Background: an optimization exercise with open tools, aiming at small area. Do not read the settings as production practice.
Where RTL was checked, it was by simulation tests only, not by an equivalence proof against the original.
Not every run is shown, and edits may drop behaviour that the tests do not exercise.
Only the layout flow was run in runs 2 to 4 and 10; the RTL was not checked for function there.
The clock port is modelled as an ideal driver; clocking choices that lean on that would not hold on a real chip.
Power figures rest on the tool's default switching activity, not on a simulated workload.

## flow/design.v

```verilog
module button_pulse(clk, reset, button_in, button_out);
	input clk, reset;
	input button_in;
	output button_out;
	reg D0, D1;
	always @(posedge clk or posedge reset) begin
		if (reset) begin D0 <= 0; D1 <= 0; end
		else begin D0 <= button_in; D1 <= D0; end
	end
	assign button_out = ~D0 & D1;
endmodule
module converter(bin, bcd1, bcd0);
	input [4:0] bin;
	output [3:0] bcd1, bcd0;
	reg [3:0] bcd1, bcd0;	
        always @(bin) begin
           if (bin < 10) begin bcd1 = 10; bcd0 = bin; end
           else if (bin < 20) begin bcd1 = 1; bcd0 = bin + 6; end
           else begin bcd1 = 2; bcd0 = bin + 12; end
        end
endmodule
module counterN(clk, reset, clr, enable, qout, tc);
    parameter N=24, M=5;
    input clk, reset;
    input clr;
    input enable;
    output [M-1:0] qout;
    output tc;
    reg [M-1:0] qout;
    assign tc = (qout==N-1) & enable;
    always @(posedge clk or posedge reset) begin
        if (reset) qout <= 0;
        else if (clr) qout <= 0;
        else if (enable) begin
            if (qout==N-1) qout <= 0;
            else qout <= qout + 1;
        end
    end
endmodule
module led(data, led);
	input [3:0] data;
   output [6:0] led;
	reg [6:0]led;
    always  @(data) begin
		case (data)
			0: led=7'b100_0000;
			1: led=7'b111_1001;
			2: led=7'b010_0100;
			3: led=7'b011_0000;
			4: led=7'b001_1001;
			5: led=7'b001_0010;
			6: led=7'b000_0010;
			7: led=7'b111_1000;
			8: led=7'b000_0000;
			9: led=7'b001_0000;
			default: led = 7'b111_1111;
		endcase
   	end
endmodule
module statemachine(set_clock, alarm_set_clock, inc_hour, inc_min, stop, stop_start, stop_reset, B0, B1, clk, reset);
	input	B0, B1, clk, reset;
	output	set_clock, alarm_set_clock, inc_hour, inc_min, stop, stop_start, stop_reset;
	reg		[3:0] state;
	reg		[3:0] next_state;
	parameter  S0 = 0, S10 = 1, S11 = 3, S12 = 2, S20 = 6, S21 = 4, S22 = 5, S30 = 7, S31 = 15, S32 = 14;
	always @* begin
		next_state = state;
		case (state)
			S0: if (B0) next_state = S10;			
				else if (B1) next_state = S30;
			S10: if (B0) next_state = S20;		
		  	     else if (B1) next_state = S11;
			S11: if (B1) next_state = S12;			
			S12: if (B1) next_state = S10;			
			S20: if (B0) next_state = S0;			
			     else if (B1) next_state = S21;
			S21: if (B1) next_state = S22;		
			S22: if (B1) next_state = S20;	
			S30: if (B0) next_state = S31;		
				 else if (B1) next_state = S0;
			S31: if (B0) next_state = S32;
			S32: if (B0) next_state = S30;
				 else if (B1) next_state = S0;
			default: next_state = S0;
		endcase
	end
	always @(posedge clk or posedge reset)begin
		if(reset) state <= S0;
		else state <= next_state;
	end
	assign set_clock = (state == S10 || state == S11 || state == S12);
	assign alarm_set_clock = (state == S20 || state == S21 || state == S22);
	assign inc_hour = (state == S11 || state == S21) && B0;
	assign inc_min = (state == S12 || state == S22) && B0;
	assign stop = (state == S30 || state == S31 || state == S32);
	assign stop_start = (state == S31);
	assign stop_reset = (state == S30) || (next_state == S30);
endmodule
module project(clk, reset, button1, button0, led5, led4, led3, led2, led1, led0, alarmon, what);
	input clk, reset, button1, button0;
	output [6:0] led5, led4, led3, led2, led1, led0, alarmon, what;
	reg [3:0] num0, num1, num2, num3, num4, num5;
	reg [6:0] alarmon, what;
	wire B1, B0, inc_hour, inc_min, stop, stop_start, stop_reset;
	wire set_clock, alarm_set_clock;
	wire [3:0] h1, h10;
	wire [4:0] hour_out;
	wire en_clock, en_sec, en_sec10, en_min, en_min10, en_hour;
	wire tc, tc_sec, tc_sec10, tc_min, tc_min10;
	wire [3:0] sec, min, hour1, hour10;
	wire [2:0] sec10, min10;
	wire [4:0] hour;
	button_pulse b0 (clk, ~reset, button0, B0);		
	button_pulse b1 (clk, ~reset, button1, B1);		
	statemachine st (set_clock, alarm_set_clock, inc_hour, inc_min, stop, stop_start, stop_reset, B0, B1, clk, ~reset);
	counterN #(1000,10) u0 (clk, ~reset, 1'b0, en_clock,  , tc);   
	counterN #(10,4) u1 (clk, ~reset, 1'b0, en_sec, sec, tc_sec);
    counterN #(6,3)  u2 (clk, ~reset, 1'b0, en_sec10, sec10, tc_sec10);
    counterN #(10,4) u3 (clk, ~reset, 1'b0, en_min, min, tc_min);
    counterN #(6,3)  u4 (clk, ~reset, 1'b0, en_min10, min10, tc_min10);
    counterN #(24,5) u5 (clk, ~reset, 1'b0, en_hour, hour, );
	assign en_clock = (set_clock) ? 1'b0 : 1;
	assign en_sec = (set_clock) ? 1'b0 : tc;             
	assign en_sec10 = tc_sec;
	assign en_min = (set_clock) ? inc_min : tc_sec10;       
	assign en_min10 = tc_min;
	assign en_hour = (set_clock) ? inc_hour : tc_min10;     
	wire  alarm_en_clock, alarm_en_sec, alarm_en_sec10, alarm_en_min, alarm_en_min10, alarm_en_hour;
	wire  alarm_tc, alarm_tc_sec, alarm_tc_sec10, alarm_tc_min, alarm_tc_min10;
	assign alarm_tc = 1'b0;
	assign alarm_tc_sec = 1'b0;
	assign alarm_tc_sec10 = 1'b0;
	wire  [3:0] alarm_sec, alarm_min;
	wire  [2:0] alarm_sec10, alarm_min10;
	wire  [4:0] alarm_hour;
    counterN #(10,4) u6 (clk, ~reset, 1'b0, alarm_en_min, alarm_min, alarm_tc_min);
    counterN #(6,3)  u7 (clk, ~reset, 1'b0, alarm_en_min10, alarm_min10, alarm_tc_min10);
    counterN #(24,5) u8 (clk, ~reset, 1'b0, alarm_en_hour, alarm_hour, );
	assign alarm_en_clock = (alarm_set_clock) ? 1'b0 : 1;
	assign alarm_en_sec = (alarm_set_clock) ? 1'b0 : alarm_tc;
	assign alarm_en_sec10 = alarm_tc_sec;
	assign alarm_en_min = (alarm_set_clock) ? inc_min : alarm_tc_sec10;
	assign alarm_en_min10 = alarm_tc_min;
	assign alarm_en_hour = (alarm_set_clock) ? inc_hour : alarm_tc_min10;
	wire stop_en_clock, stop_en_msec, stop_en_msec10, stop_en_sec, stop_en_sec10, stop_en_min, stop_en_min10;
	wire stop_tc, stop_tc_msec, stop_tc_msec10, stop_tc_sec, stop_tc_sec10, stop_tc_min, stop_tc_min10;
	wire [3:0] stop_msec, stop_msec10, stop_sec, stop_min;
	wire [2:0] stop_sec10, stop_min10;
	 counterN #(10,4) u10 (clk, 1'b0, stop_reset, stop_en_clock,  , stop_tc);
	 counterN #(10,4) u11 (clk, 1'b0, stop_reset, stop_en_msec, stop_msec, stop_tc_msec);
	 counterN #(10,4) u12 (clk, 1'b0, stop_reset, stop_en_msec10, stop_msec10, stop_tc_msec10);
	 counterN #(10,4) u13 (clk, 1'b0, stop_reset, stop_en_sec, stop_sec, stop_tc_sec);
    counterN #(6,3)  u14 (clk, 1'b0, stop_reset, stop_en_sec10, stop_sec10, stop_tc_sec10);
    counterN #(10,4) u15 (clk, 1'b0, stop_reset, stop_en_min, stop_min, stop_tc_min);
    counterN #(6,3)  u16 (clk, 1'b0, stop_reset, stop_en_min10, stop_min10, stop_tc_min10);
	assign stop_en_clock = (stop) ? 1 : 1'b0;
	assign stop_en_msec = (stop_start) ? stop_tc : 1'b0;
	assign stop_en_msec10 = stop_tc_msec;
	assign stop_en_sec = stop_tc_msec10;
	assign stop_en_sec10 = stop_tc_sec;
	assign stop_en_min = stop_tc_sec10;
	assign stop_en_min10 = stop_tc_min;
	assign hour_out = (alarm_set_clock) ? alarm_hour : hour;	
	converter h0 (hour_out, h10, h1);
	always @* begin
		if (alarm_set_clock) begin	
			num5 = h10;
			num4 = h1;
			num3 = {1'b0, alarm_min10};
			num2 = alarm_min;
			num1 = 1'b0;
			num0 = 1'b0;
			what =7'b000_1000;
		end
		else if (stop) begin
			num5 = stop_min10;
			num4 = stop_min;
			num3 = stop_sec10;
			num2 = stop_sec;
			num1 = stop_msec10;
			num0 = stop_msec;
			what =7'b111_1111;
		end
		else begin
			num5 = h10;
			num4 = h1;
			num3 = {1'b0, min10};
			num2 = min;
			num1 = {1'b0, sec10};
			num0 = sec;
			what =7'b111_1111;
		end
	end
	led u31 (num0, led0);
	led u32 (num1, led1);
	led u33 (num2, led2);
	led u34 (num3, led3);
	led u35 (num4, led4);
	led u36 (num5, led5);
	always@ * begin
		if(alarm_hour == hour && alarm_min10 == min10 && alarm_min == min)
		alarmon =7'b000_1000;
		else
		alarmon =7'b111_1111; 
	end                                 
endmodule
```

## flow/run.sh

```bash
#!/bin/bash
# synth_recipe.tcl (not shown) runs the flow's synth.tcl, then flattens the netlist and writes it again
# the make line also repeats each setting of config.mk as NAME=value (left out here)
make -C /OpenROAD-flow-scripts/flow DESIGN_CONFIG=/design/flow/config.mk WORK_HOME=/design/flow/orfs CLKGATE_MAP_FILE= SYNTH_SCRIPT=/design/flow/synth_recipe.tcl finish
```

## flow/config.mk

```make
export PLATFORM = sky130hd
export DESIGN_NAME = project
export DESIGN_NICKNAME = project
export VERILOG_FILES = /design/flow/design.v
export SDC_FILE = /design/flow/constraint.sdc
export NUM_CORES = 4
export LEC_CHECK = 0
export CAP_MARGIN = 20
export CORE_MARGIN = 2
export CORE_UTILIZATION = 40
export SLEW_MARGIN = 20
```

## flow/constraint.sdc

```tcl
create_clock -name core_clock -period 10.0 [get_ports {clk}]
set_input_delay 2.0000 -clock core_clock [delete_from_list [all_inputs] [get_ports {clk}]]
set_output_delay 2.0000 -clock core_clock [all_outputs]
set_load 0.01 [all_outputs]
```

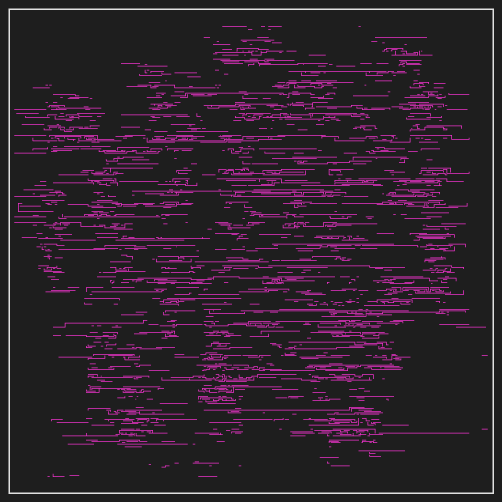
run_1/met1.png
Scale: 4 px per um.
longest straight run = 41.9 um
main direction = horizontal
wire length on this layer = 5610 um

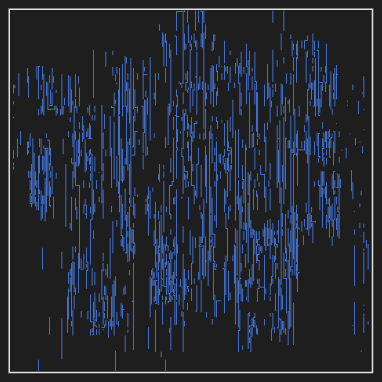
run_1/met2.png
Scale: 3 px per um.
wire length on this layer = 5860 um
share of all routed wire = 49%
nets with wire on the layer = 590
longest straight run = 49.6 um
main direction = vertical

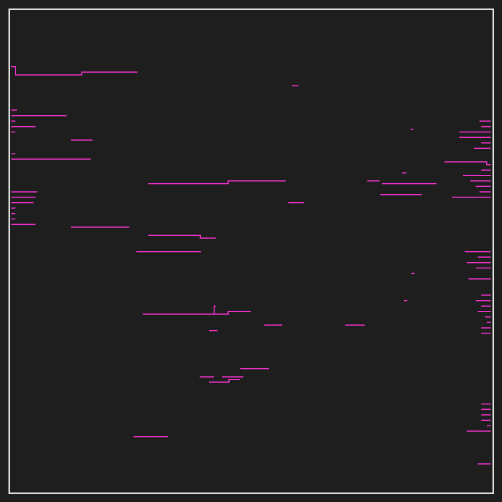
run_1/met3.png
Scale: 4 px per um.
wire length on this layer = 417 um
nets with wire on the layer = 66

==> results.txt, run 1 <==
outcome=finished clean; Top delay family on crit path=compound AO/OA/AOI/OAI gates; main combinational cell family by area after synthesis=simple AND/OR/NAND/NOR gates; #MultiIn Comb=530; number of non-clock buffers=60; number of buffers created by CTS=9; Clock transition at path regs=50 ps; fill cell count=1287; Synth top area share=0.225; Nets=738; design area=0.00629 sq mm; Tightest Hold Check Type=reg2reg; die area=0.0145 sq mm; Hold EP=b1.D1; Post-Synth XOR/XNOR Area=0.0676; Clock Power Share=0.181; buffer share of cell area=0.0934; commonest non-fill, non-tap cell in the layout=nand2_1; RSZ-0062 raised after global routing=no; die height=121 um; pin count of the biggest net entering global routing=50; gpl congestion=0.840; Cell Rows=42; P_clk=291 uW; Crit. path cell count=15; crit path DAT=5360 ps; Post-Layout Cell Count=886; CP endpoint=led4[3]; Fin. Hold Viols=0; Overall Power=1610 uW; fin crit share=0.736; Simple-Gate Fraction of Synth Area=0.253; largest class=multi-input gates; initial drt markers=194; crit path capture type=output pin; Final WS setup=2640 ps; multiplexer share of the synthesized area=0.0543; final setup TNS=0 ps; largest fanout on the critical path=28; post-synthesis cell area=0.00544 sq mm; final WL=12000 um; commonest cells in the netlist=nand2_1, nor2_1, a21oi_1, dfrtp_1, o21ai_0; slowest stage delay, CP=710 ps; sw power=668 uW; Final Slew Violations=0; Most flops, register=u0.qout; max reg flops=10; Sequential Power Share=0.278; initial core utilization=0.411; area of the multi-input gates=0.00337 sq mm; clk latency of the worst-skew pair=330 ps; logic gate share of total power=0.541; Seq area share=0.278; Synth warnings=9; critical path launch point type=flip-flop; Post-Route Skew=7.36 ps; Fin Hold WS=394 ps; total number of vias=4675; Area contributors post-synth=dfrtp_1, dfxtp_1, ha_1; Most used DFF post-synth=dfrtp_1; worst vdd ir=0.107 mV; slowest CP cell=dfrtp_1; power in combinational cells=868 uW; Switching Share=0.416; Layout area overhead=15.7%; FFs & Latches=75; minimum clock period=7360 ps; most frequent cells in the layout=nand2_1, nor2_1, a21oi_1, clkdlybuf4s50_1, dfrtp_1; GRT Util Overall=0.166; Placed Instances=870; Buffers & Inverters on Critical Path=3; crit path cell chain=nand2b_4, a21oi_4, inv_2, mux2i_1, ha_1, or3b_2, o2111ai_1, o31ai_1, xor2_1, mux2i_1, ha_1, inv_1, nor4_1, o221ai_1, clkdlybuf4s50_1; pwr/cell area=255 mW/mm^2; Post-synth EDFFs=0; FF/Latch Area=0.00175 sq mm; IO buf count=57; top power group=combinational logic; Placed Area=0.00602 sq mm; FMAX=136 MHz; n_diodes=0; Post-Syn Area per Cell=8.04 sq um; total of max-cap violations=0; Highest Signal Layer=met4; post-synthesis cell count=676; Core ar.=0.0132 sq mm; post-cts resize count=0; vias per std cell=5.28; relative slew slack=0.311; FF-to-FF Start=st.state[1]; CTS tree=built; Worst Hold Launch=b1.D0; grt total ovfl=0; measured slew at the worst slew-check pin=1020 ps; worst reg2reg setup slack=6960 ps; met2 global-route usage=0.288; worst reg2reg path endpoint=u5.qout[3]; pre-CTS setup slack=3010 ps; GR Util met1=0.209; count leader, synth=nand2_1; DR WL/cell=13.5 um; Pleak=0.00273 uW; worst setup path category=reg2out; hold depth=0; Async S/R FF share, synth=0.653; Non-clk invs=29; global routing usage on met3=0.0264; largest area contributor in the netlist=dfrtp_1; largest registers=u0.qout (10), u5.qout (5), u8.qout (5); metal3 WL=417 um; fraction of area in multi-input gates=0.535; most used routing layer=met2; vias in the first global route=4229; Synth Register Bits=75; proportion of layout cells with a drive suffix above 1=0.0606; num tapcells=176; Netlist cell types=69; I/O pins=60; clk root buf=clkbuf_16; TritonRoute pass-1 iters=5; final antenna-violating net count=0; clock tree buffer depth=2; H-Tree Depth=3; worst setup path startpoint=st.state[2]; Req. time, crit path=8000 ps; post-CTS setup buffers=0; HPWL after detailed placement=8770 um; WL met2=5860 um
## Run 2: files that changed since run 1, shown whole
removed: flow/run.sh
==> flow/design.v <==
module project(clk, reset, button1, button0, led5, led4, led3, led2, led1, led0, alarmon, what);
	input clk, reset, button1, button0;
	output [6:0] led5, led4, led3, led2, led1, led0, alarmon, what;
	function [6:0] seg;
		input [3:0] d;
		case (d)
			0: seg = 7'b100_0000;
			1: seg = 7'b111_1001;
			2: seg = 7'b010_0100;
			3: seg = 7'b011_0000;
			4: seg = 7'b001_1001;
			5: seg = 7'b001_0010;
			6: seg = 7'b000_0010;
			7: seg = 7'b111_1000;
			8: seg = 7'b000_0000;
			9: seg = 7'b001_0000;
			default: seg = 7'b111_1111;
		endcase
	endfunction
	function [3:0] n10;
		input [3:0] q;
		input en;
		n10 = q ^ {en & q[0] & (q[3] | q[1] & q[2]), en & q[0] & q[1], en & q[0] & ~q[3], en};
	endfunction
	function [2:0] n6;
		input [2:0] q;
		input en;
		n6 = q ^ {en & q[0] & (q[1] | q[2]), en & q[0] & ~q[2], en};
	endfunction
	function [4:0] n24;
		input [4:0] q;
		input en;
		reg c3;
		begin
			c3 = en & q[0] & q[1] & q[2];
			n24 = q ^ {c3 & (q[3] | q[4]), c3 & ~q[4], en & q[0] & q[1], en & q[0], en};
		end
	endfunction
	function [9:0] n1000;
		input [9:0] q;
		input en;
		reg [9:0] c;
		reg e;
		integer i;
		begin
			c[0] = en;
			for (i = 1; i < 10; i = i + 1) c[i] = c[i-1] & q[i-1];
			e = c[3] & q[9] & q[8] & q[7] & q[6] & q[5];
			n1000 = q ^ {c[9:5] | {5{e}}, c[4], c[3] & ~e, c[2:0]};
		end
	endfunction
	reg b0d0, b0d1, b1d0, b1d1;
	always @(posedge clk or negedge reset)
		if (!reset) begin b0d0 <= 0; b0d1 <= 0; b1d0 <= 0; b1d1 <= 0; end
		else begin b0d0 <= button0; b0d1 <= b0d0; b1d0 <= button1; b1d1 <= b1d0; end
	wire B0 = b0d1 & ~b0d0;
	wire B1 = b1d1 & ~b1d0;
	reg [1:0] mode, sub;
	always @(posedge clk or negedge reset)
		if (!reset) begin mode <= 0; sub <= 0; end
		else case (mode)
			0: if (B0) mode <= 1; else if (B1) mode <= 3;
			1, 2: if (sub == 0) begin
					if (B0) mode <= (mode == 1) ? 2'd2 : 2'd0;
					else if (B1) sub <= 1;
				end else if (B1) sub <= (sub == 1) ? 2'd2 : 2'd0;
			3: case (sub)
					0: if (B0) sub <= 1; else if (B1) mode <= 0;
					1: if (B0) sub <= 2;
					default: if (B0) sub <= 0; else if (B1) begin mode <= 0; sub <= 0; end
				endcase
		endcase
	wire set_clock = (mode == 1);
	wire alarm_set = (mode == 2);
	wire stop = (mode == 3);
	wire inc_hour = B0 & (sub == 1);
	wire inc_min = B0 & (sub == 2);
	reg [9:0] div;
	reg [3:0] sec, min;
	reg [2:0] sec10, min10;
	reg [4:0] hour;
	wire run = ~set_clock;
	wire div_end = &{div[9:5], div[2:0]};
	wire tick = run & div_end;
	wire sec_end = sec[3] & sec[0];
	wire sec10_end = sec10[2] & sec10[0];
	wire min_end = min[3] & min[0];
	wire min10_end = min10[2] & min10[0];
	wire hour_end = hour[4] & hour[2] & hour[1] & hour[0];
	wire en_min = set_clock ? inc_min : (tick & sec_end & sec10_end);
	wire en_hour = set_clock ? inc_hour : (en_min & min_end & min10_end);
	always @(posedge clk or negedge reset)
		if (!reset) begin div <= 0; sec <= 0; sec10 <= 0; min <= 0; min10 <= 0; hour <= 0; end
		else begin
			div <= n1000(div, run);
			sec <= n10(sec, tick);
			sec10 <= n6(sec10, tick & sec_end);
			min <= n10(min, en_min);
			min10 <= n6(min10, en_min & min_end);
			hour <= n24(hour, en_hour);
		end
	reg [3:0] amin;
	reg [2:0] amin10;
	reg [4:0] ahour;
	wire amin_end = amin[3] & amin[0];
	wire amin10_end = amin10[2] & amin10[0];
	wire ahour_end = ahour[4] & ahour[2] & ahour[1] & ahour[0];
	always @(posedge clk or negedge reset)
		if (!reset) begin amin <= 0; amin10 <= 0; ahour <= 0; end
		else begin
			amin <= n10(amin, alarm_set & inc_min);
			amin10 <= n6(amin10, alarm_set & inc_min & amin_end);
			ahour <= n24(ahour, alarm_set & inc_hour);
		end
	reg [3:0] sdiv, sms, sms10, ssec, smin;
	reg [2:0] ssec10, smin10;
	wire sclr = ~((stop & sub == 1) | (stop & sub == 2 & ~B0));
	wire sdiv_end = sdiv[3] & sdiv[0];
	wire e0 = stop & (sub == 1) & sdiv_end;
	wire e1 = e0 & sms[3] & sms[0];
	wire e2 = e1 & sms10[3] & sms10[0];
	wire e3 = e2 & ssec[3] & ssec[0];
	wire e4 = e3 & ssec10[2] & ssec10[0];
	wire e5 = e4 & smin[3] & smin[0];
	always @(posedge clk)
		if (sclr) begin sdiv <= 0; sms <= 0; sms10 <= 0; ssec <= 0; ssec10 <= 0; smin <= 0; smin10 <= 0; end
		else begin
			sdiv <= n10(sdiv, 1'b1);
			sms <= n10(sms, e0);
			sms10 <= n10(sms10, e1);
			ssec <= n10(ssec, e2);
			ssec10 <= n6(ssec10, e3);
			smin <= n10(smin, e4);
			smin10 <= n6(smin10, e5);
		end
	wire [4:0] hsel = alarm_set ? ahour : hour;
	wire [3:0] h10 = (hsel < 10) ? 4'd10 : (hsel < 20) ? 4'd1 : 4'd2;
	wire [3:0] h1 = (hsel < 10) ? hsel[3:0] : (hsel < 20) ? hsel[3:0] + 4'd6 : hsel[3:0] + 4'd12;
	reg [3:0] n0, n1, n2, n3, n4, n5;
	always @* begin
		if (alarm_set) begin
			n5 = h10; n4 = h1; n3 = {1'b0, amin10}; n2 = amin; n1 = 0; n0 = 0;
		end else if (stop) begin
			n5 = {1'b0, smin10}; n4 = smin; n3 = {1'b0, ssec10}; n2 = ssec; n1 = sms10; n0 = sms;
		end else begin
			n5 = h10; n4 = h1; n3 = {1'b0, min10}; n2 = min; n1 = {1'b0, sec10}; n0 = sec;
		end
	end
	assign led0 = seg(n0);
	assign led1 = seg(n1);
	assign led2 = seg(n2);
	assign led3 = seg(n3);
	assign led4 = seg(n4);
	assign led5 = seg(n5);
	assign what = alarm_set ? 7'b000_1000 : 7'b111_1111;
	wire match = (ahour == hour) & (amin10 == min10) & (amin == min);
	assign alarmon = match ? 7'b000_1000 : 7'b111_1111;
endmodule
==> flow/flow/run.sh <==
#!/bin/bash
# Standard layout, with single-drive buffers on the ports.
set -euo pipefail
export BUFFER_PORTS_ARGS="-buffer_cell sky130_fd_sc_hd__buf_1"
bash standard.sh > standard_flow.log 2>&1
==> flow/standard.sh <==
#!/bin/bash
# synth_recipe.tcl (not shown) runs the flow's synth.tcl, then flattens the netlist and writes it again
# the make line also repeats each setting of config.mk as NAME=value (left out here)
make -C /OpenROAD-flow-scripts/flow DESIGN_CONFIG=/design/flow/config.mk WORK_HOME=/design/flow/orfs CLKGATE_MAP_FILE= SYNTH_SCRIPT=/design/flow/synth_recipe.tcl "${@:-finish}"
==> flow/config.mk <==
export PLATFORM = sky130hd
export DESIGN_NAME = project
export DESIGN_NICKNAME = project
export VERILOG_FILES = /design/flow/design.v
export SDC_FILE = /design/flow/constraint.sdc
export NUM_CORES = 4
export LEC_CHECK = 0
export ABC_AREA = 1
export CAP_MARGIN = 20
export CORE_MARGIN = 2
export CORE_UTILIZATION = 40
export CTS_BUF_LIST = sky130_fd_sc_hd__clkbuf_4 sky130_fd_sc_hd__clkbuf_8
export CTS_CLUSTER_SIZE = 30
export SLEW_MARGIN = 20
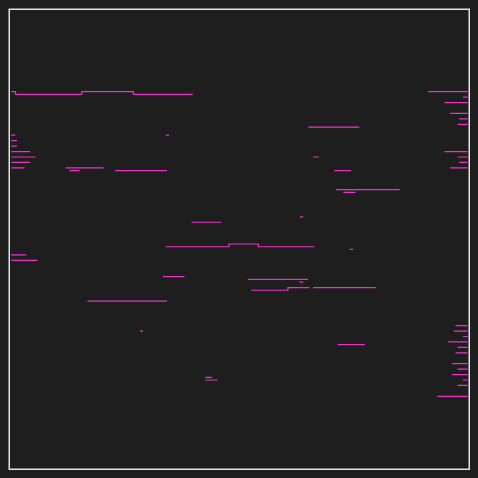
run_2/met3.png
Scale: 4 px per um.
wire length on this layer = 337 um
main direction = horizontal
nets with wire on the layer = 45
longest straight run = 19.5 um
share of all routed wire = 3.6%

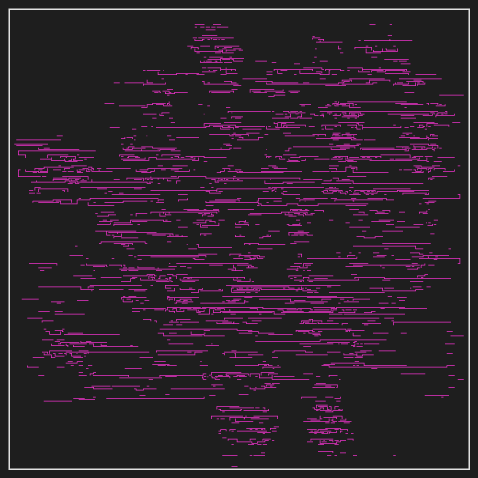
run_2/met1.png
Scale: 4 px per um.
wire length on this layer = 4550 um
nets with wire on the layer = 669
share of all routed wire = 48%
main direction = horizontal

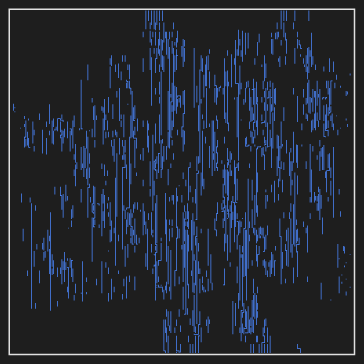
run_2/met2.png
Scale: 3 px per um.
met2 global-route usage: 0.267
final WL: 9480 um
total number of vias: 4186

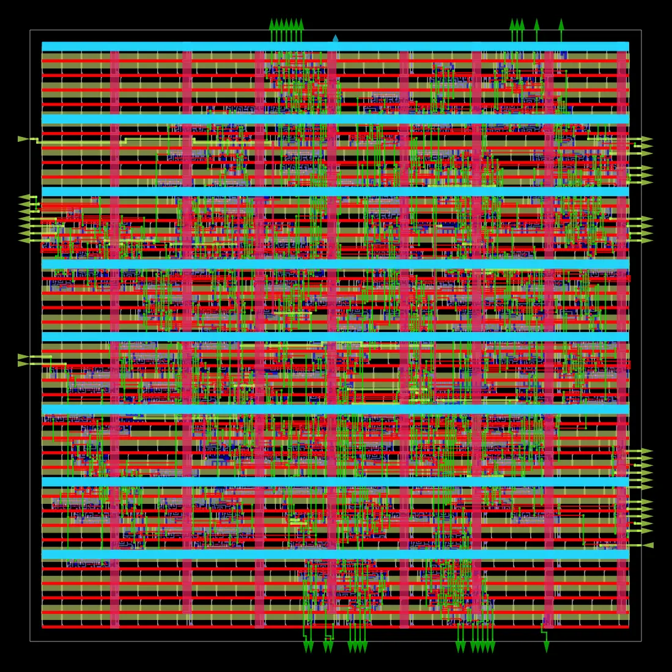
run_2/final_all.png
Cell Rows: 40
design area: 0.00539 sq mm
I/O pins: 60

==> results.txt, run 2 <==
Layout area overhead=10.0%; crit path cell chain=inv_1, ha_1, buf_4, o21ai_0, inv_1, ha_1, inv_1, nand3_1, nand2_1, nand2_1, nand2_1, nand3_1, nand2_1, inv_1, ha_1, nand3_1, nand3_1, nand2_1, buf_1; Netlist cell types=32; Pleak=0.00268 uW; clock tree buffer depth=2; fraction of area in multi-input gates=0.492; main combinational cell family by area after synthesis=simple AND/OR/NAND/NOR gates; post-synthesis cell area=0.00489 sq mm; Highest Signal Layer=met4; commonest cells in the netlist=nand2_1, inv_1, nor2_1, ha_1, o21ai_0; final setup TNS=0 ps; Post-Layout Cell Count=862; Final WS setup=4660 ps; slowest CP cell=dfrtp_1; Nets=772; worst reg2reg setup slack=6890 ps; TritonRoute pass-1 iters=4; hold depth=0; gpl congestion=0.798; worst setup path category=reg2out; clk latency of the worst-skew pair=340 ps; vias per std cell=4.86; Fin Hold WS=379 ps; Post-synth EDFFs=0; Hold EP=b1d1; P_clk=232 uW; post-cts resize count=0; Seq area share=0.324; Post-Syn Area per Cell=7.43 sq um; crit path capture type=output pin; final antenna-violating net count=0; buffer share of cell area=0.0428; Switching Share=0.474; logic gate share of total power=0.555; fin crit share=0.534; FFs & Latches=75; fill cell count=1200; crit path DAT=3340 ps; die height=115 um; IO buf count=57; Crit. path cell count=19; count leader, synth=nand2_1; GRT Util Overall=0.153; proportion of layout cells with a drive suffix above 1=0.0517; critical path launch point type=flip-flop; relative slew slack=0.552; Area contributors post-synth=dfrtp_1, ha_1, dfxtp_1; FF/Latch Area=0.00175 sq mm; Synth warnings=1; HPWL after detailed placement=7300 um; number of non-clock buffers=59; worst vdd ir=0.119 mV; largest area contributor in the netlist=dfrtp_1; outcome=finished clean; most used routing layer=met2; largest class=multi-input gates; CP endpoint=led4[5]; measured slew at the worst slew-check pin=671 ps; initial drt markers=152; global routing usage on met3=0.0344
==> run 3: changes to the inputs <==
==> flow/flow/run.sh (replaced) <==
#!/bin/bash
# Standard layout, with an area-oriented ABC script and no half-adder extraction in synthesis,
# single-drive buffers on the ports and a small clock tree.
set -euo pipefail
{ cat flow/overrides.tcl; cat synth_recipe.tcl; } > own_synth.tcl
export OWN_ABC_SCRIPT=$PWD/flow/area.abc
export BUFFER_PORTS_ARGS="-buffer_cell sky130_fd_sc_hd__buf_1"
export CTS_ARGS="-sink_clustering_enable -repair_clock_nets -root_buf sky130_fd_sc_hd__clkbuf_8 -buf_list sky130_fd_sc_hd__clkbuf_8 -sink_clustering_size 40 -sink_clustering_max_diameter 300"
bash standard.sh SYNTH_SCRIPT=$PWD/own_synth.tcl > standard_flow.log 2>&1
==> flow/flow/area.abc (new file) <==
strash
&get -n
&fraig -x
&put
scorr
dc2
strash
&get -n
&dch -f
&nf -R 1000
&put
topo
==> flow/flow/overrides.tcl (new file) <==
proc extract_fa {args} { puts "own flow: no adder extraction" }
proc abc {args} {
  set i [lsearch -exact $args -script]
  if {$i >= 0} { set args [lreplace $args $i [expr {$i + 1}] -script $::env(OWN_ABC_SCRIPT)] }
  yosys abc {*}$args
}
==> flow/config.mk (replaced) <==
export PLATFORM = sky130hd
export DESIGN_NAME = project
export DESIGN_NICKNAME = project
export VERILOG_FILES = /design/flow/design.v
export SDC_FILE = /design/flow/constraint.sdc
export NUM_CORES = 4
export LEC_CHECK = 0
export CAP_MARGIN = 20
export CORE_MARGIN = 2
export CORE_UTILIZATION = 40
export SLEW_MARGIN = 20
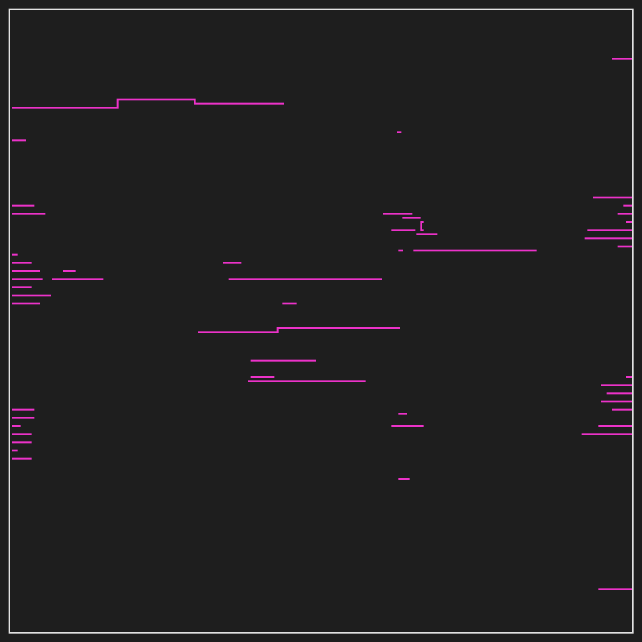
run_3/met3.png
Scale: 6 px per um.
total number of vias: 3458
final WL: 9040 um
global routing usage on met3: 0.0264

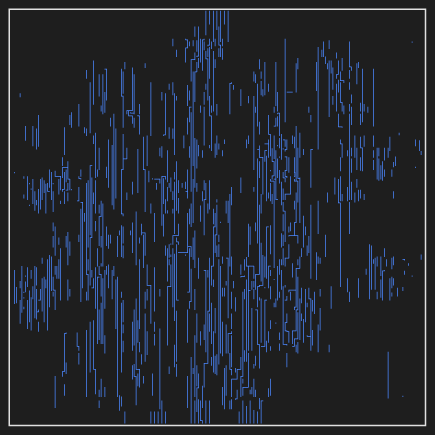
run_3/met2.png
Scale: 4 px per um.
share of all routed wire = 44%
longest straight run = 29.9 um
nets with wire on the layer = 430

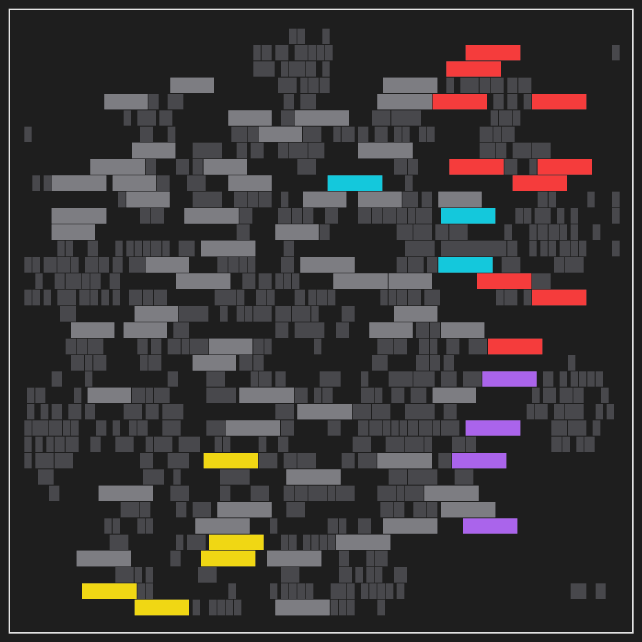
run_3/registers.png
Scale: 6 px per um. Other sequential cells in the stronger grey, the rest of the logic in the fainter grey.
`sec10` -> cyan  # sequential cells 3
`hour` -> yellow  # sequential cells 5
`div` -> red  # sequential cells 10
`min` -> purple  # sequential cells 4

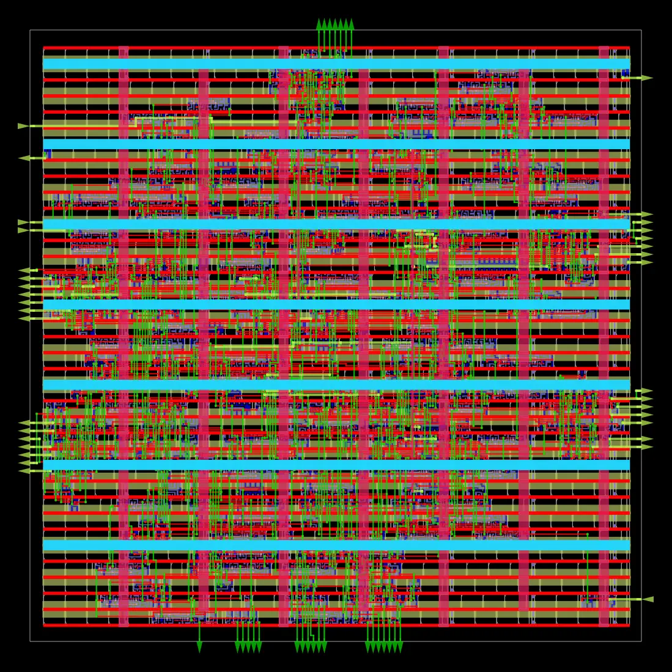
run_3/final_all.png
Final Core Density: 0.463
Post-Layout Cell Count: 661

==> results.txt, run 3 <==
outcome=finished clean; Seq area share=0.388; total of max-cap violations=0; Netlist cell types=41; fraction of area in multi-input gates=0.468; vias per std cell=5.23; area of the multi-input gates=0.00211 sq mm; initial core utilization=0.408; hold depth=0; final setup TNS=0 ps; H-Tree Depth=3; GRT Util Overall=0.173; clk root buf=clkbuf_8; clock tree buffer depth=2; grt total ovfl=0; crit path cell chain=clkinv_1, nor2_1, clkinv_1, mux2i_1, a21oi_1, nor2b_1, o22ai_1, xor2_1, a21oi_1, nor2_1, or2_0, o21ai_0, buf_1; RSZ-0062 raised after global routing=no; post-synthesis cell area=0.00397 sq mm; Core ar.=0.00973 sq mm; Post-Syn Area per Cell=8.58 sq um; Layout area overhead=13.3%; CTS tree=built; Most flops, register=div; Simple-Gate Fraction of Synth Area=0.236; gpl congestion=0.778; Crit. path cell count=13; post-CTS setup buffers=0; Non-clk invs=9; power in combinational cells=686 uW; top power group=combinational logic; DR WL/cell=13.7 um; logic gate share of total power=0.509; number of non-clock buffers=60; critical path launch point type=flip-flop; minimum clock period=6770 ps; crit path DAT=4770 ps; worst r2r path cells=15; Compound-Gate Fraction of Synth Area=0.187; clk latency of the worst-skew pair=350 ps; design area=0.00450 sq mm; Most used DFF post-synth=dfrtp_1; largest registers=div (10), ahour (5), hour (5); WL met2=4010 um; post-cts resize count=0; Final Slew Violations=0; Tightest Hold Check Type=reg2reg; max reg flops=10; final antenna-violating net count=0; Fin Hold WS=377 ps; HPWL after detailed placement=6500 um; vias in the first global route=3188; number of buffers created by CTS=9; n_diodes=0; Synth Area in Adders=0; pwr/cell area=300 mW/mm^2; largest fanout on the critical path=15; initial drt markers=182; Pint=729 uW; Worst Hold Launch=b1d0; post-synthesis cell count=463; I/O pins=60; Highest Signal Layer=met4; Post-Route Skew=16.6 ps; Switching Share=0.460; Cell Rows=36; most frequent cells in the layout=nand2_1, buf_1, nor2_1, dfrtp_1, a21oi_1; worst reg2reg setup slack=5580 ps; multiplexer share of the synthesized area=0.0126; commonest non-fill, non-tap cell in the layout=nand2_1; Overall Power=1350 uW; metal3 WL=320 um; most used routing layer=met2; relative slew slack=0.493; GR Util met1=0.249; commonest cells in the netlist=nand2_1, nor2_1, dfrtp_1, a21oi_1, dfxtp_1; Synth warnings=1; count leader, synth=nand2_1; largest class=multi-input gates; IO buf count=57; main combinational cell family by area after synthesis=simple AND/OR/NAND/NOR gates; num tapcells=133; worst setup path category=reg2out; Buffers & Inverters on Critical Path=3; pre-CTS setup slack=3590 ps; crit path capture type=output pin; worst reg2reg path endpoint=hour[3]; Sequential Power Share=0.310; Post-synth EDFFs=0; FMAX=148 MHz; P_clk=244 uW; fill cell count=967; buffer share of cell area=0.0528; FF-to-FF Start=mode[1]; Fin. Hold Viols=0; Seq group=419 uW; FF/Latch Area=0.00175 sq mm; measured slew at the worst slew-check pin=760 ps; Top delay family on crit path=simple AND/OR/NAND/NOR gates; Final WS setup=3230 ps; Placed Area=0.00429 sq mm; slowest stage delay, CP=620 ps; Synth Register Bits=75; Req. time, crit path=8000 ps; largest area contributor in the netlist=dfrtp_1; Placed Instances=645; worst setup path startpoint=mode[1]; #MultiIn Comb=368; TritonRoute pass-1 iters=4; proportion of layout cells with a drive suffix above 1=0.0379; die area=0.0107 sq mm; Post-Synth XOR/XNOR Area=0.0926; sw power=620 uW; slowest CP cell=dfrtp_1; FFs & Latches=75; Clock transition at path regs=80 ps; met2 global-route usage=0.267; fin crit share=0.677; pin count of the biggest net entering global routing=50; Synth top area share=0.309; Pleak=0.00195 uW; worst vdd ir=0.421 mV; Hold EP=b1d1; CP endpoint=led4[5]
--- run 4 (changed files replaced; the others as in run 3) ---
==> flow/design.v <==
module project(clk, reset, button1, button0, led5, led4, led3, led2, led1, led0, alarmon, what);
	input clk, reset, button1, button0;
	output [6:0] led5, led4, led3, led2, led1, led0, alarmon, what;
	function [6:0] seg10;
		input [3:0] d;
		begin
			seg10[0] = (~d[3] & ~d[2] & ~d[1] & d[0]) | (d[2] & ~d[1] & ~d[0]);
			seg10[1] = (d[2] & d[1] & ~d[0]) | (d[2] & ~d[1] & d[0]);
			seg10[2] = (~d[2] & d[1] & ~d[0]);
			seg10[3] = (d[2] & ~d[1] & ~d[0]) | (~d[3] & ~d[2] & ~d[1] & d[0]) | (d[2] & d[1] & d[0]);
			seg10[4] = (d[2] & ~d[1]) | (d[0]);
			seg10[5] = (~d[2] & d[1]) | (~d[3] & ~d[2] & d[0]) | (d[1] & d[0]);
			seg10[6] = (~d[3] & ~d[2] & ~d[1]) | (d[2] & d[1] & d[0]);
		end
	endfunction
	function [6:0] seg6;
		input [2:0] d;
		begin
			seg6[0] = (~d[2] & ~d[1] & d[0]) | (d[2] & ~d[0]);
			seg6[1] = (d[2] & d[0]);
			seg6[2] = (d[1] & ~d[0]);
			seg6[3] = (~d[2] & ~d[1] & d[0]) | (d[2] & ~d[0]);
			seg6[4] = ~((~d[2] & ~d[0]));
			seg6[5] = (~d[2] & d[0]) | (d[1]);
			seg6[6] = (~d[2] & ~d[1]);
		end
	endfunction
	function [6:0] seg6b;
		input [2:0] d;
		begin
			seg6b[0] = (~d[2] & ~d[1] & d[0]) | (d[2] & d[1]) | (d[2] & ~d[0]);
			seg6b[1] = (d[2] & d[0]);
			seg6b[2] = ~((~d[2] & d[0]) | (~d[1]));
			seg6b[3] = (~d[2] & ~d[1] & d[0]) | (d[2] & d[1]) | (d[2] & ~d[0]);
			seg6b[4] = ~((~d[2] & ~d[0]));
			seg6b[5] = (~d[2] & d[0]) | (d[1]);
			seg6b[6] = (~d[2] & ~d[1]) | (d[2] & d[1]);
		end
	endfunction
	function [3:0] n10;
		input [3:0] q;
		input en;
		n10 = q ^ {en & q[0] & (q[3] | q[1] & q[2]), en & q[0] & q[1], en & q[0] & ~q[3], en};
	endfunction
	function [2:0] n6;
		input [2:0] q;
		input en;
		n6 = q ^ {en & q[0] & (q[1] | q[2]), en & q[0] & ~q[2], en};
	endfunction
	function [4:0] n24;
		input [4:0] q;
		input en;
		reg c3;
		begin
			c3 = en & q[0] & q[1] & q[2];
			n24 = q ^ {c3 & (q[3] | q[4]), c3 & ~q[4], en & q[0] & q[1], en & q[0], en};
		end
	endfunction
	function [9:0] n1000;
		input [9:0] q;
		input en;
		reg [9:0] c;
		reg e;
		integer i;
		begin
			c[0] = en;
			for (i = 1; i < 10; i = i + 1) c[i] = c[i-1] & q[i-1];
			e = c[3] & q[9] & q[8] & q[7] & q[6] & q[5];
			n1000 = q ^ {c[9:5] | {5{e}}, c[4], c[3] & ~e, c[2:0]};
		end
	endfunction
	reg b0d0, b0d1, b1d0, b1d1;
	always @(posedge clk or negedge reset)
		if (!reset) begin b0d0 <= 0; b0d1 <= 0; b1d0 <= 0; b1d1 <= 0; end
		else begin b0d0 <= button0; b0d1 <= b0d0; b1d0 <= button1; b1d1 <= b1d0; end
	wire B0 = b0d1 & ~b0d0;
	wire B1 = b1d1 & ~b1d0;
	reg [3:0] state;
	wire ns0 = (~state[1] & ~state[0] & B0) | (state[1] & state[0] & B0) | (state[2] & state[0]) | (state[3] & ~state[1]) | (~state[1] & ~B0 & B1) | (state[0] & ~B0 & ~B1);
	wire ns1 = (state[1] & ~B0 & ~B1) | (~state[0] & ~B0 & B1) | (state[2] & state[1]) | (state[3] & state[1] & B0) | (~state[3] & ~state[2] & state[0] & B0);
	wire ns2 = (state[2] & state[1] & state[0] & ~B0) | (~state[3] & ~state[2] & state[1] & ~state[0] & ~B0 & B1) | (state[2] & ~state[0] & ~B1) | (~state[3] & ~state[2] & state[1] & state[0] & B0) | (state[2] & ~state[1] & ~B1) | (~state[3] & ~state[2] & ~state[1] & state[0] & ~B0 & B1);
	wire ns3 = (state[2] & state[1] & state[0] & B0) | (state[2] & ~state[0] & B1) | (state[2] & ~state[1] & B1) | (state[3] & ~state[0] & ~B1) | (state[3] & ~state[1] & ~B1) | (state[3] & ~B0 & ~B1);
	always @(posedge clk or negedge reset)
		if (!reset) state <= 4'd0;
		else state <= {ns3, ns2, ns1, ns0};
	wire set_clock = (~state[1] & state[0]);
	wire alarm_set = (state[1] & ~state[0]);
	wire stop = (state[1] & state[0]);
	wire hsub = (state[2] & ~state[1]) | (state[2] & ~state[0]);
	wire msub = (state[3] & ~state[1]) | (state[3] & ~state[0]);
	wire hc = (state[2] & ~state[1]);
	wire mc = (state[3] & ~state[1]);
	wire ha = (state[2] & ~state[0]);
	wire ma = (state[3] & ~state[0]);
	wire srun = (state[2] & state[1] & state[0]);
	wire spause = (state[3] & state[1] & state[0]);
	reg [9:0] div;
	reg [3:0] sec, min;
	reg [2:0] sec10, min10;
	reg [4:0] hour;
	wire run = ~set_clock;
	wire div_end = &{div[9:5], div[2:0]};
	wire tick = run & div_end;
	wire sec_end = sec[3] & sec[0];
	wire sec10_end = sec10[2] & sec10[0];
	wire min_end = min[3] & min[0];
	wire min10_end = min10[2] & min10[0];
	wire en_min = set_clock ? (B0 & mc) : (tick & sec_end & sec10_end);
	wire en_hour = set_clock ? (B0 & hc) : (en_min & min_end & min10_end);
	always @(posedge clk or negedge reset)
		if (!reset) begin div <= 0; sec <= 0; sec10 <= 0; min <= 0; min10 <= 0; hour <= 0; end
		else begin
			div <= n1000(div, run);
			sec <= n10(sec, tick);
			sec10 <= n6(sec10, tick & sec_end);
			min <= n10(min, en_min);
			min10 <= n6(min10, en_min & min_end);
			hour <= n24(hour, en_hour);
		end
	reg [3:0] amin;
	reg [2:0] amin10;
	reg [4:0] ahour;
	wire amin_end = amin[3] & amin[0];
	always @(posedge clk or negedge reset)
		if (!reset) begin amin <= 0; amin10 <= 0; ahour <= 0; end
		else begin
			amin <= n10(amin, B0 & ma);
			amin10 <= n6(amin10, B0 & ma & amin_end);
			ahour <= n24(ahour, B0 & ha);
		end
	reg [3:0] sdiv, sms, sms10, ssec, smin;
	reg [2:0] ssec10, smin10;
	wire sclr = ~(srun | (spause & ~B0));
	wire e0 = srun & sdiv[3] & sdiv[0];
	wire e1 = e0 & sms[3] & sms[0];
	wire e2 = e1 & sms10[3] & sms10[0];
	wire e3 = e2 & ssec[3] & ssec[0];
	wire e4 = e3 & ssec10[2] & ssec10[0];
	wire e5 = e4 & smin[3] & smin[0];
	always @(posedge clk)
		if (sclr) begin sdiv <= 0; sms <= 0; sms10 <= 0; ssec <= 0; ssec10 <= 0; smin <= 0; smin10 <= 0; end
		else begin
			sdiv <= n10(sdiv, 1'b1);
			sms <= n10(sms, e0);
			sms10 <= n10(sms10, e1);
			ssec <= n10(ssec, e2);
			ssec10 <= n6(ssec10, e3);
			smin <= n10(smin, e4);
			smin10 <= n6(smin10, e5);
		end
	wire [4:0] h = alarm_set ? ahour : hour;
	wire [3:0] h1;
	wire [2:0] h10;	 
	assign h1[0] = (h[0]);
	assign h1[1] = (h[3] & h[2] & ~h[1]) | (~h[4] & ~h[3] & h[1]) | (h[4] & ~h[2] & ~h[1]) | (h[4] & h[2] & h[1]);
	assign h1[2] = (~h[4] & ~h[3] & h[2]) | (h[4] & ~h[2] & ~h[1]) | (~h[4] & h[2] & h[1]);
	assign h1[3] = (h[4] & ~h[2] & h[1]) | (h[3] & ~h[2] & ~h[1]);
	assign h10[0] = (~h[4]) | (~h[2]);
	assign h10[1] = (~h[4] & ~h[3]) | (h[4] & h[2]) | (h[3] & ~h[2] & ~h[1]);
	assign h10[2] = (~h[4] & ~h[3]) | (~h[4] & ~h[2] & ~h[1]);
	wire [3:0] n0 = alarm_set ? 4'd0 : stop ? sms : sec;
	wire [3:0] n1 = alarm_set ? 4'd0 : stop ? sms10 : {1'b0, sec10};
	wire [3:0] n2 = alarm_set ? amin : stop ? ssec : min;
	wire [2:0] n3 = alarm_set ? amin10 : stop ? ssec10 : min10;
	wire [3:0] n4 = stop ? smin : h1;
	wire [2:0] n5 = stop ? smin10 : h10;
	assign led0 = seg10(n0);
	assign led1 = seg10(n1);
	assign led2 = seg10(n2);
	assign led3 = seg6(n3);
	assign led4 = seg10(n4);
	assign led5 = seg6b(n5);
	assign what = alarm_set ? 7'b000_1000 : 7'b111_1111;
	wire match = (ahour == hour) & (amin10 == min10) & (amin == min);
	assign alarmon = match ? 7'b000_1000 : 7'b111_1111;
endmodule
==> flow/flow/run.sh <==
#!/bin/bash
# Standard layout, with an area-oriented ABC script and no half-adder extraction in synthesis,
# single-drive buffers on the ports and a small clock tree.
set -euo pipefail
{ cat flow/overrides.tcl; cat synth_recipe.tcl; } > own_synth.tcl
export OWN_ABC_SCRIPT=$PWD/flow/area.abc
export BUFFER_PORTS_ARGS="-buffer_cell sky130_fd_sc_hd__buf_1"
export CTS_ARGS="-sink_clustering_enable -repair_clock_nets -root_buf sky130_fd_sc_hd__clkbuf_8 -buf_list sky130_fd_sc_hd__clkbuf_8 -sink_clustering_size 40 -sink_clustering_max_diameter 300 -dont_use_dummy_load"
bash standard.sh SYNTH_SCRIPT=$PWD/own_synth.tcl > standard_flow.log 2>&1
==> flow/config.mk <==
export PLATFORM = sky130hd
export DESIGN_NAME = project
export DESIGN_NICKNAME = project
export VERILOG_FILES = /design/flow/design.v
export SDC_FILE = /design/flow/constraint.sdc
export NUM_CORES = 4
export LEC_CHECK = 0
export CAP_MARGIN = 20
export CORE_MARGIN = 2
export CORE_UTILIZATION = 60
export SLEW_MARGIN = 20
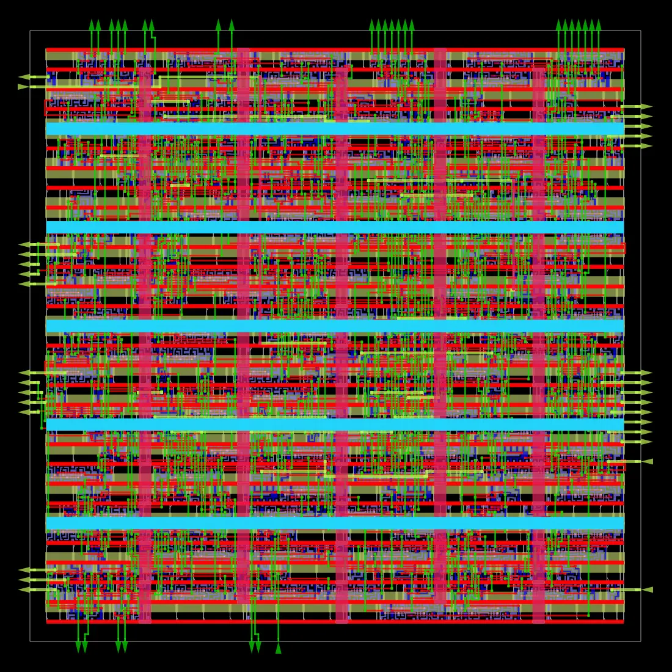
run_4/final_all.png
Final Core Density: 0.671
design area: 0.00421 sq mm
die area: 0.00710 sq mm
die height: 84.3 um

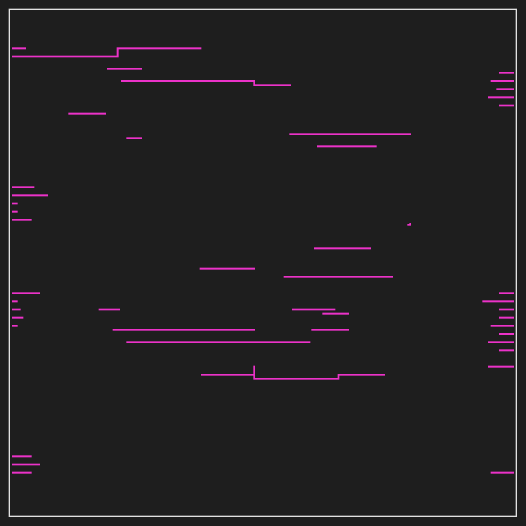
run_4/met3.png
Scale: 6 px per um.
wire length on this layer = 329 um
main direction = horizontal
longest straight run = 30.4 um
nets with wire on the layer = 42
share of all routed wire = 4.1%

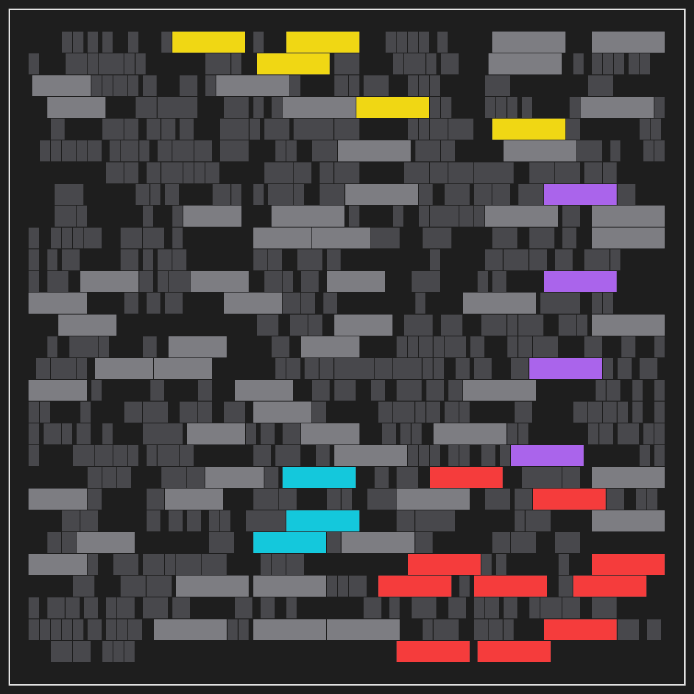
run_4/registers.png
Scale: 8 px per um. Other sequential cells in the stronger grey, the rest of the logic in the fainter grey.
`div` -> red  # sequential cells 10, where lower right
`sec10` -> cyan  # sequential cells 3
`hour` -> yellow  # sequential cells 5, where top centre
`min` -> purple  # sequential cells 4, where middle right
not coloured = 53

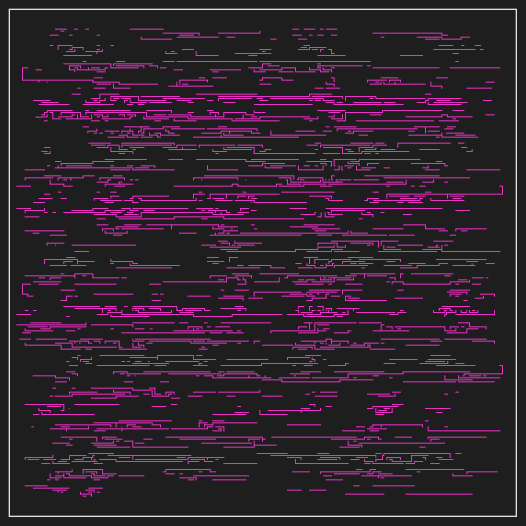
run_4/met1.png
Scale: 6 px per um.
wire length on this layer = 3990 um
longest straight run = 19.3 um
main direction = horizontal
share of all routed wire = 49%
nets with wire on the layer = 448

==> results.txt, run 4 <==
final antenna-violating net count=0; Req. time, crit path=8000 ps; Most flops, register=div; most used routing layer=met2; sw power=532 uW; buffer share of cell area=0.0546; multiplexer share of the synthesized area=0.0104; Compound-Gate Fraction of Synth Area=0.188; Area contributors post-synth=dfrtp_1, dfxtp_1, xnor2_1; I/O pins=60; Highest Signal Layer=met4; GRT Util Overall=0.241; Nets=504; outcome=finished clean; number of buffers created by CTS=9; slowest stage delay, CP=570 ps; crit path cell chain=clkinv_1, nor2_1, clkinv_1, mux2i_1, o21ai_0, a21o_1, nor2_1, nor3_1, nand2b_1, nand2_1, o21a_1, o21bai_1, buf_1; fill cell count=517; slowest CP cell=dfrtp_1; #MultiIn Comb=349; Final Slew Violations=0; Layout area overhead=9.03%; Synth Register Bits=75; critical path launch point type=flip-flop; grt total ovfl=0; pre-CTS setup slack=3970 ps; Seq group=422 uW; Synth top area share=0.317; Cell Rows=29; Top delay family on crit path=simple AND/OR/NAND/NOR gates; FMAX=155 MHz; post-synthesis cell count=443; final setup TNS=0 ps; main combinational cell family by area after synthesis=simple AND/OR/NAND/NOR gates; Post-synth EDFFs=0; gpl congestion=0.910; Buffers & Inverters on Critical Path=3; Pint=647 uW; max reg flops=10; met2 global-route usage=0.373; top power group=combinational logic; initial drt markers=206; Overall Power=1180 uW; largest registers=div (10), ahour (5), hour (5); crit path capture type=output pin; pin count of the biggest net entering global routing=50; post-CTS setup buffers=0; crit path DAT=4460 ps; Fin. Hold Viols=0; GR Util met1=0.332; Post-Syn Area per Cell=8.72 sq um; IO buf count=57; FFs & Latches=75; Clock Power Share=0.151; Non-clk invs=6; pwr/cell area=280 mW/mm^2; count leader, synth=nor2_1; minimum clock period=6460 ps; Fin Hold WS=379 ps; Sequential Power Share=0.358; num tapcells=77; TritonRoute pass-1 iters=6; worst reg2reg path endpoint=hour[3]; Simple-Gate Fraction of Synth Area=0.229
==> run 5: changes to the inputs <==
--- a/flow/design.v
+++ b/flow/design.v
@@ -5,11 +5,11 @@
 		input [3:0] d;
 		begin
 			seg10[0] = (~d[3] & ~d[2] & ~d[1] & d[0]) | (d[2] & ~d[1] & ~d[0]);
-			seg10[1] = (d[2] & d[1] & ~d[0]) | (d[2] & ~d[1] & d[0]);
+			seg10[1] = (d[2] & ~d[1] & d[0]) | (d[2] & d[1] & ~d[0]);
 			seg10[2] = (~d[2] & d[1] & ~d[0]);
-			seg10[3] = (d[2] & ~d[1] & ~d[0]) | (~d[3] & ~d[2] & ~d[1] & d[0]) | (d[2] & d[1] & d[0]);
-			seg10[4] = (d[2] & ~d[1]) | (d[0]);
-			seg10[5] = (~d[2] & d[1]) | (~d[3] & ~d[2] & d[0]) | (d[1] & d[0]);
+			seg10[3] = (~d[3] & ~d[2] & ~d[1] & d[0]) | (d[2] & ~d[1] & ~d[0]) | (d[2] & d[1] & d[0]);
+			seg10[4] = (d[0]) | (d[2] & ~d[1]);
+			seg10[5] = (~d[3] & ~d[2] & d[0]) | (~d[2] & d[1]) | (d[1] & d[0]);
 			seg10[6] = (~d[3] & ~d[2] & ~d[1]) | (d[2] & d[1] & d[0]);
 		end
 	endfunction
@@ -28,10 +28,10 @@
 	function [6:0] seg6b;
 		input [2:0] d;
 		begin
-			seg6b[0] = (~d[2] & ~d[1] & d[0]) | (d[2] & d[1]) | (d[2] & ~d[0]);
+			seg6b[0] = (~d[2] & ~d[1] & d[0]) | (d[2] & ~d[0]) | (d[2] & d[1]);
 			seg6b[1] = (d[2] & d[0]);
-			seg6b[2] = ~((~d[2] & d[0]) | (~d[1]));
-			seg6b[3] = (~d[2] & ~d[1] & d[0]) | (d[2] & d[1]) | (d[2] & ~d[0]);
+			seg6b[2] = ~((~d[1]) | (~d[2] & d[0]));
+			seg6b[3] = (~d[2] & ~d[1] & d[0]) | (d[2] & ~d[0]) | (d[2] & d[1]);
 			seg6b[4] = ~((~d[2] & ~d[0]));
 			seg6b[5] = (~d[2] & d[0]) | (d[1]);
 			seg6b[6] = (~d[2] & ~d[1]) | (d[2] & d[1]);
@@ -76,10 +76,10 @@
 	wire B0 = b0d1 & ~b0d0;
 	wire B1 = b1d1 & ~b1d0;
 	reg [3:0] state;
-	wire ns0 = (~state[1] & ~state[0] & B0) | (state[1] & state[0] & B0) | (state[2] & state[0]) | (state[3] & ~state[1]) | (~state[1] & ~B0 & B1) | (state[0] & ~B0 & ~B1);
-	wire ns1 = (state[1] & ~B0 & ~B1) | (~state[0] & ~B0 & B1) | (state[2] & state[1]) | (state[3] & state[1] & B0) | (~state[3] & ~state[2] & state[0] & B0);
-	wire ns2 = (state[2] & state[1] & state[0] & ~B0) | (~state[3] & ~state[2] & state[1] & ~state[0] & ~B0 & B1) | (state[2] & ~state[0] & ~B1) | (~state[3] & ~state[2] & state[1] & state[0] & B0) | (state[2] & ~state[1] & ~B1) | (~state[3] & ~state[2] & ~state[1] & state[0] & ~B0 & B1);
-	wire ns3 = (state[2] & state[1] & state[0] & B0) | (state[2] & ~state[0] & B1) | (state[2] & ~state[1] & B1) | (state[3] & ~state[0] & ~B1) | (state[3] & ~state[1] & ~B1) | (state[3] & ~B0 & ~B1);
+	wire ns0 = (~state[1] & ~state[0] & B0) | (state[1] & state[0] & B0) | (state[2] & state[0]) | (~state[1] & ~B0 & B1) | (state[0] & ~B0 & ~B1) | (state[3] & ~state[1]);
+	wire ns1 = (~state[0] & ~B0 & B1) | (~state[3] & ~state[2] & state[0] & B0) | (state[2] & state[1]) | (state[1] & ~B0 & ~B1) | (state[3] & state[1] & B0);
+	wire ns2 = (~state[3] & ~state[2] & ~state[1] & state[0] & ~B0 & B1) | (~state[3] & ~state[2] & state[1] & ~state[0] & ~B0 & B1) | (~state[3] & ~state[2] & state[1] & state[0] & B0) | (state[2] & ~state[1] & ~B1) | (state[2] & ~state[0] & ~B1) | (state[2] & state[1] & state[0] & ~B0);
+	wire ns3 = (state[3] & ~state[1] & ~B1) | (state[3] & ~state[0] & ~B1) | (state[3] & ~B0 & ~B1) | (state[2] & ~state[1] & B1) | (state[2] & ~state[0] & B1) | (state[2] & state[1] & state[0] & B0);
 	always @(posedge clk or negedge reset)
 		if (!reset) state <= 4'd0;
 		else state <= {ns3, ns2, ns1, ns0};
@@ -152,11 +152,11 @@
 	wire [3:0] h1;
 	wire [2:0] h10;	 
 	assign h1[0] = (h[0]);
-	assign h1[1] = (h[3] & h[2] & ~h[1]) | (~h[4] & ~h[3] & h[1]) | (h[4] & ~h[2] & ~h[1]) | (h[4] & h[2] & h[1]);
+	assign h1[1] = (~h[4] & ~h[3] & h[1]) | (h[3] & h[2] & ~h[1]) | (h[4] & ~h[2] & ~h[1]) | (~h[3] & h[2] & h[1]);
 	assign h1[2] = (~h[4] & ~h[3] & h[2]) | (h[4] & ~h[2] & ~h[1]) | (~h[4] & h[2] & h[1]);
-	assign h1[3] = (h[4] & ~h[2] & h[1]) | (h[3] & ~h[2] & ~h[1]);
+	assign h1[3] = (h[3] & ~h[2] & ~h[1]) | (h[4] & ~h[2] & h[1]);
 	assign h10[0] = (~h[4]) | (~h[2]);
-	assign h10[1] = (~h[4] & ~h[3]) | (h[4] & h[2]) | (h[3] & ~h[2] & ~h[1]);
+	assign h10[1] = (~h[4] & ~h[3]) | (~h[4] & ~h[2] & ~h[1]) | (~h[3] & h[2]);
 	assign h10[2] = (~h[4] & ~h[3]) | (~h[4] & ~h[2] & ~h[1]);
 	wire [3:0] n0 = alarm_set ? 4'd0 : stop ? sms : sec;
 	wire [3:0] n1 = alarm_set ? 4'd0 : stop ? sms10 : {1'b0, sec10};
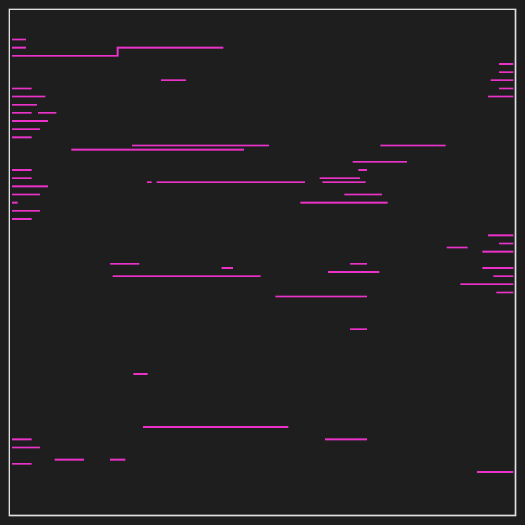
run_5/met3.png
Scale: 6 px per um.
main direction = horizontal
nets with wire on the layer = 48
wire length on this layer = 390 um
longest straight run = 28.5 um
share of all routed wire = 4.9%

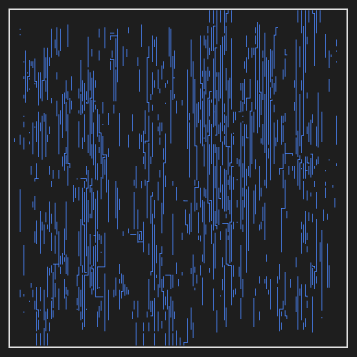
run_5/met2.png
Scale: 4 px per um.
share of all routed wire = 44%
longest straight run = 32.6 um
main direction = vertical

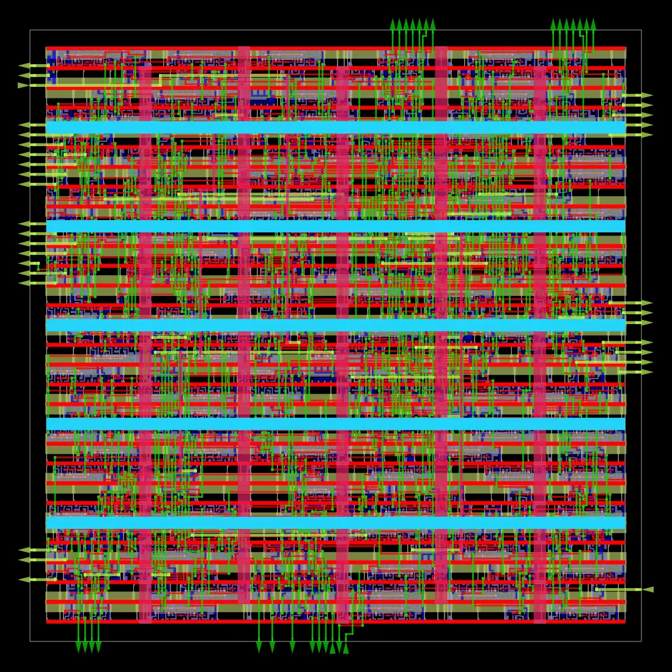
run_5/final_all.png
Final Core Density: 0.671
Post-Layout Cell Count: 573
final WL: 7950 um

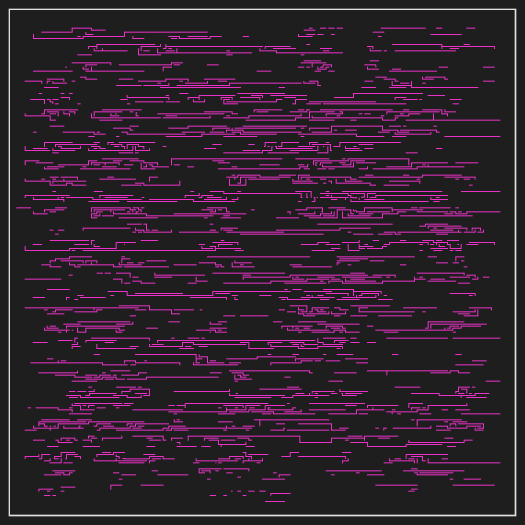
run_5/met1.png
Scale: 6 px per um.
GR Util met1: 0.351
total number of vias: 3299

==> results.txt, run 5 <==
Tightest Hold Check Type=reg2reg; slowest CP cell=clkinv_1; Seq area share=0.415; Post-Route Skew=15.7 ps; outcome=finished clean; largest area contributor in the netlist=dfrtp_1; CP endpoint=led4[3]; DR WL/cell=13.9 um; fin crit share=0.644; worst vdd ir=0.253 mV; largest class=multi-input gates; worst r2r path cells=15; Synth Area in Adders=0; I/O pins=60; Pleak=0.00183 uW; global routing usage on met3=0.0442; initial drt markers=207; crit path cell chain=clkinv_1, nor2_1, clkinv_1, mux2i_1, and2_0, nand2b_1, xnor2_1, a22o_1, nand2b_1, nand2_1, a21boi_0, o21bai_1, buf_1; Placed Area=0.00409 sq mm; commonest cells in the netlist=nand2_1, dfrtp_1, nor2_1, a21oi_1, o21ai_0; relative slew slack=0.425; post-CTS setup buffers=0; Nets=502; CTS tree=built; post-synthesis cell area=0.00385 sq mm; FMAX=155 MHz; power in combinational cells=575 uW; die height=84.1 um; minimum clock period=6440 ps; n_diodes=0; Netlist cell types=39; Compound-Gate Fraction of Synth Area=0.190; Crit. path cell count=13; Post-synth EDFFs=0; Area contributors post-synth=dfrtp_1, dfxtp_1, xnor2_1; Simple-Gate Fraction of Synth Area=0.220; Synth warnings=1; top power group=combinational logic; metal3 WL=390 um; Req. time, crit path=8000 ps; most frequent cells in the layout=nand2_1, buf_1, dfrtp_1, nor2_1, a21oi_1; Post-Syn Area per Cell=8.76 sq um; clk latency of the worst-skew pair=350 ps; gpl congestion=0.826; HPWL after detailed placement=5910 um; largest fanout on the critical path=19; vias in the first global route=2847; worst setup path category=reg2out; max reg flops=10; pin count of the biggest net entering global routing=34; Async S/R FF share, synth=0.653; most used routing layer=met1; Clock Power Share=0.149; clk root buf=clkbuf_8; largest registers=div (10), ahour (5), hour (5); Synth Register Bits=75; Placed Instances=564; post-cts resize count=0; Switching Share=0.450; H-Tree Depth=3; vias per std cell=5.76; main combinational cell family by area after synthesis=simple AND/OR/NAND/NOR gates; P_clk=175 uW; commonest non-fill, non-tap cell in the layout=nand2_1; fill cell count=554; final antenna-violating net count=0; met2 global-route usage=0.348; die area=0.00708 sq mm
## Run 6: files that changed since run 5, shown whole
removed: flow/flow/area.abc
==> flow/design.v <==
module project(clk, reset, button1, button0, led5, led4, led3, led2, led1, led0, alarmon, what);
	input clk, reset, button1, button0;
	output [6:0] led5, led4, led3, led2, led1, led0, alarmon, what;
	function [6:0] seg10;
		input [3:0] d;
		begin
			seg10[0] = (~d[3] & ~d[2] & ~d[1] & d[0]) | (~d[3] & d[2] & ~d[0]);
			seg10[1] = ~((~d[2]) | (~d[3] & ~d[0]));
			seg10[2] = (~d[3] & d[1] & ~d[0]);
			seg10[3] = (~d[2] & ~d[1] & d[0]) | (~d[3] & d[2] & ~d[0]);
			seg10[4] = (d[0]) | (~d[3] & d[2]);
			seg10[5] = (~d[3] & d[1]) | (~d[2] & ~d[1] & d[0]);
			seg10[6] = (~d[2] & ~d[1]);
		end
	endfunction
	function [6:0] seg6;
		input [2:0] d;
		begin
			seg6[0] = (~d[2] & ~d[1] & d[0]) | (d[2] & ~d[0]);
			seg6[1] = (d[2] & d[0]);
			seg6[2] = (d[1] & ~d[0]);
			seg6[3] = (~d[2] & ~d[1] & d[0]) | (d[2] & ~d[0]);
			seg6[4] = ~((~d[2] & ~d[0]));
			seg6[5] = (~d[2] & d[0]) | (d[1]);
			seg6[6] = (~d[2] & ~d[1]);
		end
	endfunction
	function [6:0] seg6b;
		input [2:0] d;
		begin
			seg6b[0] = (~d[2] & ~d[1] & d[0]) | (d[2] & ~d[0]);
			seg6b[1] = ~((~d[2]) | (~d[1] & ~d[0]));
			seg6b[2] = (d[1] & ~d[0]);
			seg6b[3] = (~d[2] & ~d[1] & d[0]) | (d[2] & ~d[0]);
			seg6b[4] = ~((~d[2] & ~d[0]));
			seg6b[5] = (~d[2] & d[0]) | (d[1]);
			seg6b[6] = (~d[2] & ~d[1]) | (d[2] & d[1]);
		end
	endfunction
	function [3:0] n10;
		input [3:0] q;
		input en;
		begin
			n10[0] = (~q[0] & en) | (q[0] & ~en);
			n10[1] = (~q[2] & ~q[1] & q[0] & en) | (q[1] & ~q[0]) | (q[1] & ~en);
			n10[2] = (~q[3] & q[1] & q[0] & en) | (~q[3] & q[2]) | (q[2] & ~en);
			n10[3] = (q[2] & q[0] & en) | (q[3] & ~q[1]) | (q[3] & ~q[0]) | (q[3] & ~en);
		end
	endfunction
	function last10;
		input [3:0] q;
		last10 = (q[3] & q[1] & q[0]);
	endfunction
	function [2:0] n6;
		input [2:0] q;
		input en;
		begin
			n6[0] = (~q[0] & en) | (q[0] & ~en);
			n6[1] = (~q[2] & ~q[1] & q[0] & en) | (q[1] & ~q[0]) | (q[1] & ~en);
			n6[2] = (q[2] & ~q[0]) | (q[2] & ~en) | (q[1] & q[0] & en);
		end
	endfunction
	function last6;
		input [2:0] q;
		last6 = (q[2] & q[0]);
	endfunction
	function [4:0] n24;
		input [4:0] q;
		input en;
		reg c3;
		begin
			c3 = en & q[0] & q[1] & q[2];
			n24 = q ^ {c3 & (q[3] | q[4]), c3 & ~q[4], en & q[0] & q[1], en & q[0], en};
		end
	endfunction
	function [3:0] nsd;
		input [3:0] q;
		nsd = q ^ {q[0] & (q[3] | q[1] & q[2]), q[0] & q[1], q[0] & ~q[3], 1'b1};
	endfunction
	function [9:0] n1000;
		input [9:0] q;
		input en;
		reg [9:0] c;
		reg e;
		integer i;
		begin
			c[0] = en;
			for (i = 1; i < 10; i = i + 1) c[i] = c[i-1] & q[i-1];
			e = c[3] & q[9] & q[8] & q[7] & q[6] & q[5];
			n1000 = q ^ {c[9:5] | {5{e}}, c[4], c[3] & ~e, c[2:0]};
		end
	endfunction
	reg b0d0, b0d1, b1d0, b1d1;
	always @(posedge clk or negedge reset)
		if (!reset) begin b0d0 <= 0; b0d1 <= 0; b1d0 <= 0; b1d1 <= 0; end
		else begin b0d0 <= button0; b0d1 <= b0d0; b1d0 <= button1; b1d1 <= b1d0; end
	wire B0 = b0d1 & ~b0d0;
	wire B1 = b1d1 & ~b1d0;
	reg [3:0] state;
	wire ns0 = (~state[1] & ~state[0] & B0) | (state[1] & state[0] & B0) | (state[2] & state[0]) | (~state[1] & ~B0 & B1) | (state[0] & ~B0 & ~B1) | (state[3] & ~state[1]);
	wire ns1 = (~state[0] & ~B0 & B1) | (~state[3] & ~state[2] & state[0] & B0) | (state[2] & state[1]) | (state[1] & ~B0 & ~B1) | (state[3] & state[1] & B0);
	wire ns2 = (~state[3] & ~state[2] & ~state[1] & state[0] & ~B0 & B1) | (~state[3] & ~state[2] & state[1] & ~state[0] & ~B0 & B1) | (~state[3] & ~state[2] & state[1] & state[0] & B0) | (state[2] & ~state[1] & ~B1) | (state[2] & ~state[0] & ~B1) | (state[2] & state[1] & state[0] & ~B0);
	wire ns3 = (state[3] & ~state[1] & ~B1) | (state[3] & ~state[0] & ~B1) | (state[3] & ~B0 & ~B1) | (state[2] & ~state[1] & B1) | (state[2] & ~state[0] & B1) | (state[2] & state[1] & state[0] & B0);
	always @(posedge clk or negedge reset)
		if (!reset) state <= 4'd0;
		else state <= {ns3, ns2, ns1, ns0};
	wire set_clock = (~state[1] & state[0]);
	wire alarm_set = (state[1] & ~state[0]);
	wire stop = (state[1] & state[0]);
	wire hsub = (state[2] & ~state[1]) | (state[2] & ~state[0]);
	wire msub = (state[3] & ~state[1]) | (state[3] & ~state[0]);
	wire hc = (state[2] & ~state[1]);
	wire mc = (state[3] & ~state[1]);
	wire ha = (state[2] & ~state[0]);
	wire ma = (state[3] & ~state[0]);
	wire srun = (state[2] & state[1] & state[0]);
	wire spause = (state[3] & state[1] & state[0]);
	reg [9:0] div;
	reg [3:0] sec, min;
	reg [2:0] sec10, min10;
	reg [4:0] hour;
	wire run = ~set_clock;
	wire div_end = &{div[9:5], div[2:0]};
	wire tick = run & div_end;
	wire en_min = set_clock ? (B0 & mc) : (tick & last10(sec) & last6(sec10));
	wire en_hour = set_clock ? (B0 & hc) : (en_min & last10(min) & last6(min10));
	always @(posedge clk or negedge reset)
		if (!reset) begin div <= 0; sec <= 0; sec10 <= 0; min <= 0; min10 <= 0; hour <= 0; end
		else begin
			div <= n1000(div, run);
			sec <= n10(sec, tick);
			sec10 <= n6(sec10, tick & last10(sec));
			min <= n10(min, en_min);
			min10 <= n6(min10, en_min & last10(min));
			hour <= n24(hour, en_hour);
		end
	reg [3:0] amin;
	reg [2:0] amin10;
	reg [4:0] ahour;
	always @(posedge clk or negedge reset)
		if (!reset) begin amin <= 0; amin10 <= 0; ahour <= 0; end
		else begin
			amin <= n10(amin, B0 & ma);
			amin10 <= n6(amin10, B0 & ma & last10(amin));
			ahour <= n24(ahour, B0 & ha);
		end
	reg [3:0] sdiv, sms, sms10, ssec, smin;
	reg [2:0] ssec10, smin10;
	wire sclr = ~(srun | (spause & ~B0));
	wire e0 = srun & sdiv[3] & sdiv[0];
	wire e1 = e0 & last10(sms);
	wire e2 = e1 & last10(sms10);
	wire e3 = e2 & last10(ssec);
	wire e4 = e3 & last6(ssec10);
	wire e5 = e4 & last10(smin);
	always @(posedge clk)
		if (sclr) begin sdiv <= 0; sms <= 0; sms10 <= 0; ssec <= 0; ssec10 <= 0; smin <= 0; smin10 <= 0; end
		else begin
			sdiv <= nsd(sdiv);
			sms <= n10(sms, e0);
			sms10 <= n10(sms10, e1);
			ssec <= n10(ssec, e2);
			ssec10 <= n6(ssec10, e3);
			smin <= n10(smin, e4);
			smin10 <= n6(smin10, e5);
		end
	wire [4:0] h = alarm_set ? ahour : hour;
	wire [3:0] h1;
	wire [2:0] h10;	 
	assign h1[0] = (h[0]);
	assign h1[1] = (~h[3] & ~h[2] & h[1]) | (h[3] & ~h[1]) | (h[4] & h[1]);
	assign h1[2] = (h[4] & ~h[2] & ~h[1] & ~h[0]) | (~h[4] & ~h[3] & h[2] & ~h[1]) | (h[3] & h[2] & h[1]) | (~h[4] & ~h[3] & h[2] & ~h[0]);
	assign h1[3] = (~h[4] & ~h[3] & h[2] & h[1]) | (h[3] & ~h[2] & ~h[1]) | (h[4] & ~h[2]);
	assign h10[0] = (h[3] & h[1]) | (h[3] & h[2]) | (h[4] & ~h[2]);
	assign h10[1] = (~h[4] & ~h[3]) | (~h[4] & ~h[2] & ~h[1]) | (~h[3] & h[2]);
	assign h10[2] = (~h[4] & ~h[3]) | (~h[4] & ~h[2] & ~h[1]);
	wire [3:0] n0 = alarm_set ? 4'd0 : stop ? sms : sec;
	wire [3:0] n1 = alarm_set ? 4'd0 : stop ? sms10 : {1'b0, sec10};
	wire [3:0] n2 = alarm_set ? amin : stop ? ssec : min;
	wire [2:0] n3 = alarm_set ? amin10 : stop ? ssec10 : min10;
	wire [3:0] n4 = stop ? smin : h1;
	wire [2:0] n5 = stop ? smin10 : h10;
	assign led0 = seg10(n0);
	assign led1 = seg10(n1);
	assign led2 = seg10(n2);
	assign led3 = seg6(n3);
	assign led4 = seg10(n4);
	assign led5 = seg6b(n5);
	assign what = alarm_set ? 7'b000_1000 : 7'b111_1111;
	wire match = (ahour == hour) & (amin10 == min10) & (amin == min);
	assign alarmon = match ? 7'b000_1000 : 7'b111_1111;
endmodule
==> flow/flow/run.sh <==
#!/bin/bash
# Standard layout with three changes: synthesis skips half/full-adder extraction and maps
# with each ABC script in flow/abc, keeping the smallest; the ports get single-drive
# buffers; the clock tree uses small buffers, larger only where a clock edge is slow, and no
# dummy loads.
set -euo pipefail
{ cat flow/overrides.tcl; cat synth_recipe.tcl; } > own_synth.tcl
export OWN_ABC_SCRIPTS="$(ls $PWD/flow/abc/*.abc | tr '\n' ' ')"
export BUFFER_PORTS_ARGS="-buffer_cell sky130_fd_sc_hd__buf_1"
export POST_CTS_TCL=$PWD/flow/clock_upsize.tcl
export OWN_CLOCK_SLEW_NS=0.11
export CTS_ARGS="-sink_clustering_enable -repair_clock_nets -root_buf sky130_fd_sc_hd__clkbuf_4 -buf_list sky130_fd_sc_hd__clkbuf_4 -sink_clustering_size 40 -sink_clustering_max_diameter 300 -dont_use_dummy_load"
bash standard.sh SYNTH_SCRIPT=$PWD/own_synth.tcl > standard_flow.log 2>&1
==> flow/flow/abc/a2.abc <==
strash
&get -n
&fraig -x
&put
scorr
dc2
strash
&get -n
&dch -f
&nf -R 1000
&put
topo
==> flow/flow/abc/a5.abc <==
strash
&get -n
&fraig -x
&put
scorr
dc2
strash
&get -n
&dch -f
&nf -R 1000 -p -a -F 10 -A 10
&put
topo
==> flow/flow/abc/a8.abc <==
strash
&get -n
&deepsyn -T 30
&put
&get -n
&dch -f
&nf -R 1000 -p
&put
topo
==> flow/flow/abc/b1.abc <==
strash
&get -n
&fraig -x
&put
scorr
dc2
strash
&get -n
&dch -f
&nf -R 1000
&put
strash
&get -n
&dch -f
&nf -R 1000
&put
topo
==> flow/flow/abc/b2.abc <==
strash
dc2
dc2
&get -n
&dch -f
&nf -R 1000 -F 8 -A 8 -a
&put
topo
==> flow/flow/clock_upsize.tcl <==
# POST_CTS hook: the clock tree is built from small buffers; give a larger buffer to each
# one whose loads see a slow clock edge, until every clock pin's estimated slew is below
# OWN_CLOCK_SLEW_NS.
set own_limit $::env(OWN_CLOCK_SLEW_NS)
for {set own_it 0} {$own_it < 20} {incr own_it} {
  estimate_parasitics -placement
  set own_worst 0
  set own_buf ""
  foreach own_b [get_cells clkbuf_*] {
    if {[get_property $own_b ref_name] != "sky130_fd_sc_hd__clkbuf_4"} { continue }
    set own_net [get_nets -of_objects [get_pins [get_full_name $own_b]/X]]
    foreach own_p [get_pins -of_objects $own_net -filter "direction==input"] {
      if {![string match "*__df*" [get_property [get_cells -of_objects $own_p] ref_name]]} { continue }
      set own_s [get_property $own_p slew_max]
      if {$own_s > $own_worst} { set own_worst $own_s; set own_buf $own_b }
    }
  }
  puts "own flow: worst clock slew [format %.4f $own_worst] ns after [get_full_name $own_buf]"
  if {$own_worst < $own_limit || $own_buf == ""} { break }
  puts "own flow: upsizing [get_full_name $own_buf] to sky130_fd_sc_hd__clkbuf_8"
  replace_cell $own_buf sky130_fd_sc_hd__clkbuf_8
}
detailed_placement
check_placement -verbose
estimate_parasitics -placement
==> flow/flow/overrides.tcl <==
# Own flow: no half/full-adder extraction, and ABC mapping tried with each script in
# OWN_ABC_SCRIPTS, keeping the smallest result.
proc extract_fa {args} { puts "own flow: no adder extraction" }
proc abc {args} {
  set i [lsearch -exact $args -script]
  if {$i >= 0} { set args [lreplace $args $i [expr {$i + 1}]] }
  set lib [lindex $args [expr {[lsearch -exact $args -liberty] + 1}]]
  set stat $::env(OBJECTS_DIR)/own_abc_stat.txt
  yosys design -save own_pre_abc
  set best -1
  set best_area 1e18
  set k 0
  foreach s $::env(OWN_ABC_SCRIPTS) {
    yosys design -load own_pre_abc
    yosys abc {*}$args -script $s
    yosys tee -q -o $stat stat -liberty $lib
    set f [open $stat r]
    set txt [read $f]
    close $f
    if {[regexp {Chip area for module[^:]*:\s*([0-9.]+)} $txt -> area]} {
      puts "own flow: ABC script $s gives area $area"
      if {$area < $best_area} {
        set best_area $area
        set best $k
        yosys design -save own_best_abc
      }
    }
    incr k
  }
  puts "own flow: keeping the result of ABC script [lindex $::env(OWN_ABC_SCRIPTS) $best]"
  yosys design -load own_best_abc
}
==> flow/config.mk <==
export PLATFORM = sky130hd
export DESIGN_NAME = project
export DESIGN_NICKNAME = project
export VERILOG_FILES = /design/flow/design.v
export SDC_FILE = /design/flow/constraint.sdc
export NUM_CORES = 4
export LEC_CHECK = 0
export CAP_MARGIN = 0
export CORE_MARGIN = 2
export CORE_UTILIZATION = 70
export SLEW_MARGIN = 0
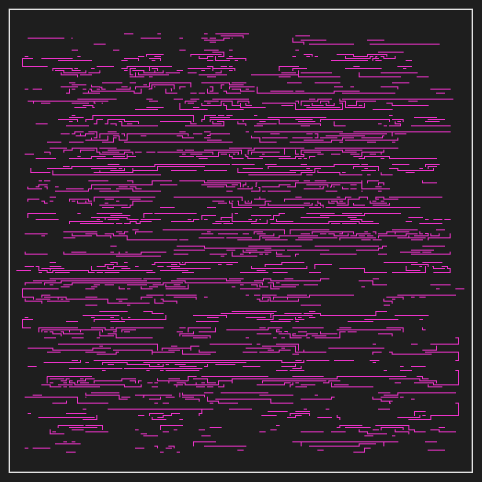
run_6/met1.png
Scale: 6 px per um.
longest straight run = 31.3 um
nets with wire on the layer = 435
share of all routed wire = 46%

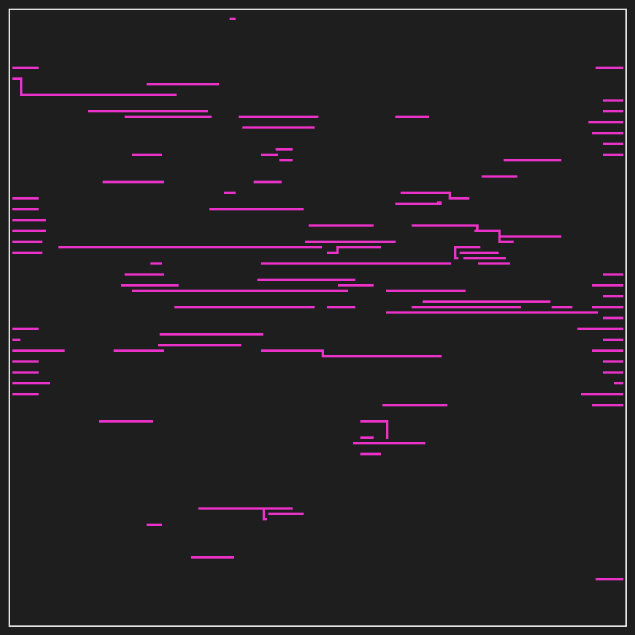
run_6/met3.png
Scale: 8 px per um.
global routing usage on met3: 0.0471
final WL: 7870 um
total number of vias: 3325

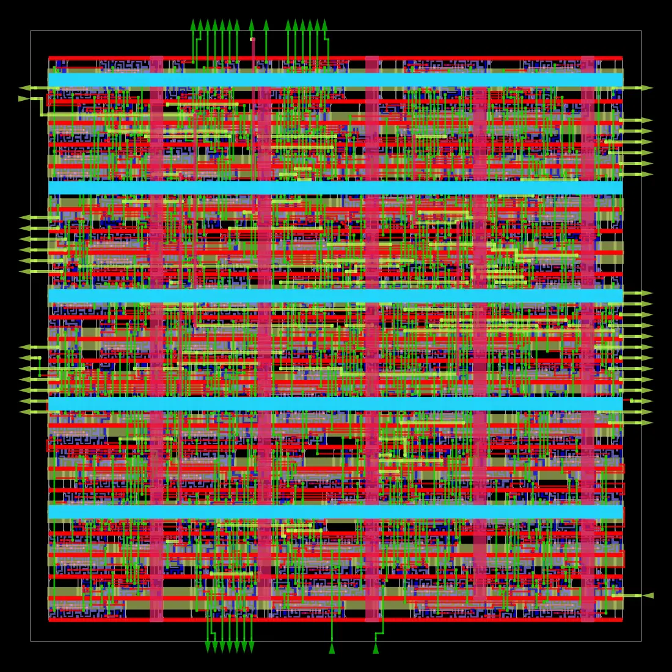
run_6/final_all.png
width of the die: 76.9 um
Post-Layout Cell Count: 549
Final Core Density: 0.786
die area: 0.00592 sq mm

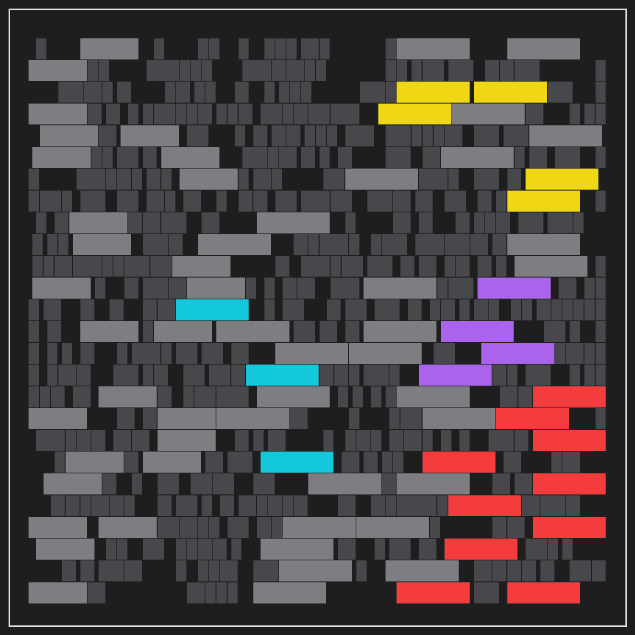
run_6/registers.png
Scale: 8 px per um. Other sequential cells in the stronger grey, the rest of the logic in the fainter grey.
`div` -> red  # sequential cells 10, where lower right
`min` -> purple  # sequential cells 4, where middle right
`sec10` -> cyan  # sequential cells 3
`hour` -> yellow  # sequential cells 5, where upper right

==> results.txt, run 6 <==
post-synthesis cell area=0.00372 sq mm; GR Util met1=0.395; GRT Util Overall=0.278; Post-synth EDFFs=0; Final WS setup=3740 ps; fill cell count=368; multiplexer share of the synthesized area=0.0141; final setup TNS=0 ps; largest fanout on the critical path=15; IO buf count=57; buffer share of cell area=0.0574; P_clk=135 uW; Hold EP=b0d1; commonest cells in the netlist=nand2_1, dfrtp_1, nor2_1, a21oi_1, o21ai_0; worst reg2reg path endpoint=hour[3]; Compound-Gate Fraction of Synth Area=0.197; sw power=414 uW; Fin Hold WS=382 ps; Placed Instances=540; Core ar.=0.00511 sq mm; vias in the first global route=2964; largest class=multi-input gates; Fin. Hold Viols=0; outcome=finished clean; Clock Power Share=0.142; crit path cell chain=clkinv_1, nor2_1, clkinv_1, mux2i_1, nand2_1, a211oi_1, a211oi_1, or3_1, a21oi_1, buf_1; Layout area overhead=7.80%; Switching Share=0.437; final antenna-violating net count=0; fin crit share=0.626; Simple-Gate Fraction of Synth Area=0.221; worst reg2reg setup slack=5390 ps; Clock transition at path regs=100 ps; metal3 WL=618 um; Synth Area in Adders=0; worst vdd ir=0.174 mV; Synth top area share=0.329; worst r2r path cells=15; top power group=sequential cells; FFs & Latches=75; largest area contributor in the netlist=dfrtp_1; Tightest Hold Check Type=reg2reg; post-synthesis cell count=424; count leader, synth=nand2_1; Most flops, register=div; TritonRoute pass-1 iters=6; Worst Hold Launch=b0d0; initial core utilization=0.729; Async S/R FF share, synth=0.653; DR WL/cell=14.3 um; Sequential Power Share=0.435; hold depth=0; RSZ-0062 raised after global routing=no; max reg flops=10; Pint=534 uW; number of non-clock buffers=59; Top delay family on crit path=simple AND/OR/NAND/NOR gates; Cell Rows=26; n_diodes=0; Highest Signal Layer=met4; CTS tree=built; grt total ovfl=0; Pleak=0.00176 uW; worst setup path category=reg2out; pre-CTS setup slack=4210 ps; area of the multi-input gates=0.00181 sq mm; clk latency of the worst-skew pair=410 ps; Non-clk invs=17; proportion of layout cells with a drive suffix above 1=0.0251; pin count of the biggest net entering global routing=50; FF-to-FF Start=state[1]; crit path capture type=output pin; CP endpoint=led4[0]; design area=0.00401 sq mm; Post-Synth XOR/XNOR Area=0.0518; Seq group=412 uW; total of max-cap violations=0; Synth warnings=1; num tapcells=70; largest registers=div (10), ahour (5), hour (5)
==> run 7: changes to the inputs <==
==> flow/config.mk (replaced) <==
export PLATFORM = sky130hd
export DESIGN_NAME = project
export DESIGN_NICKNAME = project
export VERILOG_FILES = /design/flow/design.v
export SDC_FILE = /design/flow/constraint.sdc
export NUM_CORES = 4
export LEC_CHECK = 0
export CAP_MARGIN = 20
export CORE_MARGIN = 2
export CORE_UTILIZATION = 80
export SLEW_MARGIN = 20
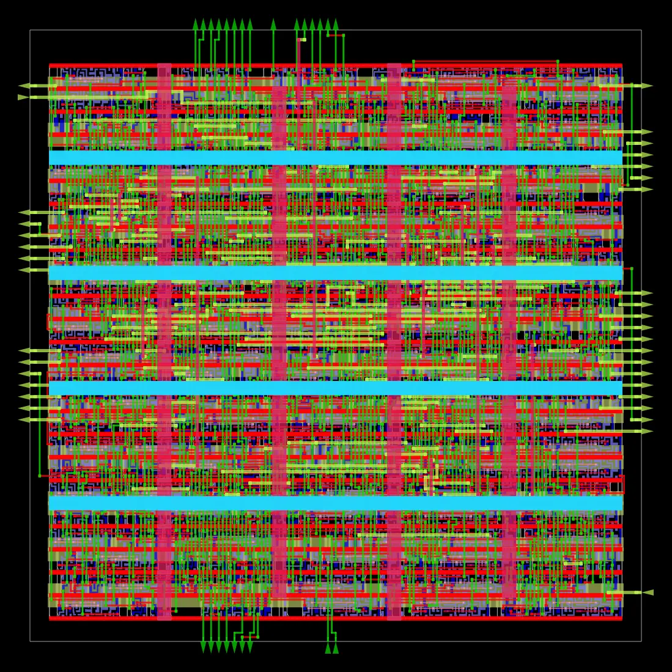
run_7/final_all.png
design area: 0.00400 sq mm
Post-Layout Cell Count: 532
final WL: 9420 um

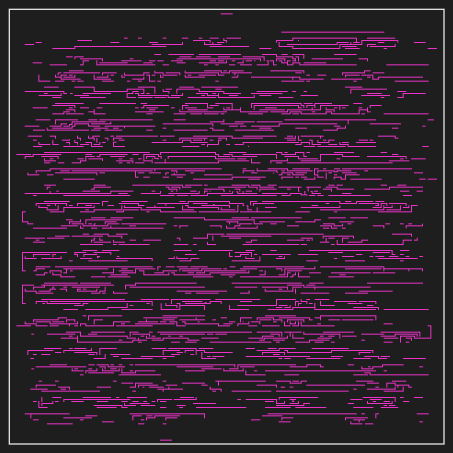
run_7/met1.png
Scale: 6 px per um.
main direction = horizontal
nets with wire on the layer = 443
longest straight run = 28.5 um

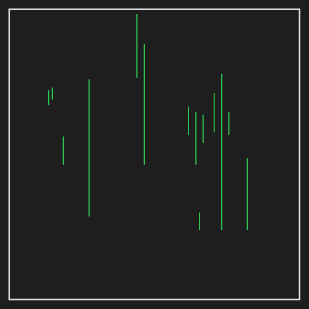
run_7/met4.png
Scale: 4 px per um.
share of all routed wire = 2.1%
longest straight run = 38.8 um

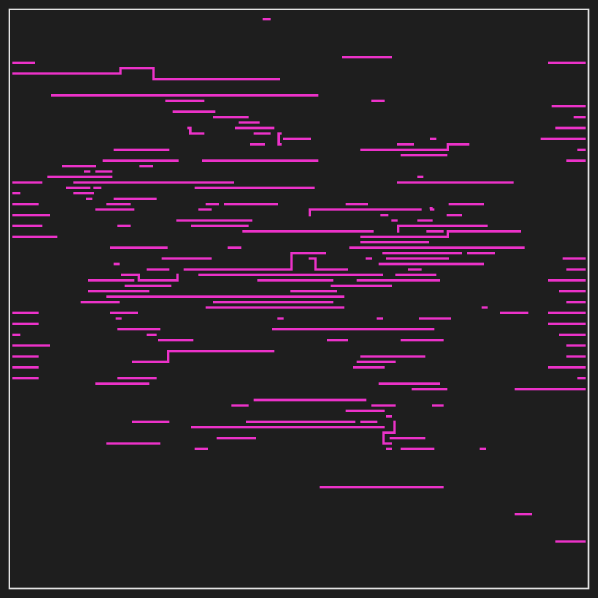
run_7/met3.png
Scale: 8 px per um.
share of all routed wire = 9.9%
longest straight run = 33.1 um
nets with wire on the layer = 121
wire length on this layer = 933 um

==> results.txt, run 7 <==
worst setup path category=reg2out; CP endpoint=led4[0]; clk cell area share=0.0185; FFs & Latches=75; outcome=finished clean; fin crit share=0.647; Netlist cell types=46; max reg flops=10; final antenna-violating net count=0; pre-CTS setup slack=4160 ps; n_diodes=0; buffer share of cell area=0.0595; Pleak=0.00176 uW; die height=72.2 um; vias in the first global route=3171; Placed Instances=523; power in combinational cells=429 uW; Final WS setup=3530 ps; gpl congestion=0.888; Switching Share=0.454; Synth Register Bits=75; grt total ovfl=0; metal3 WL=932 um; initial core utilization=0.843; measured slew at the worst slew-check pin=748 ps; Nets=486; Highest Signal Layer=met4; worst setup path startpoint=state[1]; worst reg2reg path endpoint=hour[3]; Overall Power=983 uW; crit path DAT=4470 ps; Core ar.=0.00441 sq mm; crit path capture type=output pin; die area=0.00521 sq mm; FF-to-FF Start=state[1]; width of the die=72.2 um; Layout area overhead=7.39%; Fin. Hold Viols=0; Crit. path cell count=10; area of the multi-input gates=0.00181 sq mm; Synth top area share=0.329; GR Util met1=0.507; hold depth=0; Post-Synth XOR/XNOR Area=0.0518; Post-Syn Area per Cell=8.78 sq um; worst reg2reg setup slack=5050 ps; post-synthesis cell area=0.00372 sq mm; Req. time, crit path=8000 ps; HPWL after detailed placement=6800 um; largest class=multi-input gates; sw power=446 uW; commonest cells in the netlist=nand2_1, dfrtp_1, nor2_1, a21oi_1, o21ai_0; Post-synth EDFFs=0; Seq/Total Area, Yosys=0.469; Non-clk invs=17; Final Core Density=0.906; critical path launch point type=flip-flop; minimum clock period=6470 ps; met2 global-route usage=0.625; worst r2r path cells=15; final setup TNS=0 ps; Simple-Gate Fraction of Synth Area=0.221; IO buf count=57; slowest CP cell=nor2_1; crit path cell chain=clkinv_1, nor2_1, clkinv_1, mux2i_1, nand2_1, a211oi_1, a211oi_1, or3_1, a21oi_1, buf_1; initial drt markers=732; Synth Area in Adders=0; I/O pins=60; Clock Power Share=0.141; Final Slew Violations=0; Pint=537 uW; total of max-cap violations=0; most used routing layer=met2; Top delay family on crit path=simple AND/OR/NAND/NOR gates; global routing usage on met3=0.0694; post-synthesis cell count=424; Tightest Hold Check Type=reg2reg; pwr/cell area=246 mW/mm^2; Post-Route Skew=26.3 ps; logic gate share of total power=0.436; fill cell count=208; Cell Rows=24; proportion of layout cells with a drive suffix above 1=0.0271; Buffers & Inverters on Critical Path=3; Area contributors post-synth=dfrtp_1, dfxtp_1, nand2_1; DR WL/cell=17.7 um; TritonRoute pass-1 iters=6; clk latency of the worst-skew pair=420 ps; CTS tree=built; Fin Hold WS=396 ps; Compound-Gate Fraction of Synth Area=0.197; Sequential Power Share=0.423; Placed Area=0.00392 sq mm; GRT Util Overall=0.380; Clock transition at path regs=110 ps; most frequent cells in the layout=nand2_1, buf_1, dfrtp_1, nor2_1, a21oi_1; pin count of the biggest net entering global routing=50; P_clk=138 uW; count leader, synth=nand2_1; Seq group=416 uW; main combinational cell family by area after synthesis=simple AND/OR/NAND/NOR gates; Synth warnings=1; largest area contributor in the netlist=dfrtp_1; WL met2=4610 um; number of non-clock buffers=60; largest fanout on the critical path=15; top power group=combinational logic; #MultiIn Comb=319; slowest stage delay, CP=730 ps; Seq area share=0.437; Most flops, register=div; vias per std cell=6.77; RSZ-0062 raised after global routing=no; Worst Hold Launch=b0d0; largest registers=div (10), ahour (5), hour (5); FF/Latch Area=0.00175 sq mm; total number of vias=3601; relative slew slack=0.500; num tapcells=52; Most used DFF post-synth=dfrtp_1; FMAX=155 MHz; worst vdd ir=0.157 mV
==> run 8: changes to the inputs <==
--- a/flow/config.mk
+++ b/flow/config.mk
@@ -7,5 +7,5 @@
 export LEC_CHECK = 0
 export CAP_MARGIN = 20
 export CORE_MARGIN = 2
-export CORE_UTILIZATION = 80
+export CORE_UTILIZATION = 55
 export SLEW_MARGIN = 20
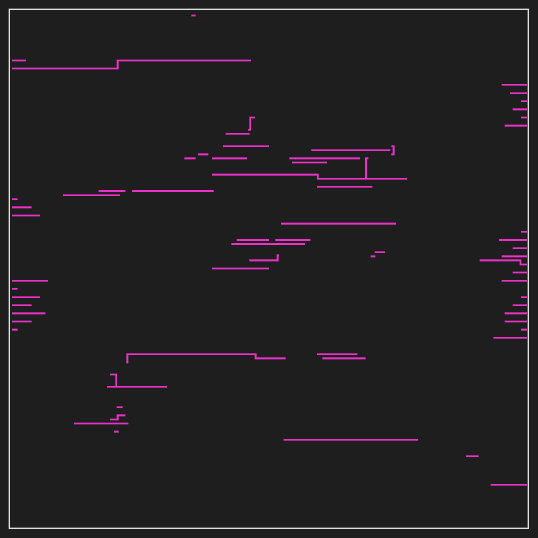
run_8/met3.png
Scale: 6 px per um.
final WL: 7960 um
global routing usage on met3: 0.0571
total number of vias: 3220

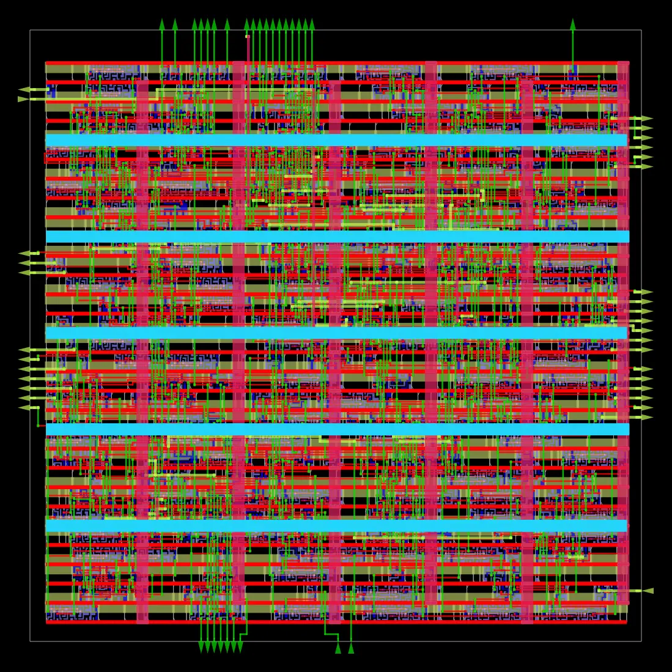
run_8/final_all.png
Cell Rows: 29
die area: 0.00744 sq mm
Post-Layout Cell Count: 556

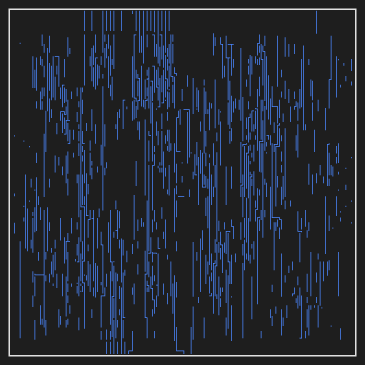
run_8/met2.png
Scale: 4 px per um.
longest straight run = 30.9 um
wire length on this layer = 3450 um
main direction = vertical
nets with wire on the layer = 405
share of all routed wire = 43%

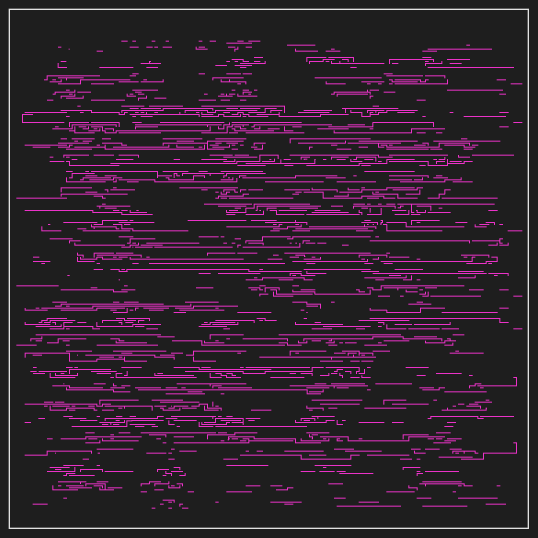
run_8/met1.png
Scale: 6 px per um.
main direction = horizontal
share of all routed wire = 51%
nets with wire on the layer = 441
longest straight run = 28.1 um

==> results.txt, run 8 <==
final antenna-violating net count=0; Layout area overhead=8.37%; Post-Syn Area per Cell=8.78 sq um; num tapcells=77; slowest stage delay, CP=660 ps; Fin Hold WS=391 ps; Buffers & Inverters on Critical Path=3; grt total ovfl=0; Post-Synth XOR/XNOR Area=0.0518; HPWL after detailed placement=5870 um; commonest cells in the netlist=nand2_1, dfrtp_1, nor2_1, a21oi_1, o21ai_0; Area contributors post-synth=dfrtp_1, dfxtp_1, nand2_1; Synth warnings=1; GR Util met1=0.336; worst setup path category=reg2out; Final Core Density=0.625; Tightest Hold Check Type=reg2reg; #MultiIn Comb=319; critical path launch point type=flip-flop; logic gate share of total power=0.419; Simple-Gate Fraction of Synth Area=0.221; largest area contributor in the netlist=dfrtp_1; Final Slew Violations=0; Seq group=411 uW; max reg flops=10; Fin. Hold Viols=0; Placed Instances=547; FF-to-FF Start=state[1]; initial core utilization=0.576; TritonRoute pass-1 iters=4; worst vdd ir=0.105 mV; Placed Area=0.00395 sq mm; Req. time, crit path=8000 ps; outcome=finished clean; measured slew at the worst slew-check pin=828 ps; Hold EP=b0d1; pwr/cell area=237 mW/mm^2; CP endpoint=led4[0]; main combinational cell family by area after synthesis=simple AND/OR/NAND/NOR gates; post-synthesis cell area=0.00372 sq mm; largest fanout on the critical path=15; Post-Route Skew=27.6 ps; Top delay family on crit path=simple AND/OR/NAND/NOR gates; DR WL/cell=14.3 um; design area=0.00403 sq mm; crit path cell chain=clkinv_1, nor2_1, clkinv_1, mux2i_1, nand3_1, a21oi_1, a211oi_1, or3_1, a21oi_1, buf_1; FF/Latch Area=0.00175 sq mm; fin crit share=0.637; initial drt markers=246; RSZ-0062 raised after global routing=no; largest class=multi-input gates; crit path capture type=output pin; Post-synth EDFFs=0; buffer share of cell area=0.0571; total of max-cap violations=0; Synth top area share=0.329; final setup TNS=0 ps; proportion of layout cells with a drive suffix above 1=0.0251; Synth Area in Adders=0; Most flops, register=div; Worst Hold Launch=b0d0; power in combinational cells=401 uW; IO buf count=57; minimum clock period=6370 ps; post-synthesis cell count=424; gpl congestion=0.890; count leader, synth=nand2_1; Crit. path cell count=10; n_diodes=0; Clock transition at path regs=70 ps; relative slew slack=0.448; Seq/Total Area, Yosys=0.469; FFs & Latches=75; largest registers=div (10), ahour (5), hour (5); Pleak=0.00176 uW; most frequent cells in the layout=nand2_1, buf_1, dfrtp_1, nor2_1, a21oi_1; width of the die=86.3 um; clk cell area share=0.0214; Netlist cell types=46; Final WS setup=3630 ps; Nets=485; fill cell count=579; Seq area share=0.433; Clock Power Share=0.150; Sequential Power Share=0.430; FMAX=157 MHz; clk latency of the worst-skew pair=420 ps; WL met2=3450 um; P_clk=144 uW; Compound-Gate Fraction of Synth Area=0.197; Async S/R FF share, synth=0.653; die height=86.3 um; slowest CP cell=nor2_1; sw power=413 uW; I/O pins=60
==> run 9: changes to the inputs <==
--- a/flow/config.mk
+++ b/flow/config.mk
@@ -7,5 +7,5 @@
 export LEC_CHECK = 0
 export CAP_MARGIN = 20
 export CORE_MARGIN = 2
-export CORE_UTILIZATION = 55
+export CORE_UTILIZATION = 70
 export SLEW_MARGIN = 20
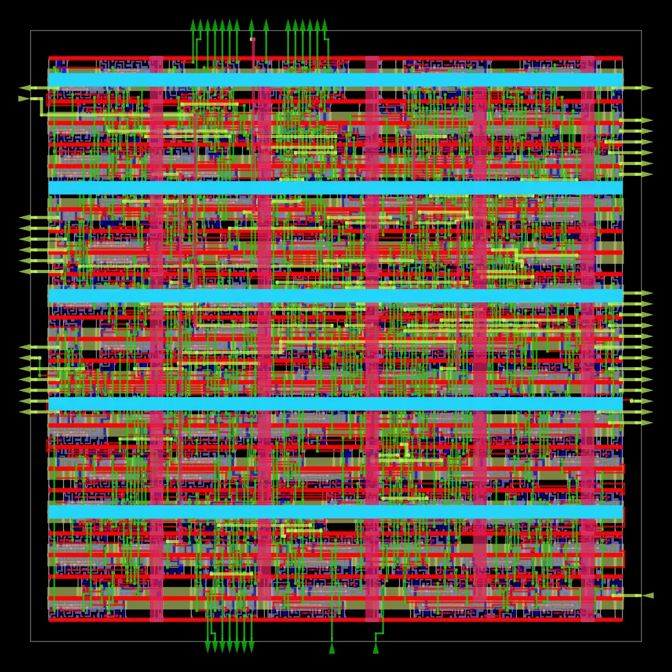
run_9/final_all.png
final WL: 7850 um
Post-Layout Cell Count: 549
die height: 76.9 um

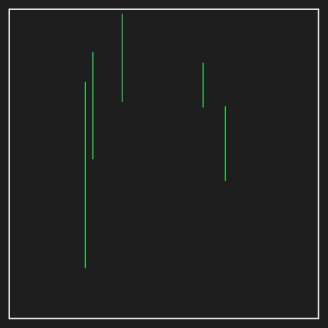
run_9/met4.png
Scale: 4 px per um.
longest straight run = 46.2 um
nets with wire on the layer = 3
share of all routed wire = 1.6%

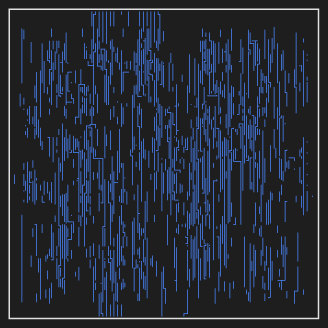
run_9/met2.png
Scale: 4 px per um.
met2 global-route usage: 0.424
total number of vias: 3314

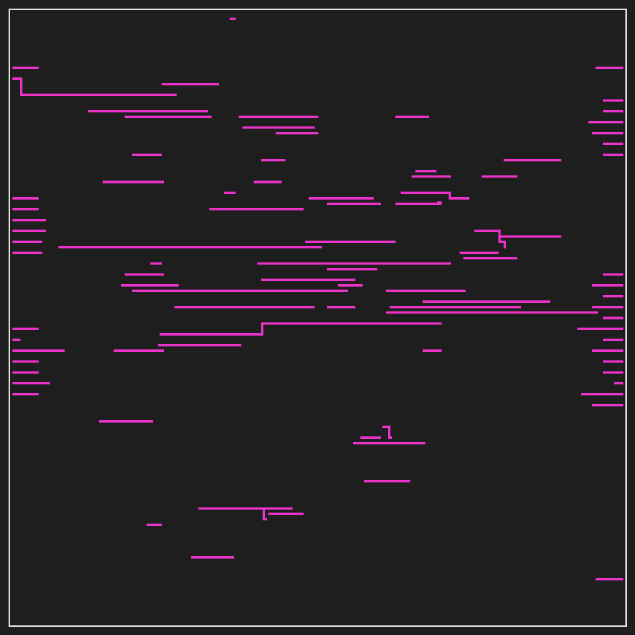
run_9/met3.png
Scale: 8 px per um.
main direction = horizontal
nets with wire on the layer = 81
share of all routed wire = 7.8%
longest straight run = 32.7 um
wire length on this layer = 611 um

==> results.txt, run 9 <==
outcome=finished clean; Layout area overhead=7.80%; worst reg2reg setup slack=5380 ps; CTS tree=built; multiplexer share of the synthesized area=0.0141; pin count of the biggest net entering global routing=50; hold depth=0; measured slew at the worst slew-check pin=793 ps; Clock Power Share=0.142; Area contributors post-synth=dfrtp_1, dfxtp_1, nand2_1; FF/Latch Area=0.00175 sq mm; count leader, synth=nand2_1; Post-synth EDFFs=0; FFs & Latches=75; Placed Area=0.00394 sq mm; Req. time, crit path=8000 ps; DR WL/cell=14.3 um; fraction of area in multi-input gates=0.451; Final Slew Violations=0; initial drt markers=387; Sequential Power Share=0.435; critical path launch point type=flip-flop; largest area contributor in the netlist=dfrtp_1; slowest stage delay, CP=610 ps; post-synthesis cell count=424; crit path capture type=output pin; GRT Util Overall=0.278; worst reg2reg path endpoint=hour[3]; worst r2r path cells=15; Pleak=0.00176 uW; WL met2=3520 um; IO buf count=57; commonest cells in the netlist=nand2_1, dfrtp_1, nor2_1, a21oi_1, o21ai_0; Synth Area in Adders=0; Clock transition at path regs=100 ps; I/O pins=60; Nets=485; Tightest Hold Check Type=reg2reg; HPWL after detailed placement=5830 um; Top delay family on crit path=simple AND/OR/NAND/NOR gates; post-synthesis cell area=0.00372 sq mm; Hold EP=b0d1; P_clk=135 uW; Post-Route Skew=17.2 ps; pre-CTS setup slack=4210 ps; Final Core Density=0.786; power in combinational cells=401 uW; Most flops, register=div; Fin Hold WS=382 ps; grt total ovfl=0; sw power=414 uW; crit path cell chain=clkinv_1, nor2_1, clkinv_1, mux2i_1, nand2_1, a211oi_1, a211oi_1, or3_1, a21oi_1, buf_1; #MultiIn Comb=319; Synth warnings=1; num tapcells=70; Crit. path cell count=10; final antenna-violating net count=0; fill cell count=368; Seq/Total Area, Yosys=0.469; crit path DAT=4260 ps; Synth Register Bits=75; clk cell area share=0.0184; Placed Instances=540; total of max-cap violations=0; Compound-Gate Fraction of Synth Area=0.197; fin crit share=0.626; worst setup path category=reg2out; initial core utilization=0.729; vias in the first global route=2964; top power group=sequential cells; final setup TNS=0 ps; slowest CP cell=nor2_1; logic gate share of total power=0.423; Switching Share=0.437; Buffers & Inverters on Critical Path=3; n_diodes=0; worst setup path startpoint=state[1]; Highest Signal Layer=met4; Pint=534 uW; clk latency of the worst-skew pair=410 ps; CP endpoint=led4[0]; Non-clk invs=17; gpl congestion=0.881; largest fanout on the critical path=15; metal3 WL=610 um; GR Util met1=0.395; worst vdd ir=0.174 mV; global routing usage on met3=0.0471; relative slew slack=0.471; Async S/R FF share, synth=0.653; largest registers=div (10), ahour (5), hour (5); FMAX=160 MHz; main combinational cell family by area after synthesis=simple AND/OR/NAND/NOR gates; Post-Synth XOR/XNOR Area=0.0518; Worst Hold Launch=b0d0; Seq group=412 uW; pwr/cell area=236 mW/mm^2; Core ar.=0.00511 sq mm; minimum clock period=6260 ps; FF-to-FF Start=state[1]; die area=0.00592 sq mm; number of non-clock buffers=59; largest class=multi-input gates; Synth top area share=0.329; Most used DFF post-synth=dfrtp_1; Seq area share=0.435; vias per std cell=6.04; most used routing layer=met2; area of the multi-input gates=0.00181 sq mm; Final WS setup=3740 ps; Cell Rows=26; RSZ-0062 raised after global routing=no; TritonRoute pass-1 iters=8
==> run 10: too many edits to list; what changed since run 9 <==
flow/design.v: 192 -> 297 lines; modules unchanged: 0
  project: edited, 192 -> 297 lines
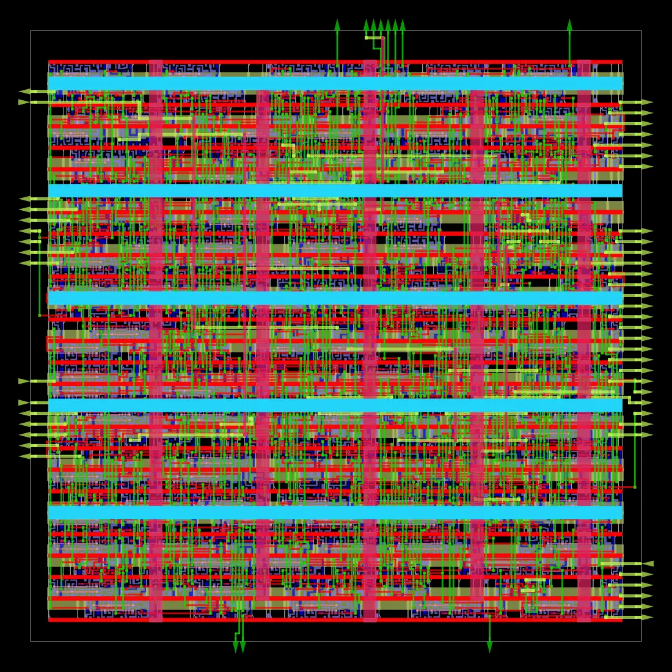
run_10/final_all.png
Post-Layout Cell Count: 565
Cell Rows: 26
design area: 0.00407 sq mm
width of the die: 77.4 um
Final Core Density: 0.792

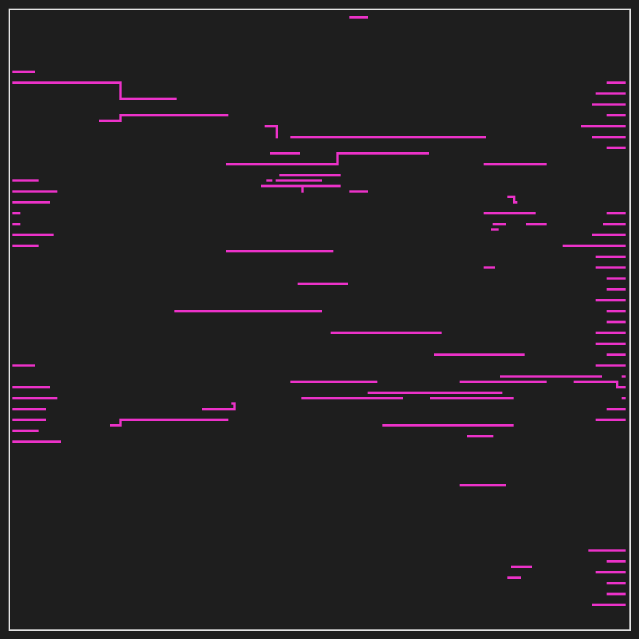
run_10/met3.png
Scale: 8 px per um.
longest straight run = 24.2 um
share of all routed wire = 6.0%
main direction = horizontal
nets with wire on the layer = 71

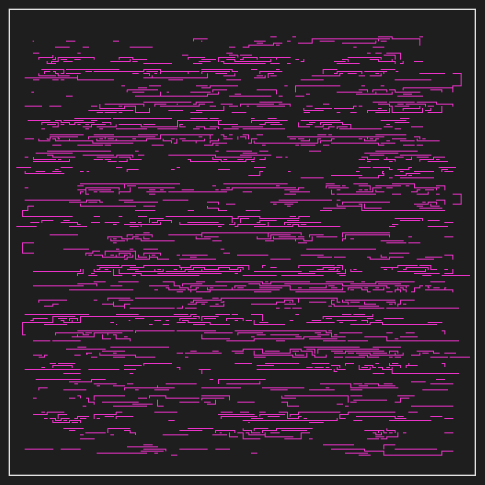
run_10/met1.png
Scale: 6 px per um.
GR Util met1: 0.362
final WL: 7970 um
total number of vias: 3335

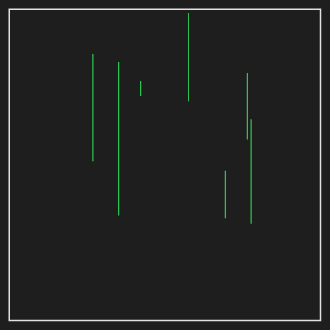
run_10/met4.png
Scale: 4 px per um.
wire length on this layer = 144 um
longest straight run = 38.1 um
main direction = vertical

==> results.txt, run 10 <==
outcome=finished clean; pin count of the biggest net entering global routing=50; most frequent cells in the layout=nor2_1, buf_1, nand2_1, dfrtp_1, a21oi_1; #MultiIn Comb=338; crit path capture type=output pin; I/O pins=60; global routing usage on met3=0.0674; minimum clock period=5920 ps; pre-CTS setup slack=4400 ps; largest registers=div (10), ahour (5), hour (5); Most flops, register=div; power in combinational cells=520 uW; vias in the first global route=3121; RSZ-0062 raised after global routing=no; relative slew slack=0.484; Switching Share=0.457; gpl congestion=0.936; met2 global-route usage=0.495; count leader, synth=nor2_1; Post-synth EDFFs=0; Nets=501; fill cell count=382; grt total ovfl=0; slowest stage delay, CP=850 ps; Most used DFF post-synth=dfrtp_1; Placed Area=0.00399 sq mm; total of max-cap violations=0; post-synthesis cell count=440; Non-clk invs=14; Req. time, crit path=8000 ps; largest area contributor in the netlist=dfrtp_1; Synth Register Bits=75; Top delay family on crit path=simple AND/OR/NAND/NOR gates; Clock transition at path regs=90 ps; Seq group=429 uW; FF-to-FF Start=state[1]; Async S/R FF share, synth=0.653; worst reg2reg setup slack=5530 ps; Seq/Total Area, Yosys=0.463; fin crit share=0.592; IO buf count=57; Buffers & Inverters on Critical Path=2; Final Slew Violations=0; TritonRoute pass-1 iters=5; Worst Hold Launch=b1d0; Crit. path cell count=11; P_clk=141 uW; CP endpoint=led4[3]; measured slew at the worst slew-check pin=774 ps; fraction of area in multi-input gates=0.460; n_diodes=0; crit path cell chain=nor2b_1, clkinv_1, nor2_1, nor2_1, nand2_1, nor3_1, a2111oi_1, nand2_1, a21boi_0, nand2b_1, buf_1; Post-Route Skew=31.9 ps; number of non-clock buffers=59; hold depth=0; Fin Hold WS=377 ps; buffer share of cell area=0.0565; Synth Area in Adders=0; worst vdd ir=0.202 mV; Seq area share=0.429; Area contributors post-synth=dfrtp_1, dfxtp_1, a21oi_1; clk latency of the worst-skew pair=430 ps; slowest CP cell=dfrtp_1; Synth warnings=1; Pint=592 uW; Placed Instances=556; critical path launch point type=flip-flop; logic gate share of total power=0.477; Compound-Gate Fraction of Synth Area=0.177; CTS tree=built; crit path DAT=3920 ps; FF/Latch Area=0.00175 sq mm; area of the multi-input gates=0.00187 sq mm; multiplexer share of the synthesized area=0.00829; Sequential Power Share=0.394; clk cell area share=0.0197; num tapcells=70; Core ar.=0.00514 sq mm; Tightest Hold Check Type=reg2reg; FFs & Latches=75; Overall Power=1090 uW; post-synthesis cell area=0.00377 sq mm; Fin. Hold Viols=0; vias per std cell=5.90; Final WS setup=4080 ps; FMAX=169 MHz; largest class=multi-input gates; most used routing layer=met2; Synth top area share=0.325; initial core utilization=0.734; HPWL after detailed placement=5900 um; final antenna-violating net count=0; Hold EP=b1d1; commonest cells in the netlist=nor2_1, dfrtp_1, nand2_1, a21oi_1, dfxtp_1; final setup TNS=0 ps; Netlist cell types=44; Post-Syn Area per Cell=8.58 sq um; worst reg2reg path endpoint=hour[3]; Pleak=0.00176 uW; main combinational cell family by area after synthesis=simple AND/OR/NAND/NOR gates; pwr/cell area=268 mW/mm^2; Layout area overhead=7.89%; Simple-Gate Fraction of Synth Area=0.253; worst r2r path cells=14; DR WL/cell=14.1 um

==> screenshots <==
Metal 2.
Scale: 4 px per um.
shot_01.png
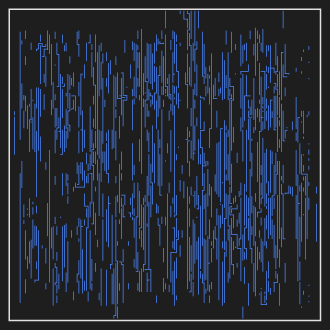
shot_02.png
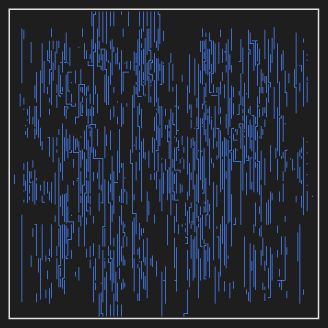
shot_03.png
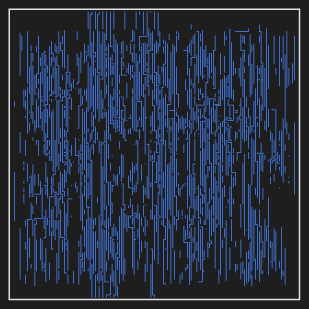
shot_04.png
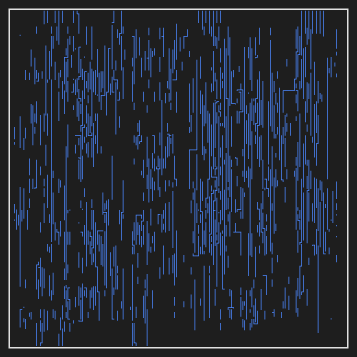
For run 7, see shot_03.png.
For run 4, see shot_04.png.
For run 10, see shot_01.png.
For run 6, see shot_02.png.

Key to shot_03.png:
wire length on this layer = 4610 um
main direction = vertical

-- port drivers added, routing unchanged --
In the flow no input, the clock included, has a driving cell. The finished layouts below were timed again as built, in two steps. Step 1 (the two cells are an assumption about what drives the block):
set clk [get_ports {clk}]
set_driving_cell -lib_cell sky130_fd_sc_hd__clkbuf_16 $clk
set_driving_cell -lib_cell sky130_fd_sc_hd__buf_2 [delete_from_list [all_inputs] $clk]
Step 2, shift: input delay + t, output delay - t, t = (earliest + latest rising clock arrival at the registers) / 2. This alone moves slack from input paths to output paths. Three values: ideal, step 1, step 2; two values: the first two.
| run | t, ns | setup slack, ns | latest minus earliest clock arrival (ns) | worst data-port slew with drivers (ns) |
|---|---|---|---|---|
| run 1 | 0.366 | 2.637 / 2.600 / 2.967 | 0.007 / 0.007 | 0.03 |
| run 2 | 0.371 | 4.663 / 4.632 / 5.004 | 0.006 / 0.007 | 0.03 |
| run 3 | 0.375 | 3.232 / 3.200 / 3.575 | 0.016 / 0.016 | 0.03 |
| run 4 | 0.375 | 3.539 / 3.508 / 3.883 | 0.015 / 0.016 | 0.03 |
| run 5 | 0.375 | 3.561 / 3.529 / 3.904 | 0.016 / 0.016 | 0.03 |
| run 6 | 0.433 | 3.736 / 3.708 / 4.141 | 0.017 / 0.018 | 0.03 |
| run 7 | 0.434 | 3.528 / 3.499 / 3.934 | 0.026 / 0.027 | 0.03 |
| run 8 | 0.439 | 3.631 / 3.601 / 4.040 | 0.028 / 0.027 | 0.03 |
| run 9 | 0.432 | 3.736 / 3.709 / 4.141 | 0.017 / 0.017 | 0.03 |
| run 10 | 0.439 | 4.084 / 4.056 / 4.495 | 0.032 / 0.032 | 0.03 |
After both steps every run listed still meets setup and hold.
